Source: an optimization exercise on an open RTL-to-GDS flow (aim: small area, a short achievable clock period and few clock cycles per item). Production flows keep margins and buffers that such runs may drop.
RTL that was checked went through simulation tests only; none was proved equivalent to the original.
Not every run is shown, and edits may drop behaviour that the tests do not exercise.
For runs 2, 3, 5 to 8, 10 and 11, only the layout was checked, not whether the RTL still works.

File: flow/design.v
`timescale 1ns/1ns
module divide
   (
	input         clock,		 
	input         reset,		 
	input         start,		 
	input         stop,			 
	input  [31:0] dividend,		 
	input  [31:0] divisor,		 
	output [31:0] quotient,		 
	output [31:0] rest			 
);
reg [31:0] rest_r, quotient_r, rdivisor;
reg [63:0] rdiv;
wire [63:0] muxes_output;
wire [32:0] prest;
assign rest = rest_r;
assign quotient = quotient_r;
always @(posedge clock)
begin
  if ( reset )   
  begin
    rest_r     <= 32'd0;
	quotient_r <= 32'd0;
	rdivisor   <= 32'd0;
	rdiv       <= 64'd0;
  end
  else
  begin
    if ( stop )
    begin
      rest_r     <= rdiv[63:32];
	  quotient_r <= rdiv[31:0];
    end
	if ( start )
	begin
	  rdivisor <= divisor;
	end
	rdiv <= muxes_output;
  end
end
assign prest = rdiv[63:31] - { 1'b0, divisor };
assign muxes_output[30:0] = start ? dividend[30:0] :
                                    { rdiv[29:0], ~prest[32] };
reg [32:0] left_mux_output_r;
always @*
begin
  if ( start )
    left_mux_output_r = { 32'd0, dividend[31] };
  else
  begin
    if ( prest[32] )
	  left_mux_output_r = rdiv[62:30];
	else
	  left_mux_output_r = { prest[31:0], rdiv[30] };
  end
end
assign muxes_output[63:31] = left_mux_output_r;
endmodule
module datapath #(
    parameter RAM_SIZE = 10,
    parameter N = 5,
    parameter NBITS = 32
)(
    input clock,
    input reset,
    output reg [RAM_SIZE-1:0] Addr,
    output [NBITS-1:0] Wdata,
    input [NBITS-1:0] Rdata,
    input [RAM_SIZE-1:0] Ndata,
    input Wdata_control,
    input LoadX_reg,             
    input LoadY_reg,             
    input [2:0] control_Addr,
    input stop_div,
    input start_div,
    output stopvd
);
parameter   resetAddr = 3'd0,
            inc_Addr = 3'd1,
            inc2_Addr = 3'd2,
            dec_Addr = 3'd3,
            hold_Addr = 3'd4;
reg [NBITS-1:0] regX;   
reg [NBITS-1:0] regY;   
wire [NBITS-1:0] rest_w;
wire [NBITS-1:0] quotient_w;
divide u_divide(
    .clock(clock),
    .reset(reset),
    .start(start_div),
    .stop(stop_div),
    .dividend(regX),
    .divisor(regY),
    .quotient(quotient_w),
    .rest(rest_w)
);
assign stopvd = (Addr == (Ndata << 1)) ? 1'b1 : 1'b0;
assign Wdata = Wdata_control ? quotient_w : rest_w;
always @(posedge clock) begin
    case (control_Addr)
        resetAddr:
            Addr <= 'h0;
        inc_Addr:
            Addr <= Addr + 1;
        inc2_Addr:
            Addr <= Addr + 2;
        dec_Addr:
            Addr <= Addr - 1;
        hold_Addr:
            Addr <= Addr;
        default:
            Addr <= Addr;
    endcase
end
always @(posedge clock) begin
    if(reset) begin
        regX <= 0;
        regY <= 0;
    end else begin
        if(LoadX_reg) regX <= Rdata;
        if(LoadY_reg) regY <= Rdata;
    end
end
endmodule
module fsm #(
    parameter RAM_SIZE = 10,
    parameter N = 5,
    parameter NBITS = 32
)(
    input clock,
    input reset,
    output reg Wdata_control,    
    output reg LoadX_reg,        
    output reg LoadY_reg,        
    output reg [2:0] control_Addr,
    output reg stop_div,
    output reg start_div,
    output reg Wenable,
    output reg busyvd,
    input startvd,   
    input stopvd     
);
reg [2:0] state, next_state;
reg [RAM_SIZE-1:0] clock_count;           
parameter   IDLE = 3'd0,
            READ_MEM = 3'd1,              
            DIVISION = 3'd2,              
            WRITE_MEM = 3'd3,             
            STOP = 3'd4;
always @(posedge clock) begin
  if(reset) begin
    state <= IDLE;
    clock_count <= 'd0;
  end else begin
    state <= next_state;
    if(state != IDLE && state != STOP)
      clock_count <= clock_count + 1;
    else
      clock_count <= 'd0;
  end
end
always @(*) begin
  next_state = state;                
  start_div = 0;                     
  stop_div = 0;                      
  Wenable = 0;                       
  busyvd = 1;                        
  LoadX_reg = 0;                     
  LoadY_reg = 0;                     
  Wdata_control = 0;                 
  control_Addr = 3'd4;
  case(state)
    IDLE: begin
      busyvd = 0;
      control_Addr = 'd0;
      if (startvd) begin
        next_state = READ_MEM;       
      end
    end
     READ_MEM: begin                  
      busyvd = 1;                    
      if(clock_count == 0) begin
        LoadX_reg = 1;               
        control_Addr = 3'd1;         
      end
      else if (clock_count == 2)
        LoadY_reg = 1;               
      else if (clock_count == 3) begin
        start_div = 1;               
        next_state = DIVISION;       
      end
    end
    DIVISION: begin                  
      if(clock_count == NBITS + 4)
        stop_div = 1;                
      if(clock_count == NBITS + 5) begin
        Wenable = 1;                 
        control_Addr = 3'd3;         
        next_state = WRITE_MEM;      
      end
    end
    WRITE_MEM: begin                 
        Wenable = 1;                 
        Wdata_control = 1;           
        control_Addr = 3'd2;         
        next_state = STOP;           
    end
    STOP: begin
      if(stopvd) begin
        busyvd = 0;                  
        control_Addr = 3'd0;         
        next_state = IDLE;           
      end else begin
        next_state = READ_MEM;       
      end
    end
  endcase
end
endmodule
module vector_divider #(
    parameter RAM_SIZE = 10,        
    parameter N = 5,
    parameter NBITS = 32            
)(
    input clock,
    input reset,
    output [RAM_SIZE-1:0] Addr,     
    output [NBITS-1:0] Wdata,       
    input [NBITS-1:0] Rdata,        
    input [RAM_SIZE-1:0] Ndata,     
    output Wenable,                 
    input startvd,                  
    output busyvd                   
);
wire LoadX_w;
wire LoadY_w;
wire [2:0] control_Addr_w;
wire stop_div_w;
wire start_div_w;
wire Wdata_control_w;
wire stopvd_w;
fsm #(
    .RAM_SIZE(RAM_SIZE),
    .N(N),
    .NBITS(NBITS)
)   u_fsm(
    .clock(clock),
    .reset(reset),
    .Wdata_control(Wdata_control_w),
    .LoadX_reg(LoadX_w),
    .LoadY_reg(LoadY_w),
    .control_Addr(control_Addr_w),
    .stop_div(stop_div_w),
    .start_div(start_div_w),
    .Wenable(Wenable),
    .busyvd(busyvd),
    .startvd(startvd),
    .stopvd(stopvd_w)
);
datapath #(
    .RAM_SIZE(RAM_SIZE),
    .N(N),
    .NBITS(NBITS)
)   u_datapath(
    .clock(clock),
    .reset(reset),
    .Addr(Addr),
    .Wdata(Wdata),
    .Rdata(Rdata),
    .Ndata(Ndata),
    .Wdata_control(Wdata_control_w),
    .LoadX_reg(LoadX_w),
    .LoadY_reg(LoadY_w),
    .control_Addr(control_Addr_w),
    .stop_div(stop_div_w),
    .start_div(start_div_w),
    .stopvd(stopvd_w)
);
endmodule
File: flow/run.sh
#!/bin/bash
# synth_recipe.tcl (not shown) runs the flow's synth.tcl, then flattens the netlist and writes it again
# the make line also repeats each setting of config.mk as NAME=value (left out here)
make -C /OpenROAD-flow-scripts/flow DESIGN_CONFIG=/design/flow/config.mk WORK_HOME=/design/flow/orfs CLKGATE_MAP_FILE= SYNTH_SCRIPT=/design/flow/synth_recipe.tcl finish
File: flow/config.mk
export PLATFORM = sky130hd
export DESIGN_NAME = vector_divider
export DESIGN_NICKNAME = vector_divider
export VERILOG_FILES = /design/flow/design.v
export SDC_FILE = /design/flow/constraint.sdc
export NUM_CORES = 4
export LEC_CHECK = 0
export CAP_MARGIN = 20
export CORE_MARGIN = 2
export CORE_UTILIZATION = 40
export SLEW_MARGIN = 20
File: flow/constraint.sdc
create_clock -name core_clock -period 4.5 [get_ports {clock}]
set_input_delay 0.9000 -clock core_clock [delete_from_list [all_inputs] [get_ports {clock}]]
set_output_delay 0.9000 -clock core_clock [all_outputs]
set_load 0.01 [all_outputs]
==> run_1/clk_routes.png <==
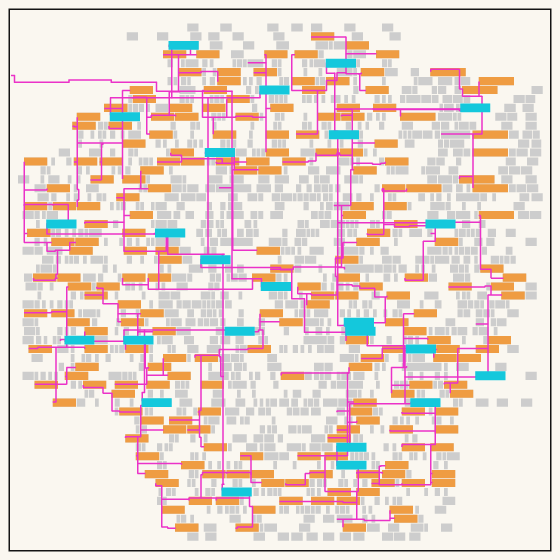
Cyan shows clock drivers, count 24. Orange shows flip-flops, count 215. Magenta shows clock wires, length 2800 um.
There are 25 routed clock nets. Position of the flops: all over the die.

==> run_1/flops_by_reg.png <==
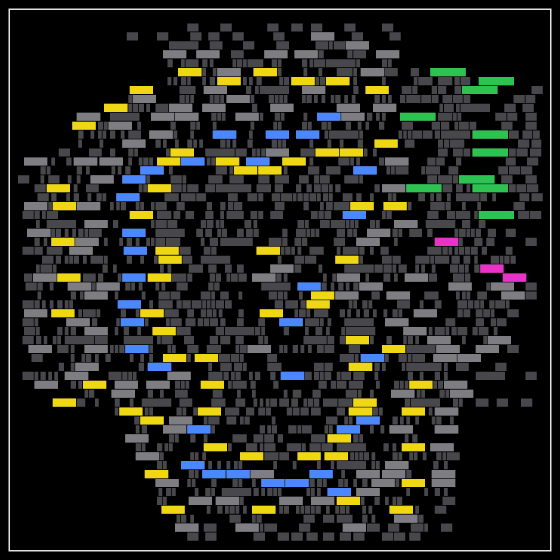
Green shows u_datapath.Addr, sequential cells 10, where upper right. Yellow shows u_datapath.u_divide.rdiv, sequential cells 64. Magenta shows u_fsm.state, sequential cells 3. Blue shows u_datapath.regY, sequential cells 32.
Another 106 sequential cells are not coloured.

==> run_1/layer_met1.png <==
Supply wires on this layer in grey.
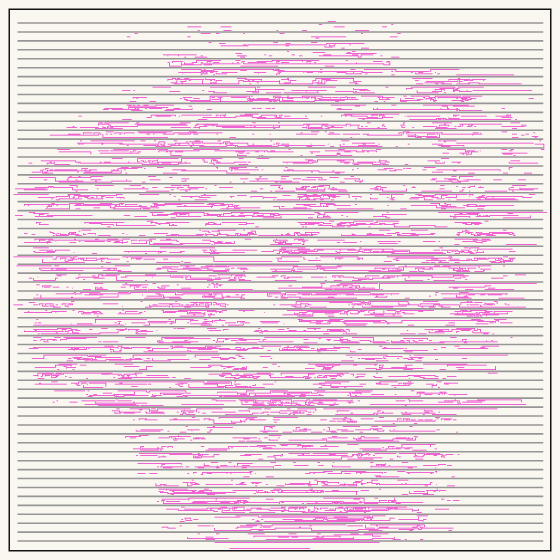
The layer holds 49% of the routed length. The longest straight run is 52.9 um.

==> run_1/io_placement.png <==
Pins as bars across the die edge, other pins in grey.
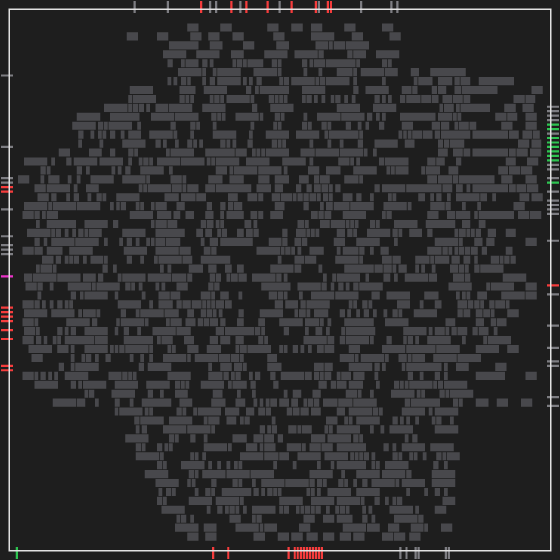
Magenta shows reset, pins 1, direction input, edge left. Red shows Rdata, pins 32, direction input, edge 13 bottom, 10 left, 8 top, 1 right. Green shows Ndata, pins 10, direction input, edge 9 right, 1 bottom.
All pins by edge: 31 right, 20 bottom, 20 left, 18 top.

==> impl_metrics.yaml, run 1 <==
sta:
  holdWs_ns: 0.450
  slew-limit-headroom_pct: 28.3
  finalMaxSlewViolations: 0
  setup_tns_ns: 0
  timing.final.crit_share_pct: 83.7
  worst_slack_ns: 0.732
  finalHoldViolCount: 0
  rsz0062_at_grt: "no"
  worstMarginPinSlew_ns: 1.08
  setup_viol: 0
  finClkSkew_ns: 0.0159
clocking:
  clkLatencyLatePin_ns: 0.52
  postCtsSetupBuffers: 0
  hold_buffers: 0
  clk_path_buf_depth: 3
  clk_pin_slew_ns: 0.06
  cts.sinks: 215
global_route:
  grt_max_degree: 64
  use_met2_pct: 30.8
  antenna_found_initial: 0
  gr-total-overflow: 0
  grt_busiest_layer: "met2"
  grt_use_met1_pct: 25.2
  met3_usage_pct: 2.54
detailed_routing:
  route.met3.wl_um: 977
  viasPerCell: 5.04
  drc: 0
  wl_per_cell_um: 14.4
  drt-initial-drc-count: 408
  first_pass_iters: 4
  ant_nets: 0
  wl_mm: 24.2
cells_and_area:
  finalNetCount: 1427
  seq_area_mm2: 0.00440
  layout_common_cells: "nand2_1 (359), dfxtp_1 (205), a21oi_1 (201)"
  seq-cell-share_pct: 36.0
  multi_input_gates: 944
  final_common_cell: "nand2_1"
  largestClassByArea: "multi-input gates"
  final_area_mm2: 0.0122
  multi_input_area_mm2: 0.00541
  syn_to_final_growth_pct: 18.7
  instances_no_fill: 1681
  fillers: 2499
  multi_input_area_share_pct: 44.3
  postLayoutCoreUtil_pct: 48.4
  n_all_buffers: 99
critical_path:
  cp-startpoint: "u_datapath.u_divide.rdiv[31]"
  r2r-end: "u_datapath.u_divide.rdiv[43]"
  crit_chain: "inv_1 > ha_1 > fa_1 > nand2b_1 > a21oi_1 > o21ai_2 > a2111oi_4 > nor4b_2 > o21bai_2 > a311o_2 > mux2i_1 > nor2_1"
  max_stage_delay_ns: 0.93
  critical-path-slowest-cell: "a311o_2"
  reg2reg_depth: 12
  cp-endpoint: "u_datapath.u_divide.rdiv[43]"
  cp_num_buf_inv: 1
  r2r_slack_ns: 0.73
  worstPathMaxFanout: 36
  startpoint_type: "flip-flop"
floorplan:
  taps: 330
  ios: 89
  dieWidth_um: 164
  start_util_pct: 40.8
  die_height_um: 164
  rows: 58
outcome:
  outcome: "no timing/DRC/antenna violations"
synthesis:
  syn_area_mm2: 0.0103
  synth_warnings: 3
  yosys_most_used_dff: "dfxtp_1"
  yosys-top-cells-area: "dfxtp_1 (40%), nand2_1 (13%), a21oi_1 (9.8%), ha_1 (5.5%), mux2_2 (3.5%)"
  seq_area_frac_synth_pct: 42.8
  synth_nets: 1371
placed_design:
  dpl.hpwl_mm: 16.2
  gp_congestion: 0.818
  dpl_cell_area_mm2: 0.0114
  placed_cells: 1639
min_path:
  min_path_type: "reg -> reg"
  min_from: "u_datapath.u_divide.quotient_r[4]"
  hold_depth: 2
flow_run:
  max_cap_viol_count: 0
Testbench counts for the RTL of run 1, summed over its fixed seeds: cycles 28,048, items 700.
==> run 1: cell families after synthesis <==
| group | synth area share [%] |
|---|---|
| mux | 6.42 |
| compound gates | 15.2 |
| flops | 42.8 |
| simple gates | 19.9 |
| fa+ha+maj | 5.86 |
| buf+inv | 4.78 |
| xor+xnor | 5.10 |
==> run 1: flip-flops by register name, indices dropped and copies added (netlist names) <==
signal,count
u_datapath.u_divide.rdiv,64
u_datapath.Addr,10
u_datapath.u_divide.quotient_r,32
u_datapath.regY,32
u_datapath.u_divide.rest_r,32
u_fsm.clock_count,10
u_fsm.state,3
u_datapath.regX,32
==> run 1: cell usage after synthesis (all sizes together) (3+ instances only) <==
cell / instances
nand4: 4
nand2b: 7
a21oi: 201
o21ai: 20
or2: 3
xnor2: 32
inv: 51
buf: 12
edfxtp: 10
ha: 45
nor2: 64
clkbuf: 57
nand3: 16
nor3: 6
dfxtp: 205
o21bai: 11
and3: 9
xor2: 28
mux2: 32
nand3b: 4
nor2b: 9
nand2: 359
a21o: 12
a31oi: 9
o22ai: 8
nor4: 3
nor3b: 3
and2: 6
mux2i: 30
## Run 2: what changed since run 1
==> flow/design.v (replaced) <==
module vector_divider #(
    parameter RAM_SIZE = 10,
    parameter N = 5,
    parameter NBITS = 32
)(
    input clock,
    input reset,
    output reg [RAM_SIZE-1:0] Addr,
    output [NBITS-1:0] Wdata,
    input [NBITS-1:0] Rdata,
    input [RAM_SIZE-1:0] Ndata,
    output reg Wenable,
    input startvd,
    output reg busyvd
);
localparam RX = 3;            
localparam XW = 32 + RX;      
localparam [3:0] IDLE = 4'd0,
                 C1   = 4'd1,    
                 C2   = 4'd2,    
                 D1   = 4'd3,    
                 P1   = 4'd4,    
                 P2   = 4'd5,    
                 E    = 4'd6,    
                 W1   = 4'd7,    
                 W2   = 4'd8;    
reg [3:0] state, nstate;
reg first, wsel;
reg [31:0] R, Q;
reg [XW-1:0] X;
reg [5:0] j;
wire [32:0] diff = {1'b0, R} - {1'b0, X[31:0]};
wire ge = ~diff[32] & ~|X[XW-1:32];
wire ph1 = (state == D1) | (state == P1);
wire shl = ge & ~j[5];                  
wire last = (Addr[9:1] == Ndata[8:0]);  
wire done2 = (j == 6'd0);
assign Wdata = wsel ? Q : R;
always @(*) begin
    nstate = state;
    case (state)
        IDLE: if (startvd) nstate = C1;
        C1:   nstate = C2;
        C2:   nstate = D1;
        D1:   nstate = shl ? P1 : E;
        P1:   if (!shl) nstate = P2;
        P2:   if (done2) nstate = last ? W1 : C1;
        E:    nstate = last ? W1 : C1;
        W1:   nstate = W2;
        default: nstate = IDLE;
    endcase
end
always @(posedge clock) begin
    if (reset) begin
        state <= IDLE;
        Addr <= 10'd1;
        first <= 1'b0;
        busyvd <= 1'b0;
        Wenable <= 1'b0;
        wsel <= 1'b0;
    end else begin
        state <= nstate;
        busyvd <= (nstate != IDLE);
        wsel <= (nstate == D1) | (nstate == W2);
        Wenable <= ((nstate == C2) | (nstate == D1)) & ~first | (nstate == W1) | (nstate == W2);
        case (state)
            IDLE: if (startvd) begin
                Addr <= Addr - 10'd1;
                first <= 1'b1;
            end
            C1: Addr <= Addr - 10'd1;
            C2: Addr <= Addr - 10'd1;
            D1: begin
                Addr <= Addr + 10'd5;
                first <= 1'b0;
            end
            P2: if (done2) Addr <= last ? Addr - 10'd2 : Addr - 10'd1;
            E:  Addr <= last ? Addr - 10'd2 : Addr - 10'd1;
            W1: Addr <= Addr - 10'd1;
            W2: Addr <= 10'd1;
            default: ;
        endcase
    end
end
always @(posedge clock) begin
    if (state == C1)
        X <= {{RX{1'b0}}, Rdata};
    else if (ph1)
        X <= shl ? {X[XW-1-RX:0], {RX{1'b0}}} : {1'b0, X[XW-1:1]};
    else if (state == P2)
        X <= {1'b0, X[XW-1:1]};
    if (state == C2)
        R <= Rdata;
    else if (state == P2 && ge)
        R <= diff[31:0];
    if (state == D1)
        Q <= 32'd0;
    else if (state == P2)
        Q <= {Q[30:0], ge};
    if (state == C1)
        j <= 6'd0;
    else if (ph1)
        j <= shl ? j + RX : j - 6'd1;
    else if (state == P2)
        j <= j - 6'd1;
end
endmodule
==> run_2/clk_routes.png <==
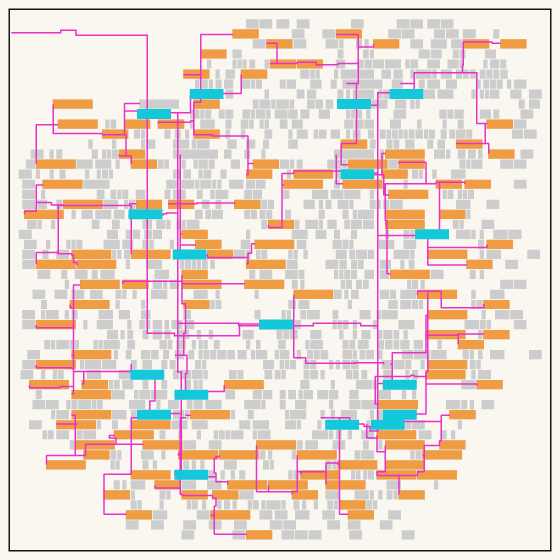
Cyan shows clock drivers, count 17. Orange shows flip-flops, count 123. Magenta shows clock wires, length 1950 um.
Position of the flops: all over the die.

==> impl_metrics.yaml, run 2 <==
outcome:
  outcome: "no timing/DRC/antenna violations"
cells_and_area:
  drive_above_1_share_pct: 7.58
  final_common_cell: "nand2_1"
  clkbuf_count: 18
  fillers: 1933
  seq-cell-share_pct: 31.5
  syn_to_final_growth_pct: 21.0
  postLayoutCoreUtil_pct: 48.9
  multi_input_area_share_pct: 47.3
  diodes: 0
  largest_reg_flops: 35
  top_regs: "X x35, Q x32, R x32"
  finalNetCount: 1126
  seq_area_mm2: 0.00310
  layout_common_cells: "nand2_1 (175), a21oi_1 (114), clkdlybuf4s50_1 (87)"
  instances_no_fill: 1325
  multi_input_gates: 756
  multi_input_area_mm2: 0.00466
  buffer_area_share_pct: 9.92
  inv_count: 43
  largestClassByArea: "multi-input gates"
  regMostFlops: "X"
  n_all_buffers: 101
  final_area_mm2: 0.00984
synthesis:
  yosys.area_share.simple_pct: 17.8
  synth.most_common_cell: "nand2_1"
  syn_inst: 974
  synth_top_area_share_pct: 23.6
  synth_compound_area_share_pct: 20.8
  synth_nets: 1058
  synthAdderAreaFrac_pct: 6.09
  synth.cells.most_frequent: "nand2_1 (175), a21oi_1 (114), nor2_1 (73), o21ai_0 (71), edfxtp_1 (64)"
  synth_top_family_by_area: "compound AO/OA/AOI/OAI gates"
  syn_area_mm2: 0.00813
  async_reset_ff_share_pct: 0
  synth-xor-area-share_pct: 4.20
  seq_area_frac_synth_pct: 38.2
  synth_warnings: 1
  yosys-top-cells-area: "edfxtp_1 (24%), dfxtp_1 (15%), nand2_1 (8.1%), a21oi_1 (7.0%), ha_1 (5.8%)"
  yosys_most_used_dff: "edfxtp_1"
  synthMuxAreaShare_pct: 8.22
clocking:
  cts-htree-levels: 4
  clkLatencyLatePin_ns: 0.43
  postCtsSetupBuffers: 0
  clk_pin_slew_ns: 0.06
  cts_root_buffer: "clkbuf_16"
  clk_path_buf_depth: 2
  hold_buffers: 0
  cts.sinks: 123
sta:
  holdWs_ns: 0.455
  finClkSkew_ns: 0.00595
  max_freq_ghz: 0.295
  slew-limit-headroom_pct: 34.7
  finalCriticalPeriod_ns: 3.40
  finalHoldViolCount: 0
  finalMaxSlewViolations: 0
  timing.final.crit_share_pct: 75.5
  worstMarginPinSlew_ns: 0.955
  worst_slack_ns: 1.10
  setup_tns_ns: 0
  setup_viol: 0
  rsz0062_at_grt: "no"
detailed_routing:
  vias: 7182
  drt-met1-wl_mm: 10.5
  highest_layer: "met4"
  first_pass_iters: 5
  ant_nets: 0
  drt-initial-drc-count: 595
  route.met3.wl_mm: 1.11
  viasPerCell: 5.42
  wl_per_cell_um: 16.7
  drc: 0
  wl_mm: 22.1
critical_path:
  worstPathMaxFanout: 25
  arrival_ns: 3.55
  crit_type: "reg -> reg"
  crit_family: "simple AND/OR/NAND/NOR gates"
  max_stage_delay_ns: 0.41
  startpoint_type: "flip-flop"
  cp-end-kind: "flip-flop"
  critical-path-slowest-cell: "edfxtp_1"
  cp_num_buf_inv: 1
  crit_chain: "ha_1 > fa_1 > nand2b_1 > a21oi_1 > nor3b_1 > or2_2 > a21oi_2 > o21ai_2 > nor2_4 > buf_4 > mux2i_1 > o21ai_0"
  cp_data_required_time_ns: 4.65
  cp-startpoint: "X[0]"
placed_design:
  gp_congestion: 0.859
  dpl.hpwl_mm: 15.4
  port_buffers: 87
  dpl_cell_area_mm2: 0.00923
  pre_cts_ws_ns: 0.972
  placed_cells: 1293
floorplan:
  ios: 89
  taps: 270
  die_height_um: 147
  die-area_mm2: 0.0215
  start_util_pct: 40.4
  rows: 52
  dieWidth_um: 147
flow_run:
  max_cap_viol_count: 0
global_route:
  gr-total-overflow: 0
  grt_pass1_vias: 6941
  grt_max_degree: 66
  antenna_found_initial: 0
  grt_usage_pct: 21.1
min_path:
  min_from: "j[0]"
  min_path_type: "reg -> reg"
==> run_2/ir_drop.png <==
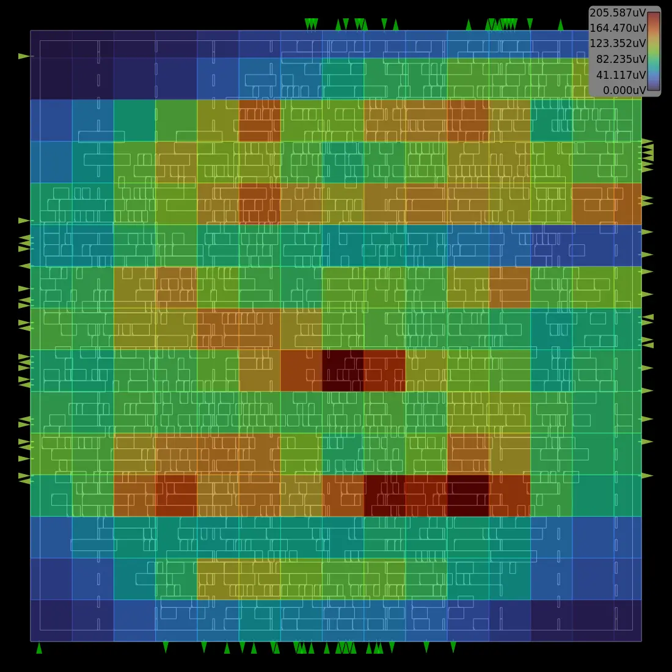

-- run 2: final timing paths --
kind                            slack (ns)    to  cells past startpoint
worst min register to register        0.45  j[0]                      1
worst max register to register        1.10  X[8]                     12
worst max-delay path                  1.10  X[8]                     12
worst min-delay path                  0.45  j[0]                      1
-- run 2: routing by layer --
metal  vias up  GRT usage (%)
met2       211           33.6
met3        26           3.38
met5         -              0
met4         0           7.72
li1       3603              -
met1      3342           29.1
-- run 2: logic make-up after synthesis --
family / count (synthesis)
multiplexers: 63
flip-flops: 123
AO/OA/AOI/OAI: 284
adder cells (fa/ha/maj): 39
AND/OR/NAND/NOR: 331
buffers and inverters: 95
XOR/XNOR: 39
## Run 3: what changed since run 2
--- a/flow/config.mk
+++ b/flow/config.mk
@@ -5,6 +5,7 @@
 export SDC_FILE = /design/flow/constraint.sdc
 export NUM_CORES = 4
 export LEC_CHECK = 0
+export ABC_CLOCK_PERIOD_IN_PS = 2500
 export CAP_MARGIN = 20
 export CORE_MARGIN = 2
 export CORE_UTILIZATION = 40
==> run_3/layer_met1.png <==
Supply wires on this layer in grey.
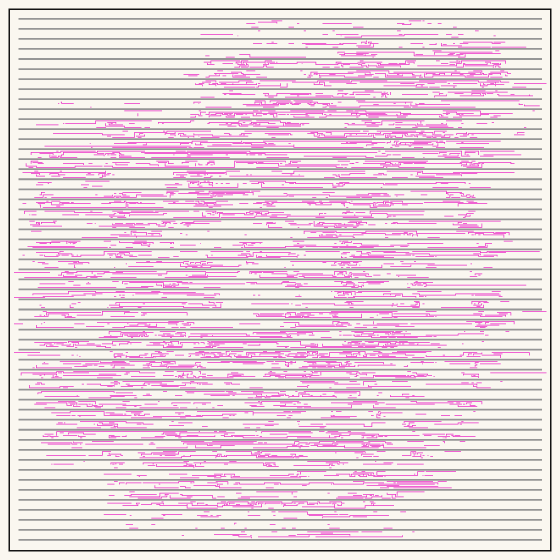
The wires run mostly horizontal. The longest straight run is 39.6 um. The layer carries 10500 um of wire. The layer holds 48% of the routed length. 1025 nets have wire on it.

==> impl_metrics.yaml, run 3 <==
placed_design:
  placed_cells: 1293
  gp_congestion: 0.859
  dpl.hpwl_mm: 15.4
  port_buffers: 87
  dpl_cell_area_mm2: 0.00923
synthesis:
  synth.cells.most_frequent: "nand2_1 (175), a21oi_1 (114), nor2_1 (73), o21ai_0 (71), edfxtp_1 (64)"
  async_reset_ff_share_pct: 0
  synth.most_common_cell: "nand2_1"
  synth_compound_area_share_pct: 20.8
  synth.distinct_cells: 68
  seq_area_frac_synth_pct: 38.2
  synth-xor-area-share_pct: 4.20
  synthAdderAreaFrac_pct: 6.09
  syn_inst: 974
  yosys_most_used_dff: "edfxtp_1"
  synth_top_area_share_pct: 23.6
  synth_seq_cells: 123
  synth_edf_count: 64
  yosys-top-cells-area: "edfxtp_1 (24%), dfxtp_1 (15%), nand2_1 (8.1%), a21oi_1 (7.0%), ha_1 (5.8%)"
  yosys.area_share.simple_pct: 17.8
  synth_warnings: 1
  synth_top_area_cell: "edfxtp_1"
  synth_nets: 1058
  syn_area_mm2: 0.00813
  synthMuxAreaShare_pct: 8.22
  avgSynthCellArea_um2: 8.35
  synth_top_family_by_area: "compound AO/OA/AOI/OAI gates"
critical_path:
  cp_num_buf_inv: 1
  critical-path-slowest-cell: "edfxtp_1"
  cp_data_required_time_ns: 4.65
  worstPathMaxFanout: 25
  arrival_ns: 3.55
  cp-end-kind: "flip-flop"
  crit_type: "reg -> reg"
  crit_family: "simple AND/OR/NAND/NOR gates"
  startpoint_type: "flip-flop"
  max_stage_delay_ns: 0.41
  crit_chain: "ha_1 > fa_1 > nand2b_1 > a21oi_1 > nor3b_1 > or2_2 > a21oi_2 > o21ai_2 > nor2_4 > buf_4 > mux2i_1 > o21ai_0"
detailed_routing:
  wl_mm: 22.1
  viasPerCell: 5.42
  first_pass_iters: 5
  drc: 0
  drt-initial-drc-count: 595
  ant_nets: 0
  vias: 7182
  wl_per_cell_um: 16.7
global_route:
  gr-total-overflow: 0
  grt_first_pass_wirelength_mm: 36.2
  grt_pass1_vias: 6941
  antenna_found_initial: 0
  grt_usage_pct: 21.1
  grt_max_degree: 66
clocking:
  post_cts_resize_count: 0
  clk_pin_slew_ns: 0.06
  cts.sinks: 123
  clk_path_buf_depth: 2
  clkLatencyLatePin_ns: 0.43
  cts-htree-levels: 4
  cts_tree: "yes"
  cts_root_buffer: "clkbuf_16"
  numCtsBuffers: 17
  postCtsSetupBuffers: 0
  hold_buffers: 0
cells_and_area:
  instances_no_fill: 1325
  regMostFlops: "X"
  finalNetCount: 1126
  fillers: 1933
  diodes: 0
  syn_to_final_growth_pct: 21.0
  final_area_mm2: 0.00984
  postLayoutCoreUtil_pct: 48.9
  drive_above_1_share_pct: 7.58
  top_regs: "X x35, Q x32, R x32"
  largest_reg_flops: 35
  final_common_cell: "nand2_1"
  layout_common_cells: "nand2_1 (175), a21oi_1 (114), clkdlybuf4s50_1 (87)"
min_path:
  min_path_type: "reg -> reg"
sta:
  finalCriticalPeriod_ns: 3.40
  finClkSkew_ns: 0.00595
  worstMarginPinSlew_ns: 0.955
  finalHoldViolCount: 0
  setup_tns_ns: 0
  finalMaxSlewViolations: 0
  rsz0062_at_grt: "no"
  slew-limit-headroom_pct: 34.7
  timing.final.crit_share_pct: 75.5
  setup_viol: 0
  max_freq_ghz: 0.295
floorplan:
  start_util_pct: 40.4
  core_area_mm2: 0.0201
  die_height_um: 147
  rows: 52
  dieWidth_um: 147
  ios: 89
  die-area_mm2: 0.0215
outcome:
  outcome: "no timing/DRC/antenna violations"
flow_run:
  max_cap_viol_count: 0
==> run_3/flops_by_reg.png <==
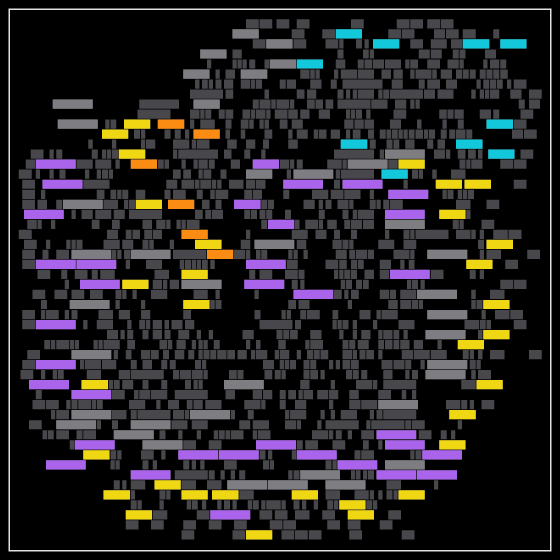
Yellow shows Q, sequential cells 32, where all over the die. Purple shows X, sequential cells 35. Orange shows j, sequential cells 6. Cyan shows Addr, sequential cells 10, where upper right.

## run 3: layout make-up
cell class	count	area [um2]	share of cell area, %
Timing Repair Buffer	101	976	9.92
Clock buffer	18	429	4.36
Multi-Input combinational cell	756	4660	47.3
Tap cell	270	338	3.43
Sequential cell	123	3100	31.5
Inverter	43	161	1.64
Clock inverter	14	178	1.81
## run 3: worst paths after layout
check | startpoint | to | slack (ns) | cells past startpoint
max | X[0] | X[8] | 1.10 | 12
min | j[0] | j[0] | 0.45 | 1
max reg2reg | X[0] | X[8] | 1.10 | 12
min reg2reg | j[0] | j[0] | 0.45 | 1
## run 3: layer usage
| layer | track usage [%] | vias to the layer above | wire length [um] | part of all wire (%) |
|---|---|---|---|---|
| met2 | 33.6 | 211 | 10000 | 45 |
| li1 | - | 3603 | - | - |
| met3 | 3.38 | 26 | 1110 | 5.0 |
| met4 | 7.72 | 0 | 429 | 1.9 |
| met5 | 0 | - | 0 | 0 |
| met1 | 29.1 | 3342 | 10500 | 48 |
## run 3: metrics by stage
step	setup slack, ns	hold WS [ns]
floorplan	1.31	0.429
global placement	0.973	0.441
detailed placement	0.972	0.449
CTS	1.06	0.456
global route	0.835	0.483
finish	1.10	0.455
## Run 4: what changed since run 3
==> flow/design.v (replaced) <==
module vector_divider #(
    parameter RAM_SIZE = 10,
    parameter N = 5,
    parameter NBITS = 32
)(
    input clock,
    input reset,
    output reg [RAM_SIZE-1:0] Addr,
    output [NBITS-1:0] Wdata,
    input [NBITS-1:0] Rdata,
    input [RAM_SIZE-1:0] Ndata,
    output Wenable,
    input startvd,
    output busyvd
);
localparam RX = 3;            
localparam XW = 32 + RX;      
localparam [3:0] IDLE = 4'd0,
                 C1   = 4'd1,    
                 C2   = 4'd2,    
                 D1   = 4'd3,    
                 P1   = 4'd4,    
                 P2   = 4'd5,    
                 E    = 4'd6,    
                 W1   = 4'd7,    
                 W2   = 4'd8;    
reg [3:0] state;
reg first;
reg [31:0] R, Q;
reg [XW-1:0] X;
reg [5:0] j;
wire [32:0] diff = {1'b0, R} - {1'b0, X[31:0]};
wire ge = ~diff[32] & ~|X[XW-1:32];
wire ph1 = (state == D1) | (state == P1);
wire shl = ge & ~j[5];                  
wire last = (Addr[9:1] == Ndata[8:0]);  
wire done2 = (j == 6'd0);
assign busyvd = (state != IDLE);
assign Wenable = ((state == C2) | (state == D1)) & ~first | (state == W1) | (state == W2);
assign Wdata = ((state == D1) | (state == W2)) ? Q : R;
always @(posedge clock) begin
    if (reset) begin
        state <= IDLE;
        Addr <= 10'd1;
        first <= 1'b0;
    end else begin
        case (state)
            IDLE: if (startvd) begin
                state <= C1;
                Addr <= Addr - 10'd1;
                first <= 1'b1;
            end
            C1: begin
                state <= C2;
                Addr <= Addr - 10'd1;
            end
            C2: begin
                state <= D1;
                Addr <= Addr - 10'd1;
            end
            D1: begin
                state <= shl ? P1 : E;
                Addr <= Addr + 10'd5;
                first <= 1'b0;
            end
            P1: if (!shl) state <= P2;
            P2: if (done2) begin
                state <= last ? W1 : C1;
                Addr <= last ? Addr - 10'd2 : Addr - 10'd1;
            end
            E: begin
                state <= last ? W1 : C1;
                Addr <= last ? Addr - 10'd2 : Addr - 10'd1;
            end
            W1: begin
                state <= W2;
                Addr <= Addr - 10'd1;
            end
            default: begin
                state <= IDLE;
                Addr <= 10'd1;
            end
        endcase
    end
end
always @(posedge clock) begin
    if (state == C1)
        X <= {{RX{1'b0}}, Rdata};
    else if (ph1)
        X <= shl ? {X[XW-1-RX:0], {RX{1'b0}}} : {1'b0, X[XW-1:1]};
    else if (state == P2)
        X <= {1'b0, X[XW-1:1]};
    if (state == C2)
        R <= Rdata;
    else if (state == P2 && ge)
        R <= diff[31:0];
    if (state == D1)
        Q <= 32'd0;
    else if (state == P2)
        Q <= {Q[30:0], ge};
    if (state == C1)
        j <= 6'd0;
    else if (ph1)
        j <= shl ? j + RX : j - 6'd1;
    else if (state == P2)
        j <= j - 6'd1;
end
endmodule
--- a/flow/config.mk
+++ b/flow/config.mk
@@ -5,7 +5,6 @@
 export SDC_FILE = /design/flow/constraint.sdc
 export NUM_CORES = 4
 export LEC_CHECK = 0
-export ABC_CLOCK_PERIOD_IN_PS = 2500
 export CAP_MARGIN = 20
 export CORE_MARGIN = 2
 export CORE_UTILIZATION = 40
==> run_4/ir_drop.png <==
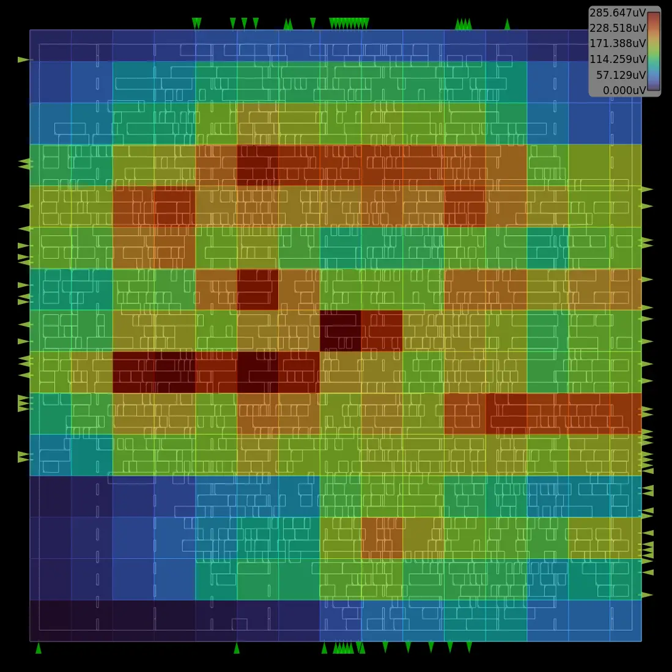

==> impl_metrics.yaml, run 4 <==
synthesis:
  syn_inst: 1006
  synth_nets: 1091
  seq_area_frac_synth_pct: 36.9
  synth.most_common_cell: "nand2_1"
  synth_top_area_share_pct: 23.3
  yosys_most_used_dff: "edfxtp_1"
  async_reset_ff_share_pct: 0
  avgSynthCellArea_um2: 8.20
  synth.cells.most_frequent: "nand2_1 (179), a21oi_1 (107), nor2_1 (95), edfxtp_1 (64), dfxtp_1 (56)"
  yosys-top-cells-area: "edfxtp_1 (23%), dfxtp_1 (14%), nand2_1 (8.1%), a21oi_1 (6.5%), ha_1 (5.9%)"
  synth_warnings: 1
critical_path:
  crit_type: "reg -> out"
  cp-end-kind: "output pin"
  critical-path-slowest-cell: "dfxtp_1"
  crit_chain: "or3b_2 > a21oi_4 > buf_4 > nand2_1 > o21ai_0 > clkdlybuf4s50_1"
  arrival_ns: 3.16
floorplan:
  ios: 89
  die-area_mm2: 0.0218
  taps: 270
  dieWidth_um: 148
  die_height_um: 148
  start_util_pct: 40.8
cells_and_area:
  seq_area_mm2: 0.00304
  regMostFlops: "X"
  clkCellAreaFrac_pct: 5.89
  diodes: 0
  final_common_cell: "nand2_1"
  fillers: 1969
  seq_cell_count: 120
  largestClassByArea: "multi-input gates"
  final_area_mm2: 0.00994
  clkbuf_count: 23
  multi_input_gates: 781
  seq-cell-share_pct: 30.6
  buffer_area_share_pct: 10.0
  multi_input_area_mm2: 0.00480
  instances_no_fill: 1352
  layout_common_cells: "nand2_1 (178), a21oi_1 (106), nor2_1 (94)"
  syn_to_final_growth_pct: 20.5
  multi_input_area_share_pct: 48.3
  inv_count: 47
  largest_reg_flops: 35
  drive_above_1_share_pct: 9.06
clocking:
  cts.sinks: 120
  clkLatencyLatePin_ns: 0.43
  cts_root_buffer: "clkbuf_16"
  clk_pin_slew_ns: 0.06
  hold_buffers: 0
  postCtsSetupBuffers: 0
  numCtsBuffers: 17
  cts-htree-levels: 4
detailed_routing:
  viasPerCell: 5.53
  first_pass_iters: 5
  drt-initial-drc-count: 472
  drc: 0
  wl_mm: 23.4
  wl_per_cell_um: 17.3
  vias: 7470
global_route:
  grt_usage_pct: 21.5
  gr-total-overflow: 0
  grt_first_pass_wirelength_mm: 37.1
  grt_max_degree: 59
  grt_pass1_vias: 7030
sta:
  rsz0062_at_grt: "no"
  finalHoldViolCount: 0
  finalCriticalPeriod_ns: 4.06
  slew-limit-headroom_pct: 41.3
  worst_slack_ns: 0.437
outcome:
  outcome: "no timing/DRC/antenna violations"
placed_design:
  placed_cells: 1320
  dpl_cell_area_mm2: 0.00935
  gp_congestion: 0.871
  dpl.hpwl_mm: 16.6
flow_run:
  max_cap_viol_count: 0
min_path:
  min_path_type: "reg -> reg"
Testbench counts for the RTL of run 4, summed over its fixed seeds: cycles 8,089, items 700.
==> run_4/clk_routes.png <==
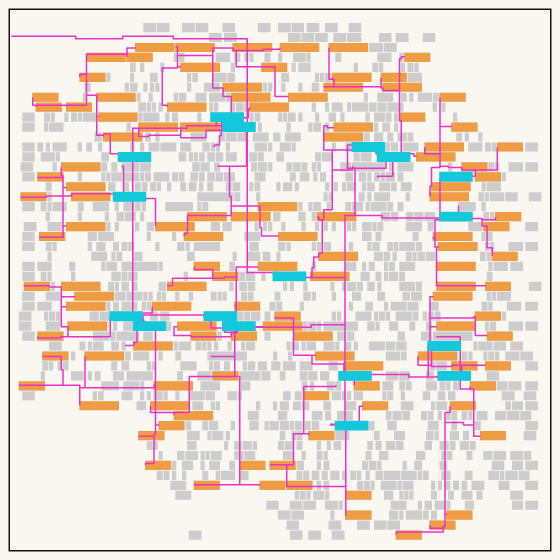
Magenta shows clock wires, length 1880 um. Orange shows flip-flops, count 120. Cyan shows clock drivers, count 17.
Position of the flops: all over the die.

-- run 4: cell types whose count changed after synthesis, sizes merged, moves of 6 or more --
cell / previous run / this run
mux2i: 33 / 4
nor3: 14 / 23
xnor2: 12 / 25
o21a: 4 / 10
o21ai: 76 / 52
nor2: 74 / 95
a31oi: 9 / 39
a21oi: 115 / 108
xor2: 27 / 10
-- run 4: cell families (layout without fill, tap and decap cells) --
logic type | Yosys count | in the layout | synth area share [%]
simple gates | 378 | 378 | 20.5
compound gates | 293 | 293 | 22.7
flops | 120 | 120 | 36.9
buf+inv | 105 | 181 | 5.35
fa+ha+maj | 40 | 40 | 6.16
xor+xnor | 35 | 35 | 3.72
mux | 35 | 35 | 4.72
-- run 4: layer usage --
layer | up-vias | GRT usage, % | routed length, um
met5 | - | 0 | 0
met4 | 0 | 7.45 | 526
met3 | 35 | 3.86 | 1090
met2 | 196 | 33.4 | 10400
met1 | 3497 | 30.3 | 11300
li1 | 3742 | - | -
-- run 4: worst paths after layout --
path,start,end,cells past startpoint
hold / removal,Q[31],Q[31],2
setup / recovery,state[3],Wdata[1],6
hold reg to reg,Q[31],Q[31],2
setup reg to reg,X[0],R[20],11
==> run 5: a larger rewrite; changed files in full <==
==> flow/design.v <==
module cmpsub #(parameter W=32) (input [W-1:0] a, input [W-1:0] b, output [W-1:0] d, output c);
wire [W-1:0] p = a ^ ~b;
wire [W-1:0] g0 = a & ~b;
wire G_0_0 = g0[0] | p[0];
wire ng1 = g0[1] | (p[1] & G_0_0);
wire ng2 = g0[3] | (p[3] & g0[2]);
wire np2 = p[3] & p[2];
wire ng3 = g0[5] | (p[5] & g0[4]);
wire np3 = p[5] & p[4];
wire ng4 = g0[7] | (p[7] & g0[6]);
wire np4 = p[7] & p[6];
wire ng5 = g0[9] | (p[9] & g0[8]);
wire np5 = p[9] & p[8];
wire ng6 = g0[11] | (p[11] & g0[10]);
wire np6 = p[11] & p[10];
wire ng7 = g0[13] | (p[13] & g0[12]);
wire np7 = p[13] & p[12];
wire ng8 = g0[15] | (p[15] & g0[14]);
wire np8 = p[15] & p[14];
wire ng9 = g0[17] | (p[17] & g0[16]);
wire np9 = p[17] & p[16];
wire ng10 = g0[19] | (p[19] & g0[18]);
wire np10 = p[19] & p[18];
wire ng11 = g0[21] | (p[21] & g0[20]);
wire np11 = p[21] & p[20];
wire ng12 = g0[23] | (p[23] & g0[22]);
wire np12 = p[23] & p[22];
wire ng13 = g0[25] | (p[25] & g0[24]);
wire np13 = p[25] & p[24];
wire ng14 = g0[27] | (p[27] & g0[26]);
wire np14 = p[27] & p[26];
wire ng15 = g0[29] | (p[29] & g0[28]);
wire np15 = p[29] & p[28];
wire ng16 = g0[31] | (p[31] & g0[30]);
wire np16 = p[31] & p[30];
wire ng17 = ng2 | (np2 & ng1);
wire ng18 = ng4 | (np4 & ng3);
wire np18 = np4 & np3;
wire ng19 = ng6 | (np6 & ng5);
wire np19 = np6 & np5;
wire ng20 = ng8 | (np8 & ng7);
wire np20 = np8 & np7;
wire ng21 = ng10 | (np10 & ng9);
wire np21 = np10 & np9;
wire ng22 = ng12 | (np12 & ng11);
wire np22 = np12 & np11;
wire ng23 = ng14 | (np14 & ng13);
wire np23 = np14 & np13;
wire ng24 = ng16 | (np16 & ng15);
wire np24 = np16 & np15;
wire ng25 = ng18 | (np18 & ng17);
wire ng26 = ng20 | (np20 & ng19);
wire np26 = np20 & np19;
wire ng27 = ng22 | (np22 & ng21);
wire np27 = np22 & np21;
wire ng28 = ng24 | (np24 & ng23);
wire np28 = np24 & np23;
wire ng29 = ng26 | (np26 & ng25);
wire ng30 = ng28 | (np28 & ng27);
wire np30 = np28 & np27;
wire ng31 = ng30 | (np30 & ng29);
wire ng32 = ng27 | (np27 & ng29);
wire ng33 = ng19 | (np19 & ng25);
wire ng34 = ng21 | (np21 & ng29);
wire ng35 = ng23 | (np23 & ng32);
wire ng36 = ng3 | (np3 & ng17);
wire ng37 = ng5 | (np5 & ng25);
wire ng38 = ng7 | (np7 & ng33);
wire ng39 = ng9 | (np9 & ng29);
wire ng40 = ng11 | (np11 & ng34);
wire ng41 = ng13 | (np13 & ng32);
wire ng42 = ng15 | (np15 & ng35);
wire ng43 = g0[2] | (p[2] & ng1);
wire ng44 = g0[4] | (p[4] & ng17);
wire ng45 = g0[6] | (p[6] & ng36);
wire ng46 = g0[8] | (p[8] & ng25);
wire ng47 = g0[10] | (p[10] & ng37);
wire ng48 = g0[12] | (p[12] & ng33);
wire ng49 = g0[14] | (p[14] & ng38);
wire ng50 = g0[16] | (p[16] & ng29);
wire ng51 = g0[18] | (p[18] & ng39);
wire ng52 = g0[20] | (p[20] & ng34);
wire ng53 = g0[22] | (p[22] & ng40);
wire ng54 = g0[24] | (p[24] & ng32);
wire ng55 = g0[26] | (p[26] & ng41);
wire ng56 = g0[28] | (p[28] & ng35);
wire ng57 = g0[30] | (p[30] & ng42);
assign d[0] = ~p[0];
assign d[1] = p[1] ^ G_0_0;
assign d[2] = p[2] ^ ng1;
assign d[3] = p[3] ^ ng43;
assign d[4] = p[4] ^ ng17;
assign d[5] = p[5] ^ ng44;
assign d[6] = p[6] ^ ng36;
assign d[7] = p[7] ^ ng45;
assign d[8] = p[8] ^ ng25;
assign d[9] = p[9] ^ ng46;
assign d[10] = p[10] ^ ng37;
assign d[11] = p[11] ^ ng47;
assign d[12] = p[12] ^ ng33;
assign d[13] = p[13] ^ ng48;
assign d[14] = p[14] ^ ng38;
assign d[15] = p[15] ^ ng49;
assign d[16] = p[16] ^ ng29;
assign d[17] = p[17] ^ ng50;
assign d[18] = p[18] ^ ng39;
assign d[19] = p[19] ^ ng51;
assign d[20] = p[20] ^ ng34;
assign d[21] = p[21] ^ ng52;
assign d[22] = p[22] ^ ng40;
assign d[23] = p[23] ^ ng53;
assign d[24] = p[24] ^ ng32;
assign d[25] = p[25] ^ ng54;
assign d[26] = p[26] ^ ng41;
assign d[27] = p[27] ^ ng55;
assign d[28] = p[28] ^ ng35;
assign d[29] = p[29] ^ ng56;
assign d[30] = p[30] ^ ng42;
assign d[31] = p[31] ^ ng57;
assign c = ng31;
endmodule
module vector_divider #(
    parameter RAM_SIZE = 10,
    parameter N = 5,
    parameter NBITS = 32
)(
    input clock,
    input reset,
    output reg [RAM_SIZE-1:0] Addr,
    output [NBITS-1:0] Wdata,
    input [NBITS-1:0] Rdata,
    input [RAM_SIZE-1:0] Ndata,
    output reg Wenable,
    input startvd,
    output reg busyvd
);
localparam RX = 3;            
localparam XW = 32 + RX;      
localparam [3:0] IDLE = 4'd0,
                 C1   = 4'd1,    
                 C2   = 4'd2,    
                 D1   = 4'd3,    
                 P1   = 4'd4,    
                 P2   = 4'd5,    
                 E    = 4'd6,    
                 W1   = 4'd7,    
                 W2   = 4'd8;    
reg [3:0] state, nstate;
reg first, wsel;
reg [31:0] R, Q;
reg [XW-1:0] X;
reg [5:0] j;
wire [31:0] diff;
wire nb;
cmpsub #(.W(32)) u_sub (.a(R), .b(X[31:0]), .d(diff), .c(nb));
wire ge = nb & ~|X[XW-1:32];
wire ph1 = (state == D1) | (state == P1);
wire shl = ge & ~j[5];                  
wire last = (Addr[9:1] == Ndata[8:0]);  
wire done2 = (j == 6'd0);
assign Wdata = wsel ? Q : R;
always @(*) begin
    nstate = state;
    case (state)
        IDLE: if (startvd) nstate = C1;
        C1:   nstate = C2;
        C2:   nstate = D1;
        D1:   nstate = shl ? P1 : E;
        P1:   if (!shl) nstate = P2;
        P2:   if (done2) nstate = last ? W1 : C1;
        E:    nstate = last ? W1 : C1;
        W1:   nstate = W2;
        default: nstate = IDLE;
    endcase
end
always @(posedge clock) begin
    if (reset) begin
        state <= IDLE;
        Addr <= 10'd1;
        first <= 1'b0;
        busyvd <= 1'b0;
        Wenable <= 1'b0;
        wsel <= 1'b0;
    end else begin
        state <= nstate;
        busyvd <= (nstate != IDLE);
        wsel <= (nstate == D1) | (nstate == W2);
        Wenable <= ((nstate == C2) | (nstate == D1)) & ~first | (nstate == W1) | (nstate == W2);
        case (state)
            IDLE: if (startvd) begin
                Addr <= Addr - 10'd1;
                first <= 1'b1;
            end
            C1: Addr <= Addr - 10'd1;
            C2: Addr <= Addr - 10'd1;
            D1: begin
                Addr <= Addr + 10'd5;
                first <= 1'b0;
            end
            P2: if (done2) Addr <= last ? Addr - 10'd2 : Addr - 10'd1;
            E:  Addr <= last ? Addr - 10'd2 : Addr - 10'd1;
            W1: Addr <= Addr - 10'd1;
            W2: Addr <= 10'd1;
            default: ;
        endcase
    end
end
always @(posedge clock) begin
    if (state == C1)
        X <= {{RX{1'b0}}, Rdata};
    else if (ph1)
        X <= shl ? {X[XW-1-RX:0], {RX{1'b0}}} : {1'b0, X[XW-1:1]};
    else if (state == P2)
        X <= {1'b0, X[XW-1:1]};
    if (state == C2)
        R <= Rdata;
    else if (state == P2 && ge)
        R <= diff;
    if (state == D1)
        Q <= 32'd0;
    else if (state == P2)
        Q <= {Q[30:0], ge};
    if (state == C1)
        j <= 6'd0;
    else if (ph1)
        j <= shl ? j + RX : j - 6'd1;
    else if (state == P2)
        j <= j - 6'd1;
end
endmodule
==> run_5/layer_met1.png <==
Supply wires on this layer in grey.
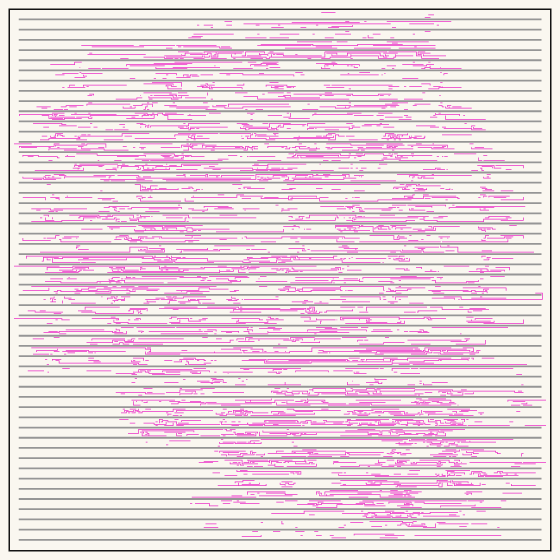
The layer carries 9790 um of wire. The wires run mostly horizontal. 975 nets have wire on it. The longest straight run is 39.1 um. The layer holds 49% of the routed length.

==> impl_metrics.yaml, run 5 <==
sta:
  finalCriticalPeriod_ns: 3.63
  slew-limit-headroom_pct: 33.7
  finalHoldViolCount: 0
  rsz0062_at_grt: "no"
min_path:
  min_path_type: "reg -> reg"
detailed_routing:
  first_pass_iters: 5
  drt-initial-drc-count: 462
  highest_layer: "met4"
  route.met3.wl_mm: 1.02
  wl_per_cell_um: 16.1
  vias: 6622
  drt-met1-wl_mm: 9.79
  viasPerCell: 5.30
clocking:
  cts-htree-levels: 4
  cts.sinks: 123
  hold_buffers: 0
  clkLatencyLatePin_ns: 0.42
  cts_root_buffer: "clkbuf_16"
  postCtsSetupBuffers: 0
  clk_pin_slew_ns: 0.06
floorplan:
  dieWidth_um: 144
  die_height_um: 144
  die-area_mm2: 0.0207
  start_util_pct: 40.5
placed_design:
  gp_congestion: 0.850
  dpl.hpwl_mm: 14.1
cells_and_area:
  largest_reg_flops: 35
  final_area_mm2: 0.00951
  diodes: 0
  regMostFlops: "X"
  drive_above_1_share_pct: 9.44
global_route:
  grt_pass1_vias: 6347
  grt_usage_pct: 20.5
  grt_first_pass_wirelength_mm: 33.2
  use_met2_pct: 31.6
  grt_max_degree: 62
  met3_usage_pct: 3.47
  grt_busiest_layer: "met2"
synthesis:
  yosys-top-cells-area: "edfxtp_1 (25%), dfxtp_1 (15%), nand2_1 (9.1%), ha_1 (5.9%), mux2_2 (5.5%)"
  yosys.area_share.simple_pct: 18.2
  syn_inst: 908
  synthMuxAreaShare_pct: 6.16
  avgSynthCellArea_um2: 8.63
  synth_nets: 1006
  synthAdderAreaFrac_pct: 10.0
  yosys_most_used_dff: "edfxtp_1"
  synth_top_area_share_pct: 24.5
  synth_warnings: 1
  synth.cells.most_frequent: "nand2_1 (190), a21oi_1 (77), nor2_1 (69), edfxtp_1 (64), dfxtp_1 (59)"
  synth_compound_area_share_pct: 17.8
outcome:
  outcome: "no timing/DRC/antenna violations"
flow_run:
  max_cap_viol_count: 0
critical_path:
  cp-end-kind: "flip-flop"
==> run_5/clk_routes.png <==
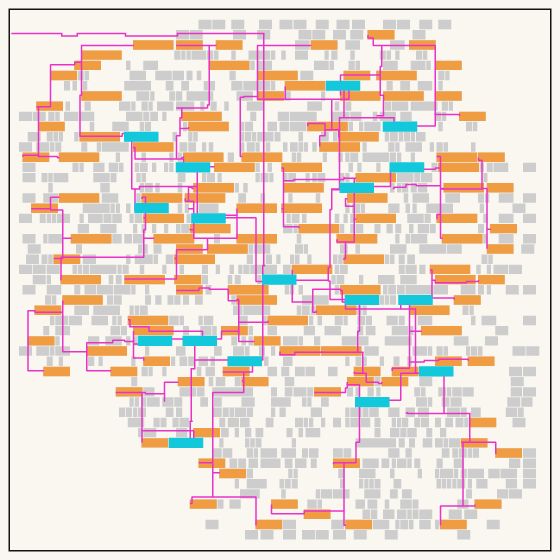
Magenta shows clock wires, length 1860 um. Orange shows flip-flops, count 123. Cyan shows clock drivers, count 17.
There are 18 routed clock nets.

-- run 5: logic make-up (layout without fill, tap and decap cells) --
family | count (synthesis) | after routing
compound gates | 227 | 227
fa+ha+maj | 53 | 53
buf+inv | 102 | 179
simple gates | 332 | 332
flops | 123 | 123
xor+xnor | 28 | 28
mux | 43 | 43
-- run 5: area by class of cell --
class / instances / area [um2]
Fill cell: 1848 / 9820
Clock buffer: 25 / 485
Multi-Input combinational cell: 683 / 4360
Tap cell: 265 / 332
Timing Repair Buffer: 97 / 958
Clock inverter: 7 / 90.1
Sequential cell: 123 / 3100
Inverter: 50 / 188
-- run 5: stage by stage --
| step | cells | worst slack (ns) |
|---|---|---|
| after CTS | 1250 | 0.842 |
| after global placement | 1218 | 0.904 |
| after global routing | 1250 | 0.665 |
| after detailed placement | 1218 | 0.895 |
| final | 1250 | 0.871 |
| after floorplan | 908 | 1.10 |
-- run 5: path summary, 6_finish.rpt --
| kind | startpoint | endpoint | slack [ns] | depth (start not counted) |
|---|---|---|---|---|
| max | X[0] | R[30] | 0.87 | 12 |
| min reg2reg | Q[31] | Q[31] | 0.45 | 2 |
| min | Q[31] | Q[31] | 0.45 | 2 |
| max reg2reg | X[0] | R[30] | 0.87 | 12 |
## Run 6: what changed since run 5
--- a/flow/design.v
+++ b/flow/design.v
@@ -134,7 +134,7 @@
     input startvd,
     output reg busyvd
 );
-localparam RX = 3;            
+localparam RX = 4;            
 localparam XW = 32 + RX;      
 localparam [3:0] IDLE = 4'd0,
                  C1   = 4'd1,    
==> run_6/flops_by_reg.png <==
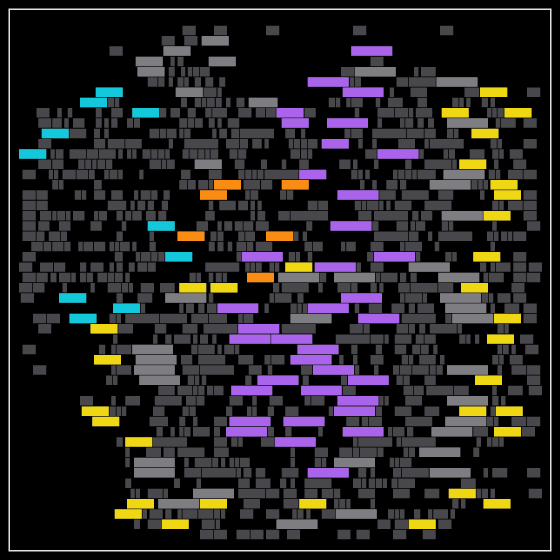
Orange shows j, sequential cells 6. Cyan shows Addr, sequential cells 10. Purple shows X, sequential cells 36. Yellow shows Q, sequential cells 32, where all over the die.
Another 40 sequential cells are not coloured.

==> impl_metrics.yaml, run 6 <==
clocking:
  cts.sinks: 124
  hold_buffers: 0
  numCtsBuffers: 17
  cts-htree-levels: 4
  clk_path_buf_depth: 2
  postCtsSetupBuffers: 0
  post_cts_resize_count: 0
  clkLatencyLatePin_ns: 0.42
  clk_pin_slew_ns: 0.06
  cts_tree: "yes"
  cts_root_buffer: "clkbuf_16"
sta:
  rsz0062_at_grt: "no"
  finalMaxSlewViolations: 0
  setup_viol: 0
  holdWs_ns: 0.468
  slew-limit-headroom_pct: 31.1
  finalCriticalPeriod_ns: 3.43
  max_freq_ghz: 0.292
  finClkSkew_ns: 0.0130
  timing.final.crit_share_pct: 76.2
  setup_tns_ns: 0
  finalHoldViolCount: 0
  worstMarginPinSlew_ns: 1.03
detailed_routing:
  drt-initial-drc-count: 380
  wl_per_cell_um: 16.4
  route.met3.wl_um: 855
  wl_mm: 19.5
  drt-met1-wl_mm: 9.47
  vias: 6346
  drc: 0
  highest_layer: "met4"
  ant_nets: 0
  first_pass_iters: 5
  viasPerCell: 5.33
  dr_wl_met2_mm: 8.99
synthesis:
  syn_area_mm2: 0.00770
  synth-xor-area-share_pct: 3.41
  synth.cells.most_frequent: "nand2_1 (147), a21oi_1 (76), edfxtp_1 (64), o21ai_0 (64), dfxtp_1 (60)"
  synth_top_area_cell: "edfxtp_1"
  synth_top_family_by_area: "compound AO/OA/AOI/OAI gates"
  seq_area_frac_synth_pct: 40.5
  synthMuxAreaShare_pct: 6.33
  synth_compound_area_share_pct: 18.9
  syn_inst: 850
  synth_top_area_share_pct: 24.9
  avgSynthCellArea_um2: 9.06
  yosys_most_used_dff: "edfxtp_1"
  synth_edf_count: 64
  synthAdderAreaFrac_pct: 10.5
  synth.most_common_cell: "nand2_1"
  yosys-top-cells-area: "edfxtp_1 (25%), dfxtp_1 (16%), nand2_1 (7.2%), ha_1 (6.3%), mux2_2 (5.6%)"
  synth_seq_cells: 124
  yosys.area_share.simple_pct: 15.1
  synth.distinct_cells: 60
  async_reset_ff_share_pct: 0
  synth_warnings: 1
  synth_nets: 950
global_route:
  grt_max_degree: 66
  grt_pass1_vias: 6092
  gr-total-overflow: 0
  use_met2_pct: 32.5
  grt_busiest_layer: "met2"
  grt_use_met1_pct: 27.7
  antenna_found_initial: 0
  grt_usage_pct: 20.0
  met3_usage_pct: 4.19
  grt_first_pass_wirelength_mm: 31.9
cells_and_area:
  clkCellAreaFrac_pct: 6.04
  n_all_buffers: 96
  seq_area_mm2: 0.00312
  top_regs: "X x36, Q x32, R x32"
  final_area_mm2: 0.00936
  drive_above_1_share_pct: 9.24
  inv_count: 58
  final_common_cell: "nand2_1"
  finalNetCount: 1018
  multi_input_area_mm2: 0.00419
  clkbuf_count: 28
  seq_cell_count: 124
  largest_reg_flops: 36
  syn_to_final_growth_pct: 21.5
  multi_input_area_share_pct: 44.8
  diodes: 0
  buffer_area_share_pct: 10.0
  seq-cell-share_pct: 33.4
  regMostFlops: "X"
  layout_common_cells: "nand2_1 (147), clkdlybuf4s50_1 (87), a21oi_1 (76)"
  largestClassByArea: "multi-input gates"
  multi_input_gates: 621
  fillers: 1784
critical_path:
  crit_type: "reg -> reg"
  cp-startpoint: "X[0]"
  arrival_ns: 3.60
  r2r_start: "X[0]"
  cp_data_required_time_ns: 4.67
  startpoint_type: "flip-flop"
  worstPathMaxFanout: 3
  cp-end-kind: "flip-flop"
outcome:
  outcome: "no timing/DRC/antenna violations"
floorplan:
  core_area_mm2: 0.0188
  ios: 89
  dieWidth_um: 143
  taps: 260
  rows: 50
  die-area_mm2: 0.0204
  die_height_um: 143
  start_util_pct: 40.9
min_path:
  min_path_type: "reg -> reg"
  min_from: "Q[14]"
placed_design:
  dpl.hpwl_mm: 13.8
  port_buffers: 87
  gp_congestion: 0.852
  dpl_cell_area_mm2: 0.00880
flow_run:
  max_cap_viol_count: 0
==> run_6/io_placement.png <==
Pins as bars across the die edge, other pins in grey.
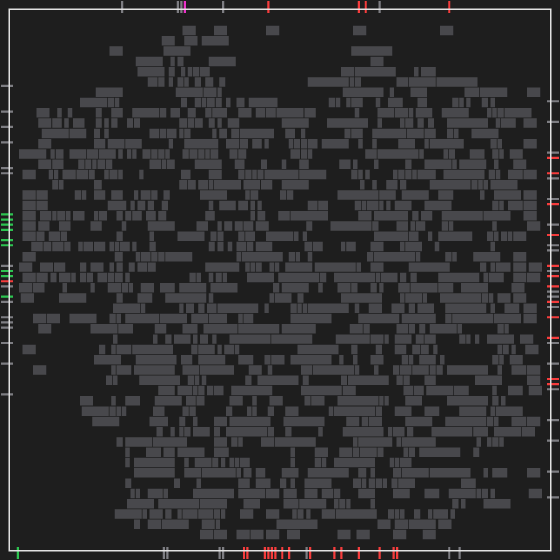
Magenta shows reset, pins 1, direction input, edge top. Green shows Ndata, pins 10, direction input, edge 9 left, 1 bottom. Red shows Rdata, pins 32, direction input, edge 15 bottom, 12 right, 4 top, 1 left.
All pins by edge: 31 right, 25 left, 23 bottom, 10 top.

-- run 6: worst max-delay path: stages, from the launching register on --
cell	delay, ns
edfxtp_1	0.41
ha_1	0.21
fa_1	0.41
nor2b_1	0.16
o2111a_1	0.24
o211ai_1	0.16
nand3_1	0.21
a21o_1	0.14
a21o_1	0.17
a31oi_1	0.10
nor3_1	0.26
fa_1	0.45
mux2_2	0.26
-- run 6: final timing paths --
| check | slack, ns | cells past startpoint | endpoint |
|---|---|---|---|
| worst min-delay path | 0.47 | 2 | Q[15] |
| worst max-delay path | 1.07 | 12 | R[22] |
| worst max register to register | 1.07 | 12 | R[22] |
| worst min register to register | 0.47 | 2 | Q[15] |
-- run 6: metrics by stage --
step                utilization (%)  setup WS [ns]  cells
global placement               46.7           1.10   1159
floorplan                         -           1.48    850
detailed placement             46.7           1.06   1159
CTS                            49.7           1.08   1191
finish                         49.7           1.07   1191
global route                   49.7          0.842   1191
-- run 6: cells by family after synthesis --
kind of cell,Yosys count
AOI/OAI and AO/OA,229
xor gates and xnor gates,30
DFF,124
adders and majority gates,55
and+or+nand+nor,263
buffers and inverters,105
muxes,44
## Run 7: what changed since run 6
--- a/flow/config.mk
+++ b/flow/config.mk
@@ -7,5 +7,5 @@
 export LEC_CHECK = 0
 export CAP_MARGIN = 20
 export CORE_MARGIN = 2
-export CORE_UTILIZATION = 40
+export CORE_UTILIZATION = 65
 export SLEW_MARGIN = 20
==> run_7/flops_by_reg.png <==
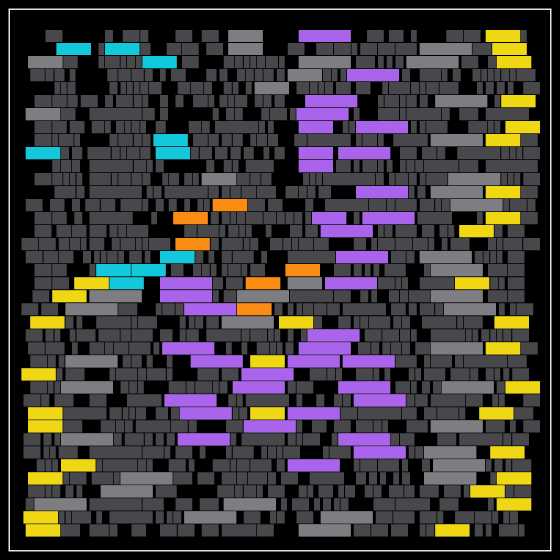
Yellow shows Q, sequential cells 32, where all over the die. Cyan shows Addr, sequential cells 10. Orange shows j, sequential cells 6, where centre. Purple shows X, sequential cells 36.

==> impl_metrics.yaml, run 7 <==
critical_path:
  r2r_start: "X[0]"
  crit_type: "reg -> reg"
  crit_family: "adder cells"
  cp_num_buf_inv: 0
  cp-end-kind: "flip-flop"
  arrival_ns: 3.72
  cp-startpoint: "X[0]"
  cp_data_required_time_ns: 4.67
placed_design:
  dpl.hpwl_mm: 14.2
  gp_congestion: 0.967
  pre_cts_ws_ns: 1.01
sta:
  worst_slack_ns: 0.949
  finalHoldViolCount: 0
  max_freq_ghz: 0.282
  finalMaxSlewViolations: 0
cells_and_area:
  multi_input_area_share_pct: 45.0
  multi_input_area_mm2: 0.00420
  instances_no_fill: 1076
  fillers: 736
  regMostFlops: "X"
  seq_cell_count: 124
  clkbuf_count: 18
  finalNetCount: 1020
  largest_reg_flops: 36
  layout_common_cells: "nand2_1 (147), clkdlybuf4s50_1 (87), a21oi_1 (76)"
  buffer_area_share_pct: 10.2
  syn_to_final_growth_pct: 21.0
  seq_area_mm2: 0.00312
  top_regs: "X x36, Q x32, R x32"
clocking:
  clk_pin_slew_ns: 0.05
  clkLatencyLatePin_ns: 0.42
  hold_buffers: 0
  cts-htree-levels: 4
  numCtsBuffers: 17
floorplan:
  dieWidth_um: 113
  taps: 143
  die_height_um: 113
  rows: 39
  core_area_mm2: 0.0115
  ios: 89
global_route:
  antenna_found_initial: 0
  use_met2_pct: 55.7
synthesis:
  synth.cells.most_frequent: "nand2_1 (147), a21oi_1 (76), edfxtp_1 (64), o21ai_0 (64), dfxtp_1 (60)"
  async_reset_ff_share_pct: 0
  yosys-top-cells-area: "edfxtp_1 (25%), dfxtp_1 (16%), nand2_1 (7.2%), ha_1 (6.3%), mux2_2 (5.6%)"
  synth_warnings: 1
  synth_seq_cells: 124
  synth.most_common_cell: "nand2_1"
  synth_top_area_share_pct: 24.9
  syn_area_mm2: 0.00770
detailed_routing:
  wl_per_cell_um: 18.9
  drt-met1-wl_mm: 8.01
  viasPerCell: 6.36
  ant_nets: 0
flow_run:
  max_cap_viol_count: 0
min_path:
  min_from: "Q[4]"
outcome:
  outcome: "no timing/DRC/antenna violations"
==> run_7/io_placement.png <==
Pins as bars across the die edge, other pins in grey.
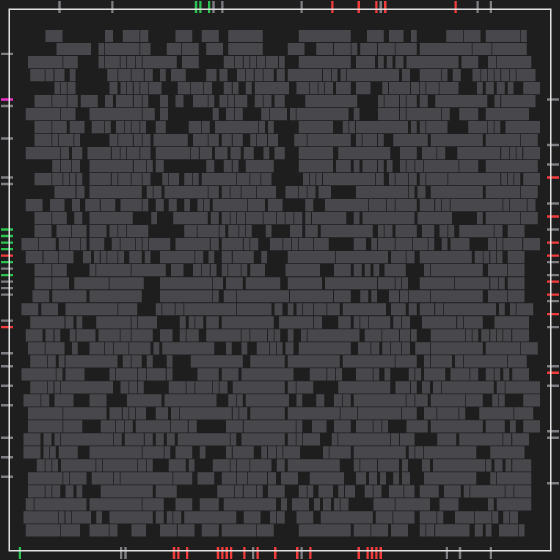
Red shows Rdata, pins 32, direction input, edge 17 bottom, 8 right, 5 top, 2 left. Magenta shows reset, pins 1, direction input, edge left. Green shows Ndata, pins 10, direction input, edge 6 left, 3 top, 1 bottom.
All pins by edge: 26 left, 25 bottom, 22 right, 16 top.

run 7: per-stage QoR:
stage          cell area, um2  hold slack [ns]  util, %
2_1_floorplan            7700            0.433        -
3_3_place_gp             8670            0.448     75.2
3_5_place_dp             8670            0.461     75.3
4_1_cts                  9330            0.468     81.0
5_1_grt                  9330            0.480     81.0
6_report                 9330            0.466     81.0
run 7: logic make-up (layout without fill, tap and decap cells):
kind of cell / after synthesis / in the layout / share of synthesized area [%]
mux: 44 / 44 / 6.33
buf+inv: 105 / 188 / 5.23
flops: 124 / 124 / 40.5
compound gates: 229 / 229 / 18.9
simple gates: 263 / 263 / 15.1
xor+xnor: 30 / 30 / 3.41
fa+ha+maj: 55 / 55 / 10.5
run 7: worst register-to-register path: stages, from the launching register on:
cell and delay, ns:
edfxtp_1 0.40, ha_1 0.22, fa_1 0.41, nor2b_1 0.18, o2111a_1 0.25, o211ai_1 0.17
nand3_1 0.21, a21o_1 0.14, a21o_1 0.18, a31oi_1 0.12, nor3_1 0.30, fa_1 0.47
mux2_2 0.27
## Run 8: what changed since run 7
--- a/flow/config.mk
+++ b/flow/config.mk
@@ -7,5 +7,5 @@
 export LEC_CHECK = 0
 export CAP_MARGIN = 20
 export CORE_MARGIN = 2
-export CORE_UTILIZATION = 65
+export CORE_UTILIZATION = 80
 export SLEW_MARGIN = 20
==> impl_metrics.yaml, run 8 <==
synthesis:
  avgSynthCellArea_um2: 9.06
  yosys-top-cells-area: "edfxtp_1 (25%), dfxtp_1 (16%), nand2_1 (7.2%), ha_1 (6.3%), mux2_2 (5.6%)"
  synth_warnings: 1
  async_reset_ff_share_pct: 0
  syn_area_mm2: 0.00770
  synth_edf_count: 64
  seq_area_frac_synth_pct: 40.5
  syn_inst: 850
  synth.distinct_cells: 60
  synth_nets: 950
  yosys_most_used_dff: "edfxtp_1"
  synth_top_area_share_pct: 24.9
  synth_seq_cells: 124
  synth_top_area_cell: "edfxtp_1"
  synth.most_common_cell: "nand2_1"
  synth.cells.most_frequent: "nand2_1 (147), a21oi_1 (76), edfxtp_1 (64), o21ai_0 (64), dfxtp_1 (60)"
placed_design:
  port_buffers: 87
  dpl_cell_area_mm2: 0.00866
  gp_congestion: 0.961
  dpl.hpwl_mm: 17.1
  placed_cells: 1031
floorplan:
  die_height_um: 102
  dieWidth_um: 102
  ios: 89
  start_util_pct: 83.0
  rows: 35
outcome:
  error_line: "[ERROR DPL-0033] detailed placement checks failed during check placement."
  failed_stage: "4_1_cts"
  outcome: "did not finish"
clocking:
  post_cts_resize_count: 0
  hold_buffers: 0
  cts.sinks: 124
  postCtsSetupBuffers: 0
  numCtsBuffers: 17
  clk_path_buf_depth: 2
  cts_root_buffer: "clkbuf_8"
  cts-htree-levels: 4
run 8: cell counts after synthesis:
Identical to the previous run, type by type.
run 8: cells by family after synthesis:
group                    count (synthesis)  share of synthesized area [%]
AND/OR/NAND/NOR                        263                           15.1
XOR/XNOR                                30                           3.41
flip-flops                             124                           40.5
buffers and inverters                  105                           5.23
multiplexers                            44                           6.33
AO/OA/AOI/OAI                          229                           18.9
adder cells (fa/ha/maj)                 55                           10.5
run 8: worst max-delay path by stage:
| stage | endpoint | slack [ns] |
|---|---|---|
| 2_1_floorplan | R[22] | 1.48 |
| 3_3_place_gp | R[22] | 1.16 |
| 3_5_place_dp | R[22] | 0.89 |
run 8: through the flow:
stage / setup slack (ns)
3_5_place_dp: 0.892
2_1_floorplan: 1.48
3_3_place_gp: 1.16
## Run 9: what changed since run 8
--- a/flow/design.v
+++ b/flow/design.v
@@ -207,10 +207,10 @@
 end
 always @(posedge clock) begin
     if (state == C1)
-        X <= {{RX{1'b0}}, Rdata};
-    else if (ph1)
-        X <= shl ? {X[XW-1-RX:0], {RX{1'b0}}} : {1'b0, X[XW-1:1]};
-    else if (state == P2)
+        X <= {{RX-1{1'b0}}, Rdata, 1'b0};
+    else if (ph1 && shl)
+        X <= {X[XW-1-RX:0], {RX{1'b0}}};
+    else
         X <= {1'b0, X[XW-1:1]};
     if (state == C2)
         R <= Rdata;
@@ -221,10 +221,10 @@
     else if (state == P2)
         Q <= {Q[30:0], ge};
     if (state == C1)
-        j <= 6'd0;
-    else if (ph1)
-        j <= shl ? j + RX : j - 6'd1;
-    else if (state == P2)
+        j <= 6'd1;
+    else if (ph1 && shl)
+        j <= j + RX;
+    else
         j <= j - 6'd1;
 end
 endmodule
--- a/flow/config.mk
+++ b/flow/config.mk
@@ -7,5 +7,5 @@
 export LEC_CHECK = 0
 export CAP_MARGIN = 20
 export CORE_MARGIN = 2
-export CORE_UTILIZATION = 80
+export CORE_UTILIZATION = 40
 export SLEW_MARGIN = 20
==> run_9/ir_drop.png <==
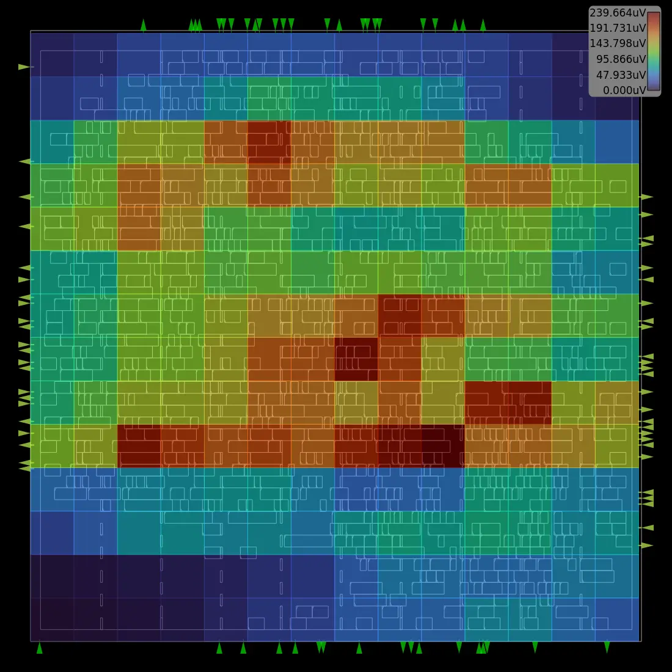

==> impl_metrics.yaml, run 9 <==
critical_path:
  startpoint_type: "flip-flop"
  critical-path-slowest-cell: "fa_1"
  worstPathMaxFanout: 3
  max_stage_delay_ns: 0.44
  reg2reg_depth: 13
synthesis:
  yosys_most_used_dff: "dfxtp_1"
  seq_area_frac_synth_pct: 37.5
  synth_edf_count: 32
  synth_seq_cells: 124
  synthMuxAreaShare_pct: 6.00
  synth_nets: 948
  avgSynthCellArea_um2: 8.81
  synthAdderAreaFrac_pct: 10.8
  synth_warnings: 1
  synth_top_area_share_pct: 24.7
  yosys-top-cells-area: "dfxtp_1 (25%), edfxtp_1 (13%), nand2_1 (7.1%), a21oi_1 (6.6%), ha_1 (6.5%)"
  synth.distinct_cells: 67
  async_reset_ff_share_pct: 0
  syn_inst: 848
  synth.cells.most_frequent: "nand2_1 (142), a21oi_1 (99), dfxtp_1 (92), o21ai_0 (55), inv_1 (53)"
  synth.most_common_cell: "nand2_1"
  synth_top_area_cell: "dfxtp_1"
  yosys.area_share.simple_pct: 15.0
  syn_area_mm2: 0.00747
  synth-xor-area-share_pct: 3.52
  synth_compound_area_share_pct: 21.4
  synth_top_family_by_area: "compound AO/OA/AOI/OAI gates"
clocking:
  clk_path_buf_depth: 2
  cts_root_buffer: "clkbuf_16"
  postCtsSetupBuffers: 0
  cts_tree: "yes"
  cts.sinks: 124
  numCtsBuffers: 17
  hold_buffers: 0
  cts-htree-levels: 4
  post_cts_resize_count: 0
floorplan:
  rows: 49
  ios: 89
  die_height_um: 141
  start_util_pct: 41.2
  dieWidth_um: 141
placed_design:
  dpl.hpwl_mm: 13.3
  placed_cells: 1124
  port_buffers: 87
  pre_cts_ws_ns: 1.07
  gp_congestion: 0.852
  dpl_cell_area_mm2: 0.00849
cells_and_area:
  top_regs: "X x36, Q x32, R x32"
  postLayoutCoreUtil_pct: 50.2
  instances_no_fill: 1156
  syn_to_final_growth_pct: 21.9
  layout_common_cells: "nand2_1 (142), a21oi_1 (99), dfxtp_1 (91)"
  seq_area_mm2: 0.00280
  diodes: 0
  final_common_cell: "nand2_1"
  final_area_mm2: 0.00910
sta:
  holdWs_ns: 0.451
  finalMaxSlewViolations: 0
  rsz0062_at_grt: "no"
  finClkSkew_ns: 0.00974
min_path:
  hold_depth: 2
global_route:
  gr-total-overflow: 0
  use_met2_pct: 30.9
  antenna_found_initial: 0
  grt_use_met1_pct: 27.6
outcome:
  outcome: "no timing/DRC/antenna violations"
detailed_routing:
  ant_nets: 0
Testbench counts for the RTL of run 9, summed over its fixed seeds: cycles 7,930, items 700.
==> run_9/layer_met1.png <==
Supply wires on this layer in grey.
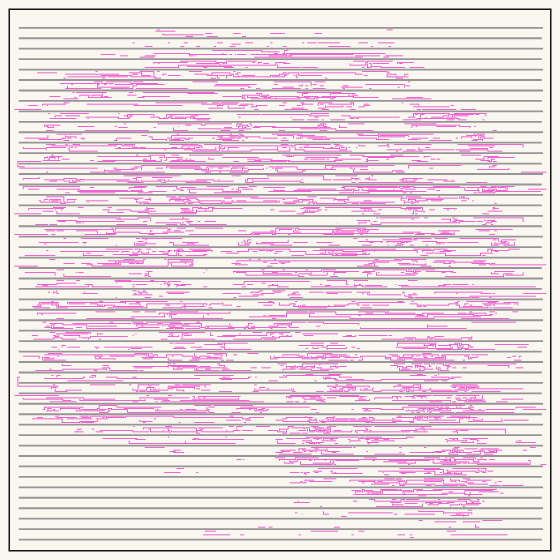
The wires run mostly horizontal. The longest straight run is 42.7 um. The layer carries 9300 um of wire.

-- run 9: changes by cell type after synthesis, moves of 6 or more --
cell,before,now
a21oi_1,76,99
dfxtp_1,60,92
o21ai_0,64,55
nand2b_1,9,3
a221o_1,21,27
clkbuf_1,38,31
edfxtp_1,64,32
nor3_1,31,14
-- run 9: cell type report --
cell class | instances | share of cell area, %
Sequential cell | 124 | 30.8
Timing Repair Buffer | 98 | 10.5
Clock buffer | 26 | 5.83
Multi-Input combinational cell | 620 | 46.7
Inverter | 53 | 2.19
Tap cell | 229 | 3.15
Clock inverter | 6 | 0.880
-- run 9: final timing paths --
| path | slack (ns) | from | to |
|---|---|---|---|
| hold reg to reg | 0.45 | Q[31] | Q[31] |
| setup reg to reg | 1.06 | R[0] | R[22] |
| setup / recovery | 1.06 | R[0] | R[22] |
| hold / removal | 0.45 | Q[31] | Q[31] |
## Run 10: what changed since run 9
--- a/flow/design.v
+++ b/flow/design.v
@@ -126,27 +126,28 @@
 )(
     input clock,
     input reset,
-    output reg [RAM_SIZE-1:0] Addr,
+    output [RAM_SIZE-1:0] Addr,
     output [NBITS-1:0] Wdata,
     input [NBITS-1:0] Rdata,
     input [RAM_SIZE-1:0] Ndata,
-    output reg Wenable,
+    output Wenable,
     input startvd,
     output reg busyvd
 );
 localparam RX = 4;            
 localparam XW = 32 + RX;      
-localparam [3:0] IDLE = 4'd0,
-                 C1   = 4'd1,    
-                 C2   = 4'd2,    
-                 D1   = 4'd3,    
-                 P1   = 4'd4,    
-                 P2   = 4'd5,    
-                 E    = 4'd6,    
-                 W1   = 4'd7,    
-                 W2   = 4'd8;    
+localparam [3:0] IDLE = 4'b1000,
+                 P1   = 4'b1001,    
+                 P2   = 4'b1010,    
+                 E    = 4'b1011,    
+                 C1   = 4'b0000,    
+                 C2   = 4'b1100,    
+                 W1   = 4'b1101,    
+                 D1   = 4'b0100,    
+                 W2   = 4'b0101;    
 reg [3:0] state, nstate;
-reg first, wsel;
+reg first;
+reg [8:0] h;
 reg [31:0] R, Q;
 reg [XW-1:0] X;
 reg [5:0] j;
@@ -156,13 +157,18 @@
 wire ge = nb & ~|X[XW-1:32];
 wire ph1 = (state == D1) | (state == P1);
 wire shl = ge & ~j[5];                  
-wire last = (Addr[9:1] == Ndata[8:0]);  
+wire [8:0] hd = h - 9'd1;
+wire last = (h == 9'd0);                
 wire done2 = (j == 6'd0);
-assign Wdata = wsel ? Q : R;
+wire alo = state[3];
+wire we = state[2];
+assign Addr = {we ? h : hd, alo};
+assign Wdata = alo ? R : Q;
+assign Wenable = we & ~first;
 always @(*) begin
     nstate = state;
     case (state)
-        IDLE: if (startvd) nstate = C1;
+        IDLE: if (startvd) nstate = E;
         C1:   nstate = C2;
         C2:   nstate = D1;
         D1:   nstate = shl ? P1 : E;
@@ -170,39 +176,26 @@
         P2:   if (done2) nstate = last ? W1 : C1;
         E:    nstate = last ? W1 : C1;
         W1:   nstate = W2;
+        W2:   nstate = IDLE;
         default: nstate = IDLE;
     endcase
 end
 always @(posedge clock) begin
     if (reset) begin
         state <= IDLE;
-        Addr <= 10'd1;
         first <= 1'b0;
         busyvd <= 1'b0;
-        Wenable <= 1'b0;
-        wsel <= 1'b0;
     end else begin
         state <= nstate;
         busyvd <= (nstate != IDLE);
-        wsel <= (nstate == D1) | (nstate == W2);
-        Wenable <= ((nstate == C2) | (nstate == D1)) & ~first | (nstate == W1) | (nstate == W2);
-        case (state)
-            IDLE: if (startvd) begin
-                Addr <= Addr - 10'd1;
-                first <= 1'b1;
-            end
-            C1: Addr <= Addr - 10'd1;
-            C2: Addr <= Addr - 10'd1;
-            D1: begin
-                Addr <= Addr + 10'd5;
-                first <= 1'b0;
-            end
-            P2: if (done2) Addr <= last ? Addr - 10'd2 : Addr - 10'd1;
-            E:  Addr <= last ? Addr - 10'd2 : Addr - 10'd1;
-            W1: Addr <= Addr - 10'd1;
-            W2: Addr <= 10'd1;
-            default: ;
-        endcase
+        if (state == IDLE) begin
+            h <= Ndata[8:0];
+            first <= 1'b1;
+        end
+        if (state == D1) begin
+            h <= hd;
+            first <= 1'b0;
+        end
     end
 end
 always @(posedge clock) begin
==> flow/flow/run.sh (new file) <==
#!/bin/bash
cd "$(dirname "$0")/.."
export BUFFER_PORTS_ARGS="-buffer_cell sky130_fd_sc_hd__buf_1"
export CTS_ARGS="-sink_clustering_enable -repair_clock_nets -buf_list sky130_fd_sc_hd__clkbuf_8 -dont_use_dummy_load"
bash standard.sh > standard_run.log 2>&1
==> flow/standard.sh (new file) <==
#!/bin/bash
# synth_recipe.tcl (not shown) runs the flow's synth.tcl, then flattens the netlist and writes it again
# the make line also repeats each setting of config.mk as NAME=value (left out here)
make -C /OpenROAD-flow-scripts/flow DESIGN_CONFIG=/design/flow/config.mk WORK_HOME=/design/flow/orfs CLKGATE_MAP_FILE= SYNTH_SCRIPT=/design/flow/synth_recipe.tcl "${@:-finish}"
--- a/flow/config.mk
+++ b/flow/config.mk
@@ -8,4 +8,6 @@
 export CAP_MARGIN = 20
 export CORE_MARGIN = 2
 export CORE_UTILIZATION = 40
+export CTS_BUF_LIST = sky130_fd_sc_hd__clkbuf_8
+export SETUP_SLACK_MARGIN = 1.3
 export SLEW_MARGIN = 20
removed: flow/run.sh
==> run_10/flops_by_reg.png <==
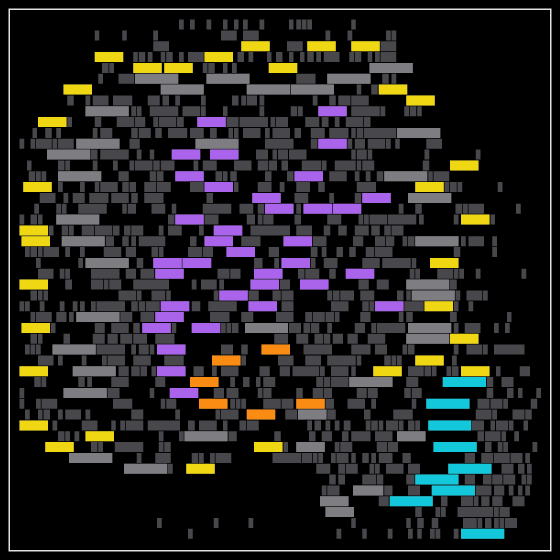
Cyan shows h, sequential cells 9, where lower right. Orange shows j, sequential cells 6. Purple shows X, sequential cells 36. Yellow shows Q, sequential cells 32, where all over the die.
Another 38 sequential cells are not coloured.

==> impl_metrics.yaml, run 10 <==
clocking:
  postCtsSetupBuffers: 8
  cts_tree: "yes"
  post_cts_resize_count: 17
  clk_path_buf_depth: 2
  cts.sinks: 121
  clk_pin_slew_ns: 0.07
  hold_buffers: 0
  cts_root_buffer: "clkbuf_8"
  cts-htree-levels: 4
floorplan:
  dieWidth_um: 136
  rows: 48
  die-area_mm2: 0.0184
  ios: 89
  start_util_pct: 40.5
  die_height_um: 136
detailed_routing:
  ant_nets: 0
  wl_mm: 16.9
  viasPerCell: 5.21
cells_and_area:
  layout_common_cells: "nand2_1 (136), buf_1 (84), dfxtp_1 (79)"
  instances_no_fill: 1060
  syn_to_final_growth_pct: 14.6
  postLayoutCoreUtil_pct: 46.4
  seq_area_mm2: 0.00283
  diodes: 0
  final_area_mm2: 0.00794
  final_common_cell: "nand2_1"
  top_regs: "X x36, Q x32, R x32"
synthesis:
  synth.distinct_cells: 53
  synth_warnings: 1
  seq_area_frac_synth_pct: 40.9
  synth_edf_count: 41
  synth_seq_cells: 121
  avgSynthCellArea_um2: 9.27
  yosys_most_used_dff: "dfxtp_1"
  synth.most_common_cell: "nand2_1"
  async_reset_ff_share_pct: 0
  syn_area_mm2: 0.00693
  syn_inst: 747
  synth_top_area_cell: "dfxtp_1"
  synth_top_area_share_pct: 23.1
  synth.cells.most_frequent: "nand2_1 (139), dfxtp_1 (80), a21oi_1 (60), inv_1 (51), edfxtp_1 (41)"
  synth_nets: 843
  yosys-top-cells-area: "dfxtp_1 (23%), edfxtp_1 (18%), nand2_1 (7.5%), ha_1 (6.3%), mux2_2 (5.2%)"
placed_design:
  port_buffers: 87
  dpl.hpwl_mm: 11.4
  placed_cells: 1025
  pre_cts_ws_ns: 0.916
  dpl_cell_area_mm2: 0.00740
  gp_congestion: 0.827
min_path:
  min_from: "Q[6]"
  hold_depth: 2
  min_to: "Q[7]"
sta:
  timing.final.crit_share_pct: 70.5
  finalMaxSlewViolations: 0
  finClkSkew_ns: 0.0122
  rsz0062_at_grt: "yes"
  holdWs_ns: 0.452
  worst_slack_ns: 1.33
critical_path:
  startpoint_type: "flip-flop"
  r2r-end: "R[30]"
  crit_top_cell: "or3_4"
  critical-path-slowest-cell: "edfxtp_1"
  r2r_slack_ns: 1.37
  r2r_start: "R[0]"
  cp-startpoint: "h[0]"
  cp-endpoint: "Addr[8]"
  worstPathMaxFanout: 4
flow_run:
  max_cap_viol_count: 0
global_route:
  gr-total-overflow: 0
  use_met2_pct: 29.5
  grt_use_met1_pct: 26.1
  antenna_found_initial: 1
outcome:
  outcome: "no timing/DRC/antenna violations"
==> run_10/io_placement.png <==
Pins as bars across the die edge, other pins in grey.
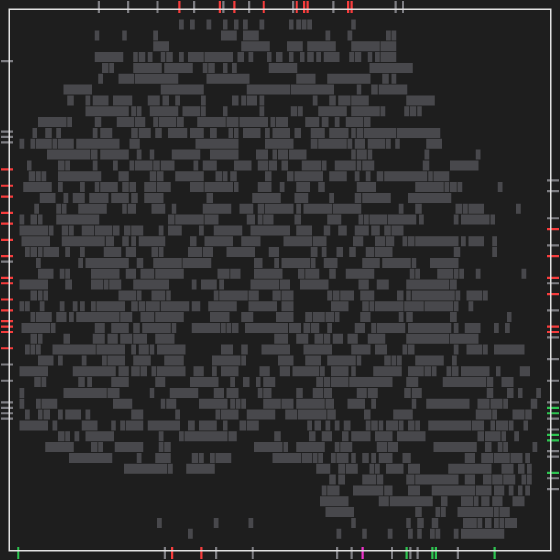
Red shows Rdata, pins 32, direction input, edge 15 left, 9 top, 6 right, 2 bottom. Green shows Ndata, pins 10, direction input, edge 5 bottom, 5 right. Magenta shows reset, pins 1, direction input, edge bottom.
All pins by edge: 27 right, 26 left, 19 top, 17 bottom.

-- run 10: changes by cell type after synthesis, moves of 9 or more --
cell      previous run  this run
a21oi_1             99        60
buf_2               12         0
dfxtp_1             92        80
edfxtp_1            32        41
nor3_1              14        35
o21ai_0             55        34
-- run 10: layout make-up --
| cell class | instances | area share [%] |
|---|---|---|
| Multi-Input combinational cell | 533 | 48.2 |
| Clock buffer | 17 | 2.95 |
| Tap cell | 225 | 3.55 |
| Inverter | 51 | 2.41 |
| Timing Repair Buffer | 113 | 7.14 |
| Sequential cell | 121 | 35.7 |
-- run 10: kinds of logic (layout without fill, tap and decap cells) --
group	Yosys count	in the layout	synth area share (%)
adder cells (fa/ha/maj)	51	51	10.9
XOR/XNOR	34	34	4.30
AO/OA/AOI/OAI	169	169	16.9
flip-flops	121	121	40.9
buffers and inverters	95	181	6.07
AND/OR/NAND/NOR	244	246	15.6
multiplexers	33	33	5.35
## Run 11: what changed since run 10
==> flow/flow/run.sh (replaced) <==
#!/bin/bash
cd "$(dirname "$0")/.."
export BUFFER_PORTS_ARGS="-buffer_cell sky130_fd_sc_hd__buf_1"
export CTS_ARGS="-sink_clustering_enable -repair_clock_nets -root_buf sky130_fd_sc_hd__clkbuf_8 -buf_list sky130_fd_sc_hd__clkbuf_4 -dont_use_dummy_load"
bash standard.sh > standard_run.log 2>&1
==> run_11/ir_drop.png <==
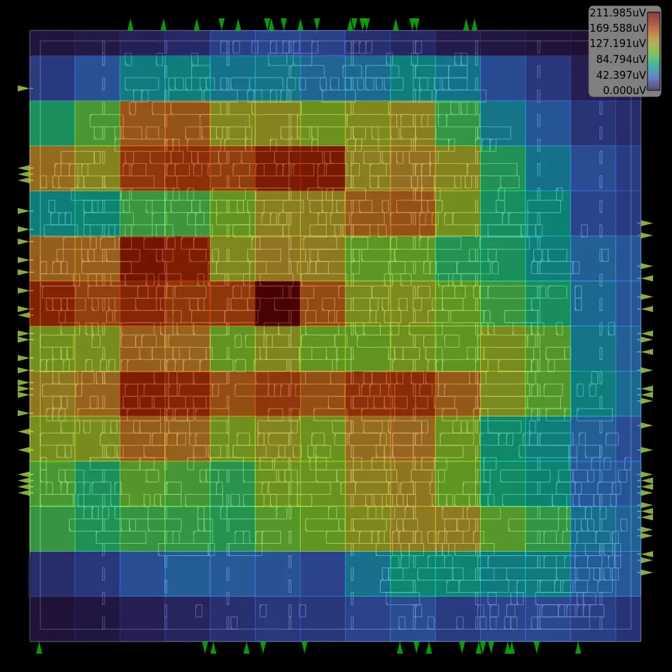

==> impl_metrics.yaml, run 11 <==
outcome:
  outcome: "no timing/DRC/antenna violations"
critical_path:
  critical-path-slowest-cell: "edfxtp_1"
  cp-startpoint: "h[0]"
  r2r_slack_ns: 1.39
  crit_family: "simple AND/OR/NAND/NOR gates"
  cp_num_buf_inv: 2
  cp-end-kind: "output pin"
  cp-endpoint: "Addr[8]"
  r2r-end: "R[30]"
  r2r_start: "R[0]"
  startpoint_type: "flip-flop"
  crit_top_cell: "or3_4"
  path_depth: 6
  cp_data_required_time_ns: 3.60
  worstPathMaxFanout: 4
  crit_type: "reg -> out"
  max_stage_delay_ns: 0.42
cells_and_area:
  final_common_cell: "nand2_1"
  finalNetCount: 934
  top_regs: "X x36, Q x32, R x32"
  layout_common_cells: "nand2_1 (136), buf_1 (84), dfxtp_1 (79)"
  postLayoutCoreUtil_pct: 45.8
  syn_to_final_growth_pct: 13.2
  diodes: 0
  instances_no_fill: 1061
  fillers: 1713
  regMostFlops: "X"
  final_area_mm2: 0.00784
  largest_reg_flops: 36
synthesis:
  synth_top_family_by_area: "compound AO/OA/AOI/OAI gates"
  synthAdderAreaFrac_pct: 10.9
  avgSynthCellArea_um2: 9.27
  synth_top_area_cell: "dfxtp_1"
  synth.cells.most_frequent: "nand2_1 (139), dfxtp_1 (80), a21oi_1 (60), inv_1 (51), edfxtp_1 (41)"
  syn_inst: 747
  synth_warnings: 1
  async_reset_ff_share_pct: 0
  synth_seq_cells: 121
  syn_area_mm2: 0.00693
  synth.most_common_cell: "nand2_1"
  synth_top_area_share_pct: 23.1
  synth_edf_count: 41
  yosys.area_share.simple_pct: 15.6
  synth_nets: 843
  synth-xor-area-share_pct: 4.30
  synth_compound_area_share_pct: 16.9
  yosys-top-cells-area: "dfxtp_1 (23%), edfxtp_1 (18%), nand2_1 (7.5%), ha_1 (6.3%), mux2_2 (5.2%)"
  yosys_most_used_dff: "dfxtp_1"
  synth.distinct_cells: 53
  synthMuxAreaShare_pct: 5.35
  seq_area_frac_synth_pct: 40.9
sta:
  setup_viol: 0
  holdWs_ns: 0.447
  finalMaxSlewViolations: 0
  finClkSkew_ns: 0.0253
  finalCriticalPeriod_ns: 3.16
  setup_tns_ns: 0
  finalHoldViolCount: 0
  timing.final.crit_share_pct: 70.2
  max_freq_ghz: 0.316
  worstMarginPinSlew_ns: 1.03
  slew-limit-headroom_pct: 31.0
  worst_slack_ns: 1.34
  rsz0062_at_grt: "yes"
detailed_routing:
  vias: 5508
  wl_mm: 16.6
  viasPerCell: 5.19
  first_pass_iters: 5
  drt-initial-drc-count: 344
  dr_wl_met2_mm: 7.54
  wl_per_cell_um: 15.7
  highest_layer: "met5"
  route.met3.wl_um: 930
  ant_nets: 0
flow_run:
  max_cap_viol_count: 0
clocking:
  numCtsBuffers: 17
  cts_tree: "yes"
  hold_buffers: 0
  cts_root_buffer: "clkbuf_8"
  clk_path_buf_depth: 2
  cts-htree-levels: 4
  clk_pin_slew_ns: 0.10
  cts.sinks: 121
global_route:
  grt_max_degree: 70
  antenna_found_initial: 1
  gr-total-overflow: 0
  grt_pass1_vias: 5261
placed_design:
  gp_congestion: 0.827
  pre_cts_ws_ns: 0.916
  port_buffers: 87
  placed_cells: 1025
  dpl.hpwl_mm: 11.4
  dpl_cell_area_mm2: 0.00740
floorplan:
  ios: 89
  dieWidth_um: 136
  rows: 48
  die_height_um: 136
  die-area_mm2: 0.0184
  start_util_pct: 40.5
  core_area_mm2: 0.0171
min_path:
  hold_depth: 2
  min_from: "Q[6]"
  min_path_type: "reg -> reg"
  min_to: "Q[7]"
==> run_11/io_placement.png <==
Pins as bars across the die edge, other pins in grey.
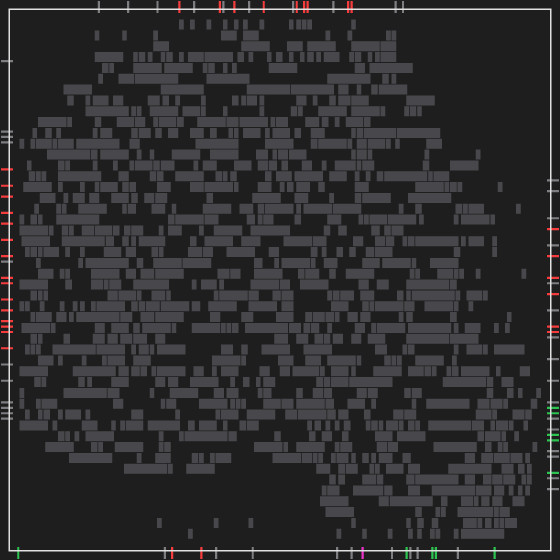
Magenta shows reset, pins 1, direction input, edge bottom. Green shows Ndata, pins 10, direction input, edge 5 bottom, 5 right. Red shows Rdata, pins 32, direction input, edge 15 left, 9 top, 6 right, 2 bottom.

## run 11: layout make-up
type | count | area, um2 | share of cell area, %
Multi-Input combinational cell | 533 | 3830 | 48.8
Tap cell | 225 | 282 | 3.59
Clock buffer | 17 | 134 | 1.71
Inverter | 51 | 191 | 2.44
Timing Repair Buffer | 114 | 574 | 7.32
Sequential cell | 121 | 2830 | 36.1
## run 11: repair_timing
| action | 4_1_cts | 5_1_grt |
|---|---|---|
| buffers inserted | 8 | 9 |
| endpoints found under the hold margin | 0 | 0 |
| gates resized for setup | 17 | 20 |
| pin swaps | 3 | 10 |
| setup endpoints to repair | 58 | 72 |
| gates cloned | 2 | 0 |
## run 11: per-layer routing
layer  vias to the layer above  GRT usage [%]
li1                       2793              -
met5                         -              0
met3                        20           4.94
met4                         2           5.56
met1                      2563           26.0
met2                       130           28.8
## Run 12: what changed since run 11
--- a/flow/design.v
+++ b/flow/design.v
@@ -157,18 +157,18 @@
 wire ge = nb & ~|X[XW-1:32];
 wire ph1 = (state == D1) | (state == P1);
 wire shl = ge & ~j[5];                  
-wire [8:0] hd = h - 9'd1;
-wire last = (h == 9'd0);                
+wire [8:0] h1 = h + 9'd1;
+wire last = (h1 == Ndata[8:0]);         
 wire done2 = (j == 6'd0);
 wire alo = state[3];
 wire we = state[2];
-assign Addr = {we ? h : hd, alo};
+assign Addr = {we ? h : h1, alo};
 assign Wdata = alo ? R : Q;
 assign Wenable = we & ~first;
 always @(*) begin
     nstate = state;
     case (state)
-        IDLE: if (startvd) nstate = E;
+        IDLE: if (startvd) nstate = C1;
         C1:   nstate = C2;
         C2:   nstate = D1;
         D1:   nstate = shl ? P1 : E;
@@ -183,19 +183,20 @@
 always @(posedge clock) begin
     if (reset) begin
         state <= IDLE;
+        h <= 9'h1ff;
         first <= 1'b0;
         busyvd <= 1'b0;
     end else begin
         state <= nstate;
         busyvd <= (nstate != IDLE);
-        if (state == IDLE) begin
-            h <= Ndata[8:0];
+        if (state == IDLE && startvd)
             first <= 1'b1;
-        end
         if (state == D1) begin
-            h <= hd;
+            h <= h1;
             first <= 1'b0;
         end
+        if (state == W2)
+            h <= 9'h1ff;
     end
 end
 always @(posedge clock) begin
==> run_12/io_placement.png <==
Pins as bars across the die edge, other pins in grey.
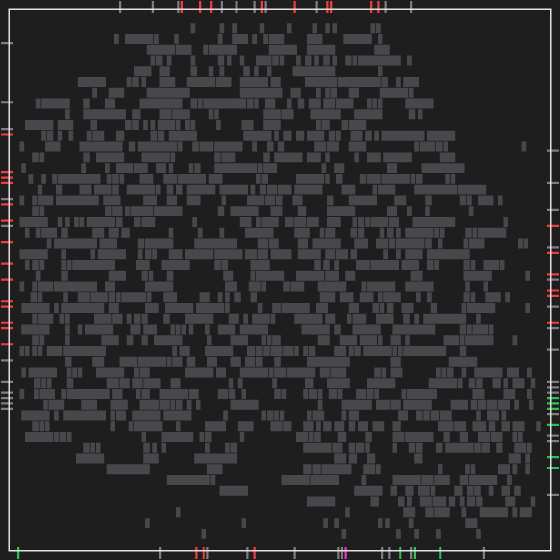
Magenta shows reset, pins 1, direction input, edge bottom. Green shows Ndata, pins 10, direction input, edge 6 right, 4 bottom. Red shows Rdata, pins 32, direction input, edge 14 left, 9 top, 6 right, 3 bottom.
All pins by edge: 27 right, 25 left, 19 top, 18 bottom.

==> impl_metrics.yaml, run 12 <==
clocking:
  post_cts_resize_count: 11
  cts.sinks: 121
  cts_root_buffer: "clkbuf_8"
  cts_tree: "yes"
  numCtsBuffers: 17
  clk_path_buf_depth: 2
  cts-htree-levels: 4
  clk_pin_slew_ns: 0.10
  hold_buffers: 0
  postCtsSetupBuffers: 2
outcome:
  outcome: "no timing/DRC/antenna violations"
synthesis:
  yosys-top-cells-area: "dfxtp_1 (25%), edfxtp_1 (14%), nand2_1 (8.0%), ha_1 (6.2%), mux2_2 (5.3%)"
  synth_top_area_cell: "dfxtp_1"
  syn_area_mm2: 0.00703
  avgSynthCellArea_um2: 8.89
  synth_warnings: 1
  synth.most_common_cell: "nand2_1"
  synth.cells.most_frequent: "nand2_1 (150), dfxtp_1 (89), a21oi_1 (62), inv_1 (46), nor3_1 (40)"
  synth_top_area_share_pct: 25.4
  async_reset_ff_share_pct: 0
  synth_edf_count: 32
  seq_area_frac_synth_pct: 39.0
  yosys_most_used_dff: "dfxtp_1"
  syn_inst: 790
  synth.distinct_cells: 61
  synth_nets: 886
sta:
  setup_tns_ns: 0
  setup_viol: 0
  worst_slack_ns: 1.34
  max_freq_ghz: 0.316
  slew-limit-headroom_pct: 39.5
  finalCriticalPeriod_ns: 3.16
  worstMarginPinSlew_ns: 0.907
  holdWs_ns: 0.428
  finClkSkew_ns: 0.0388
  finalHoldViolCount: 0
  rsz0062_at_grt: "yes"
  finalMaxSlewViolations: 0
  timing.final.crit_share_pct: 70.2
cells_and_area:
  diodes: 0
  postLayoutCoreUtil_pct: 45.3
  layout_common_cells: "nand2_1 (148), dfxtp_1 (87), buf_1 (87)"
  finalNetCount: 962
  final_area_mm2: 0.00780
  largest_reg_flops: 36
  regMostFlops: "X"
  instances_no_fill: 1089
  top_regs: "X x36, Q x32, R x32"
  final_common_cell: "nand2_1"
  syn_to_final_growth_pct: 11.0
floorplan:
  start_util_pct: 40.8
  dieWidth_um: 137
  rows: 48
  die-area_mm2: 0.0186
  core_area_mm2: 0.0172
  die_height_um: 137
  ios: 89
detailed_routing:
  first_pass_iters: 4
  route.met3.wl_um: 768
  dr_wl_met2_mm: 7.98
  ant_nets: 0
  viasPerCell: 5.17
  wl_mm: 17.1
  drt-initial-drc-count: 254
  highest_layer: "met4"
  vias: 5634
  wl_per_cell_um: 15.7
global_route:
  met3_usage_pct: 3.81
  grt_busiest_layer: "met2"
  grt_use_met1_pct: 26.4
  use_met2_pct: 30.4
  grt_max_degree: 43
  antenna_found_initial: 0
  grt_pass1_vias: 5439
  gr-total-overflow: 0
min_path:
  min_path_type: "reg -> reg"
  min_from: "X[6]"
  hold_depth: 2
  min_to: "X[5]"
placed_design:
  gp_congestion: 0.815
  dpl_cell_area_mm2: 0.00751
  pre_cts_ws_ns: 0.767
  port_buffers: 87
  placed_cells: 1065
  dpl.hpwl_mm: 12.5
critical_path:
  max_stage_delay_ns: 0.52
  cp-end-kind: "flip-flop"
  cp_data_required_time_ns: 4.64
  worstPathMaxFanout: 3
  r2r_start: "R[0]"
  path_depth: 13
  r2r-end: "R[20]"
  crit_type: "reg -> reg"
  critical-path-slowest-cell: "fa_2"
  cp-startpoint: "R[0]"
  cp_num_buf_inv: 1
  crit_family: "adder cells"
  cp-endpoint: "R[20]"
flow_run:
  max_cap_viol_count: 0
Testbench counts for the RTL of run 12, summed over its fixed seeds: cycles 7,930, items 700.
==> run_12/clk_routes.png <==
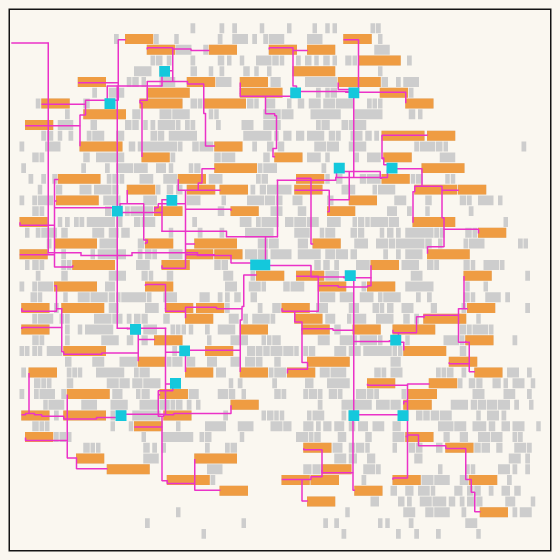
Orange shows flip-flops, count 121. Magenta shows clock wires, length 1640 um. Cyan shows clock drivers, count 17.
There are 18 routed clock nets. Position of the flops: all over the die.

-- run 12: cell count changes after synthesis, moves of 4 or more --
| cell | change |
|---|---|
| nand2_1 | +11 |
| dfxtp_1 | +9 |
| edfxtp_1 | -9 |
| nand3_1 | +7 |
| o21ai_0 | -6 |
| and3_1 | +5 |
| inv_1 | -5 |
| nor3_1 | +5 |
| xnor2_1 | +5 |
| a21o_1 | -4 |
| buf_1 | +4 |
| buf_2 | +4 |
| nor2_1 | +4 |
-- run 12: cells by family after synthesis --
kind of cell | after synthesis | synth area share [%]
DFF | 121 | 39.0
AOI/OAI and AO/OA | 165 | 15.6
muxes | 35 | 5.59
and+or+nand+nor | 282 | 18.2
adders and majority gates | 51 | 10.8
xor gates and xnor gates | 39 | 4.86
buffers and inverters | 97 | 5.91
-- run 12: worst min-delay path, delay by kind of cell (launching register included) --
family / cells / cell delay (ns)
flip-flops: 1 / 0.32
AND/OR/NAND/NOR: 2 / 0.09
-- run 12: area by class of cell --
cell class                      instances  area [um2]
Fill cell                            1773        9430
Multi-Input combinational cell        572        3990
Sequential cell                       121        2750
Timing Repair Buffer                  107         477
Tap cell                              225         282
Inverter                               47         176
Clock buffer                           17         134
## Run 13: what changed since run 12
==> flow/flow/run.sh (replaced) <==
#!/bin/bash
cd "$(dirname "$0")/.."
export BUFFER_PORTS_ARGS="-buffer_cell sky130_fd_sc_hd__buf_1"
export CTS_ARGS="-sink_clustering_enable -repair_clock_nets -buf_list sky130_fd_sc_hd__clkbuf_8 -dont_use_dummy_load"
bash standard.sh > standard_run.log 2>&1
--- a/flow/config.mk
+++ b/flow/config.mk
@@ -8,6 +8,5 @@
 export CAP_MARGIN = 20
 export CORE_MARGIN = 2
 export CORE_UTILIZATION = 40
-export CTS_BUF_LIST = sky130_fd_sc_hd__clkbuf_8
-export SETUP_SLACK_MARGIN = 1.3
+export SETUP_SLACK_MARGIN = 1.5
 export SLEW_MARGIN = 20
==> run_13/ir_drop.png <==
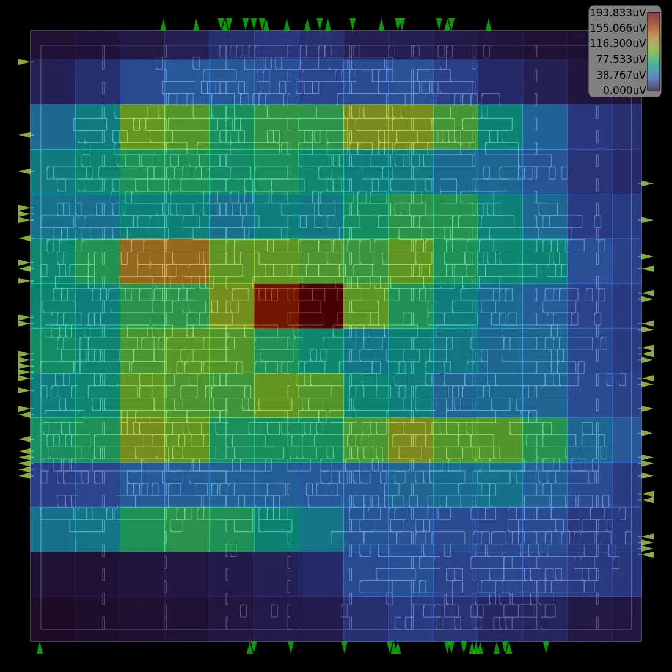

==> impl_metrics.yaml, run 13 <==
floorplan:
  start_util_pct: 40.8
  die-area_mm2: 0.0186
  rows: 48
  ios: 89
  core_area_mm2: 0.0172
  die_height_um: 137
  dieWidth_um: 137
synthesis:
  synth_seq_cells: 121
  synth_top_area_cell: "dfxtp_1"
  seq_area_frac_synth_pct: 39.0
  synth_edf_count: 32
  synth_top_area_share_pct: 25.4
  synthMuxAreaShare_pct: 5.59
  synth_compound_area_share_pct: 15.6
  synth_nets: 886
  synth_top_family_by_area: "simple AND/OR/NAND/NOR gates"
  syn_area_mm2: 0.00703
  synth.cells.most_frequent: "nand2_1 (150), dfxtp_1 (89), a21oi_1 (62), inv_1 (46), nor3_1 (40)"
  synth-xor-area-share_pct: 4.86
  synthAdderAreaFrac_pct: 10.8
  synth.most_common_cell: "nand2_1"
  yosys.area_share.simple_pct: 18.2
  synth_warnings: 1
  yosys-top-cells-area: "dfxtp_1 (25%), edfxtp_1 (14%), nand2_1 (8.0%), ha_1 (6.2%), mux2_2 (5.3%)"
  async_reset_ff_share_pct: 0
  syn_inst: 790
  synth.distinct_cells: 61
  yosys_most_used_dff: "dfxtp_1"
  avgSynthCellArea_um2: 8.89
placed_design:
  pre_cts_ws_ns: 1.11
  port_buffers: 87
  placed_cells: 1063
  dpl_cell_area_mm2: 0.00753
  dpl.hpwl_mm: 12.2
  gp_congestion: 0.820
sta:
  worstMarginPinSlew_ns: 0.959
  max_freq_ghz: 0.326
  rsz0062_at_grt: "yes"
  finalHoldViolCount: 0
  setup_viol: 0
  finalCriticalPeriod_ns: 3.07
  finClkSkew_ns: 0.0196
  holdWs_ns: 0.442
  timing.final.crit_share_pct: 68.1
  slew-limit-headroom_pct: 36.1
  setup_tns_ns: 0
  finalMaxSlewViolations: 0
  worst_slack_ns: 1.43
global_route:
  grt_pass1_vias: 5462
  gr-total-overflow: 0
  grt_usage_pct: 19.2
  grt_max_degree: 43
  antenna_found_initial: 1
  grt_first_pass_wirelength_mm: 27.8
clocking:
  cts_root_buffer: "clkbuf_8"
  clkLatencyLatePin_ns: 0.44
  cts_tree: "yes"
  clk_path_buf_depth: 2
  hold_buffers: 0
  cts.sinks: 121
  post_cts_resize_count: 19
  cts-htree-levels: 4
  numCtsBuffers: 17
  postCtsSetupBuffers: 7
  clk_pin_slew_ns: 0.07
detailed_routing:
  vias: 5793
  drc: 0
  first_pass_iters: 4
  ant_nets: 0
  viasPerCell: 5.29
  wl_per_cell_um: 15.7
  drt-initial-drc-count: 297
  wl_mm: 17.2
critical_path:
  reg2reg_depth: 14
  crit_type: "reg -> reg"
  arrival_ns: 3.24
  critical-path-slowest-cell: "fa_1"
  crit_chain: "inv_1 > ha_2 > fa_2 > nand2b_4 > a21o_1 > a31o_4 > o21ai_4 > a31o_2 > a21o_1 > nand2_2 > a31oi_2 > fa_1 > nand2_1 > nand2_1"
  cp_data_required_time_ns: 4.68
  worstPathMaxFanout: 3
  r2r_start: "R[0]"
  max_stage_delay_ns: 0.43
  cp-end-kind: "flip-flop"
  startpoint_type: "flip-flop"
  r2r-end: "R[22]"
  cp-startpoint: "R[0]"
  cp-endpoint: "R[22]"
  r2r_slack_ns: 1.43
cells_and_area:
  largest_reg_flops: 36
  layout_common_cells: "nand2_1 (147), dfxtp_1 (87), buf_1 (87)"
  postLayoutCoreUtil_pct: 46.6
  multi_input_area_mm2: 0.00405
  seq_area_mm2: 0.00275
  regMostFlops: "X"
  top_regs: "X x36, Q x32, R x32"
  final_area_mm2: 0.00803
  fillers: 1709
  instances_no_fill: 1096
  finalNetCount: 969
  syn_to_final_growth_pct: 14.3
  drive_above_1_share_pct: 13.7
  diodes: 0
  final_common_cell: "nand2_1"
min_path:
  min_path_type: "reg -> reg"
  min_to: "X[5]"
  hold_depth: 2
  min_from: "X[6]"
outcome:
  outcome: "no timing/DRC/antenna violations"
flow_run:
  max_cap_viol_count: 0
==> run_13/clk_routes.png <==
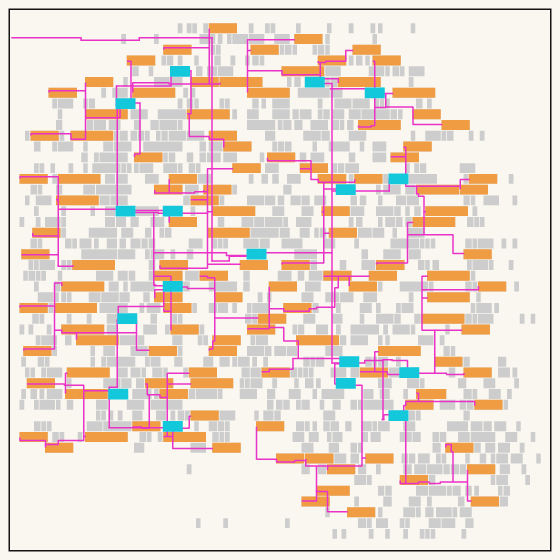
Cyan shows clock drivers, count 17. Orange shows flip-flops, count 121. Magenta shows clock wires, length 1720 um.
Position of the flops: all over the die. There are 18 routed clock nets.

-- run 13: cell counts after synthesis --
Identical to the previous run, type by type.
-- run 13: worst max-delay path, delay by kind of cell (launching register included) --
kind / cells / cell delay, ns
adder cells (fa/ha/maj): 3 / 0.95
AND/OR/NAND/NOR: 4 / 0.34
flip-flops: 1 / 0.34
AO/OA/AOI/OAI: 6 / 1.13
buffers and inverters: 1 / 0.05
-- run 13: final cells by class --
type	count	share of cell area, %
multi-input combinational	572	50.4
inverter	47	2.20
sequential	121	34.2
timing repair buffer	114	6.79
tap	225	3.51
clock buffer	17	2.91
-- run 13: metal layers --
metal | share of wire (%) | vias up | global-route usage, %
met2 | 46 | 121 | 30.1
met5 | 0.093 | - | 0
li1 | - | 2916 | -
met1 | 48 | 2733 | 26.2
met3 | 4.8 | 21 | 4.30
met4 | 1.4 | 2 | 6.31

==> screenshots <==
Ports around the boundary.
Pins as bars across the die edge, other pins in grey.
shot_01.png
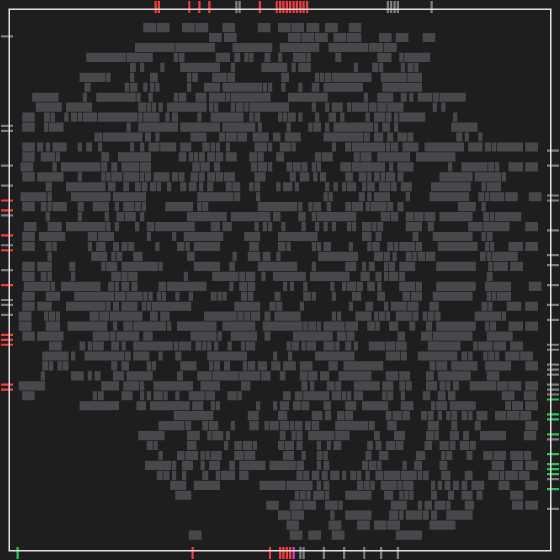
shot_02.png
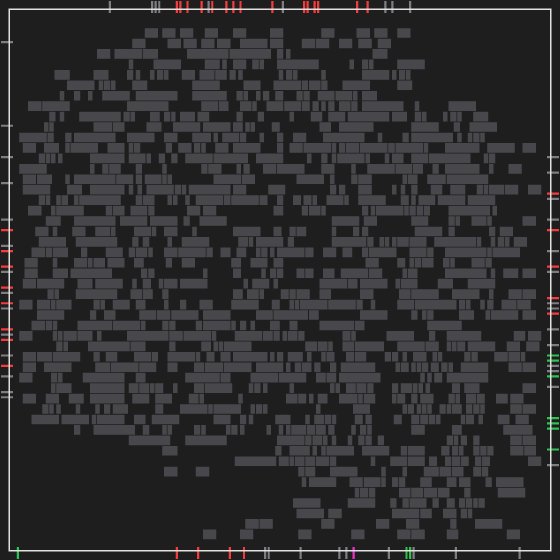
shot_03.png
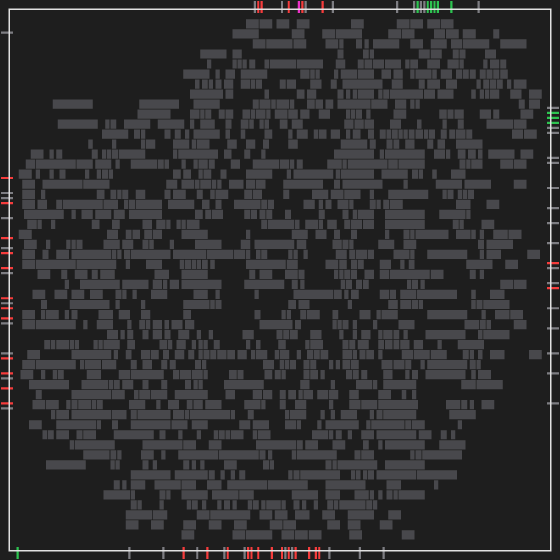
run 4: shot_01.png
run 3: shot_03.png
run 9: shot_02.png

Key to shot_01.png:
Red shows Rdata, pins 32, direction input, edge 16 top, 10 left, 6 bottom. Magenta shows reset, pins 1, direction input, edge bottom. Green shows Ndata, pins 10, direction input, edge 9 right, 1 bottom.
All pins by edge: 30 right, 23 top, 21 left, 15 bottom.


==> screenshots <==
Supply voltage drop heat map.
picture 1
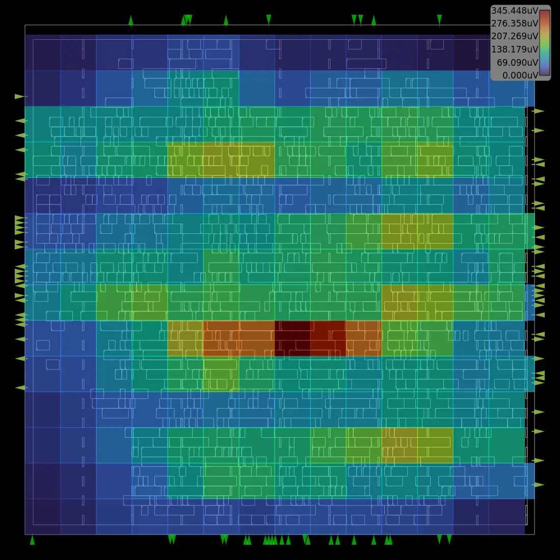
picture 2
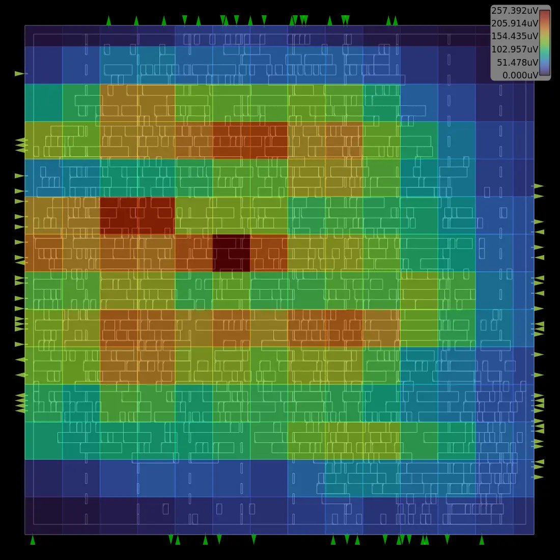
picture 3
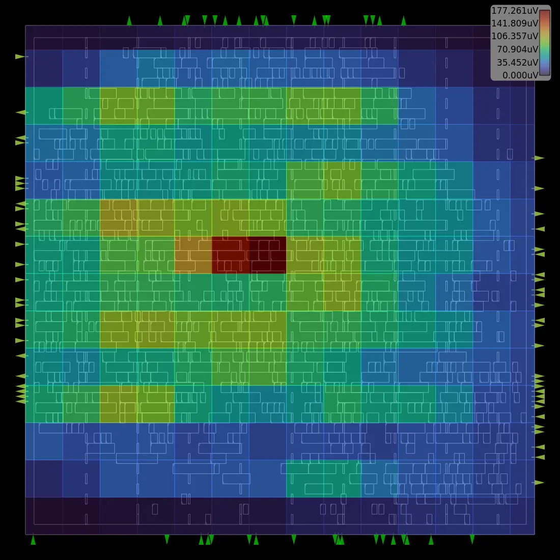
picture 4
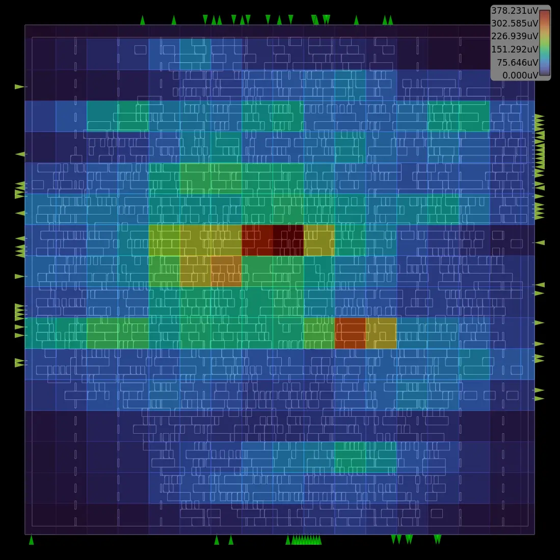
picture 5
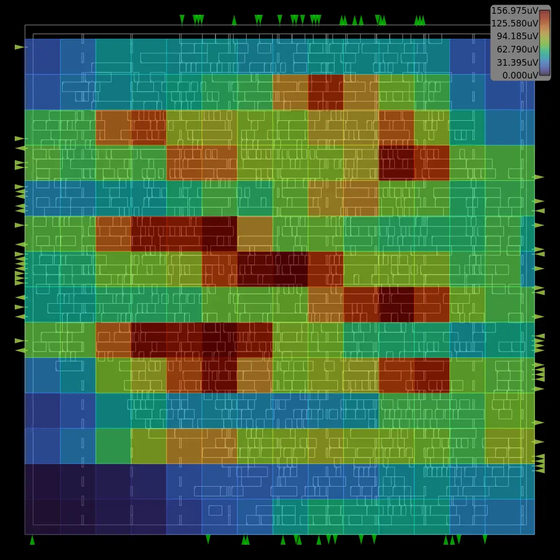
picture 6
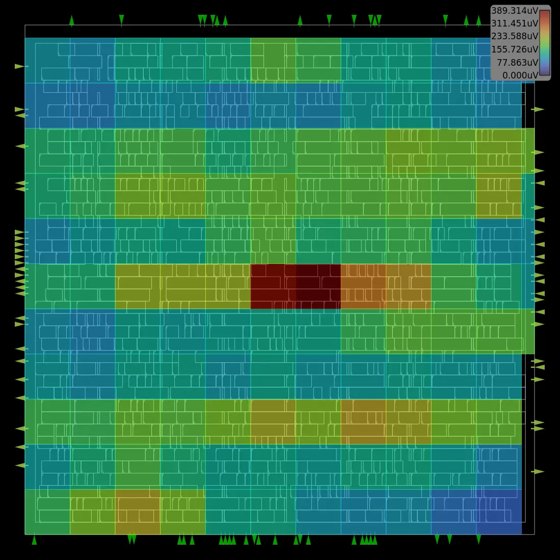
For run 5, see picture 5.
For run 6, see picture 1.
For run 1, see picture 4.
For run 10, see picture 2.
For run 12, see picture 3.
For run 7, see picture 6.

what the ideal ports hide:
The results above use ideal ports. As a check the final layouts listed here were re-extracted and re-timed, cells and wires unchanged.
Step 1 (the two cells are an assumption about what drives the block):
set clk [get_ports {clock}]
set_driving_cell -lib_cell sky130_fd_sc_hd__clkbuf_16 $clk
set_driving_cell -lib_cell sky130_fd_sc_hd__buf_2 [delete_from_list [all_inputs] $clk]
Step 2, shift: input delay + t, output delay - t, t = (earliest + latest rising clock arrival at the registers) / 2. This alone moves slack from input paths to output paths.
Three values: ideal ports, drivers, drivers and shift; two values: the first two.
run | t (ns) | setup WS [ns] | slew at the worst register clock pin (ns) | cell pins on the clock port's net
run 1 | 0.553 | 0.732 / 0.723 / 0.723 | 0.06 / 0.06 | 1
run 2 | 0.470 | 1.105 / 1.105 / 0.932 | 0.06 / 0.06 | 1
run 3 | 0.470 | 1.105 / 1.105 / 0.932 | 0.06 / 0.06 | 1
run 4 | 0.466 | 0.437 / 0.393 / 0.858 | 0.06 / 0.06 | 1
run 5 | 0.454 | 0.871 / 0.871 / 0.871 | 0.06 / 0.06 | 1
run 6 | 0.461 | 1.072 / 1.072 / 1.010 | 0.06 / 0.06 | 1
run 7 | 0.462 | 0.949 / 0.949 / 0.874 | 0.06 / 0.06 | 1
run 9 | 0.460 | 1.063 / 1.063 / 1.063 | 0.06 / 0.06 | 1
run 10 | 0.467 | 1.326 / 1.290 / 1.373 | 0.07 / 0.07 | 1
run 11 | 0.442 | 1.339 / 1.305 / 1.392 | 0.10 / 0.10 | 1
run 12 | 0.447 | 1.340 / 1.340 / 1.340 | 0.11 / 0.11 | 1
run 13 | 0.470 | 1.435 / 1.435 / 1.435 | 0.07 / 0.07 | 1
After both steps setup and hold are still met in every run listed.
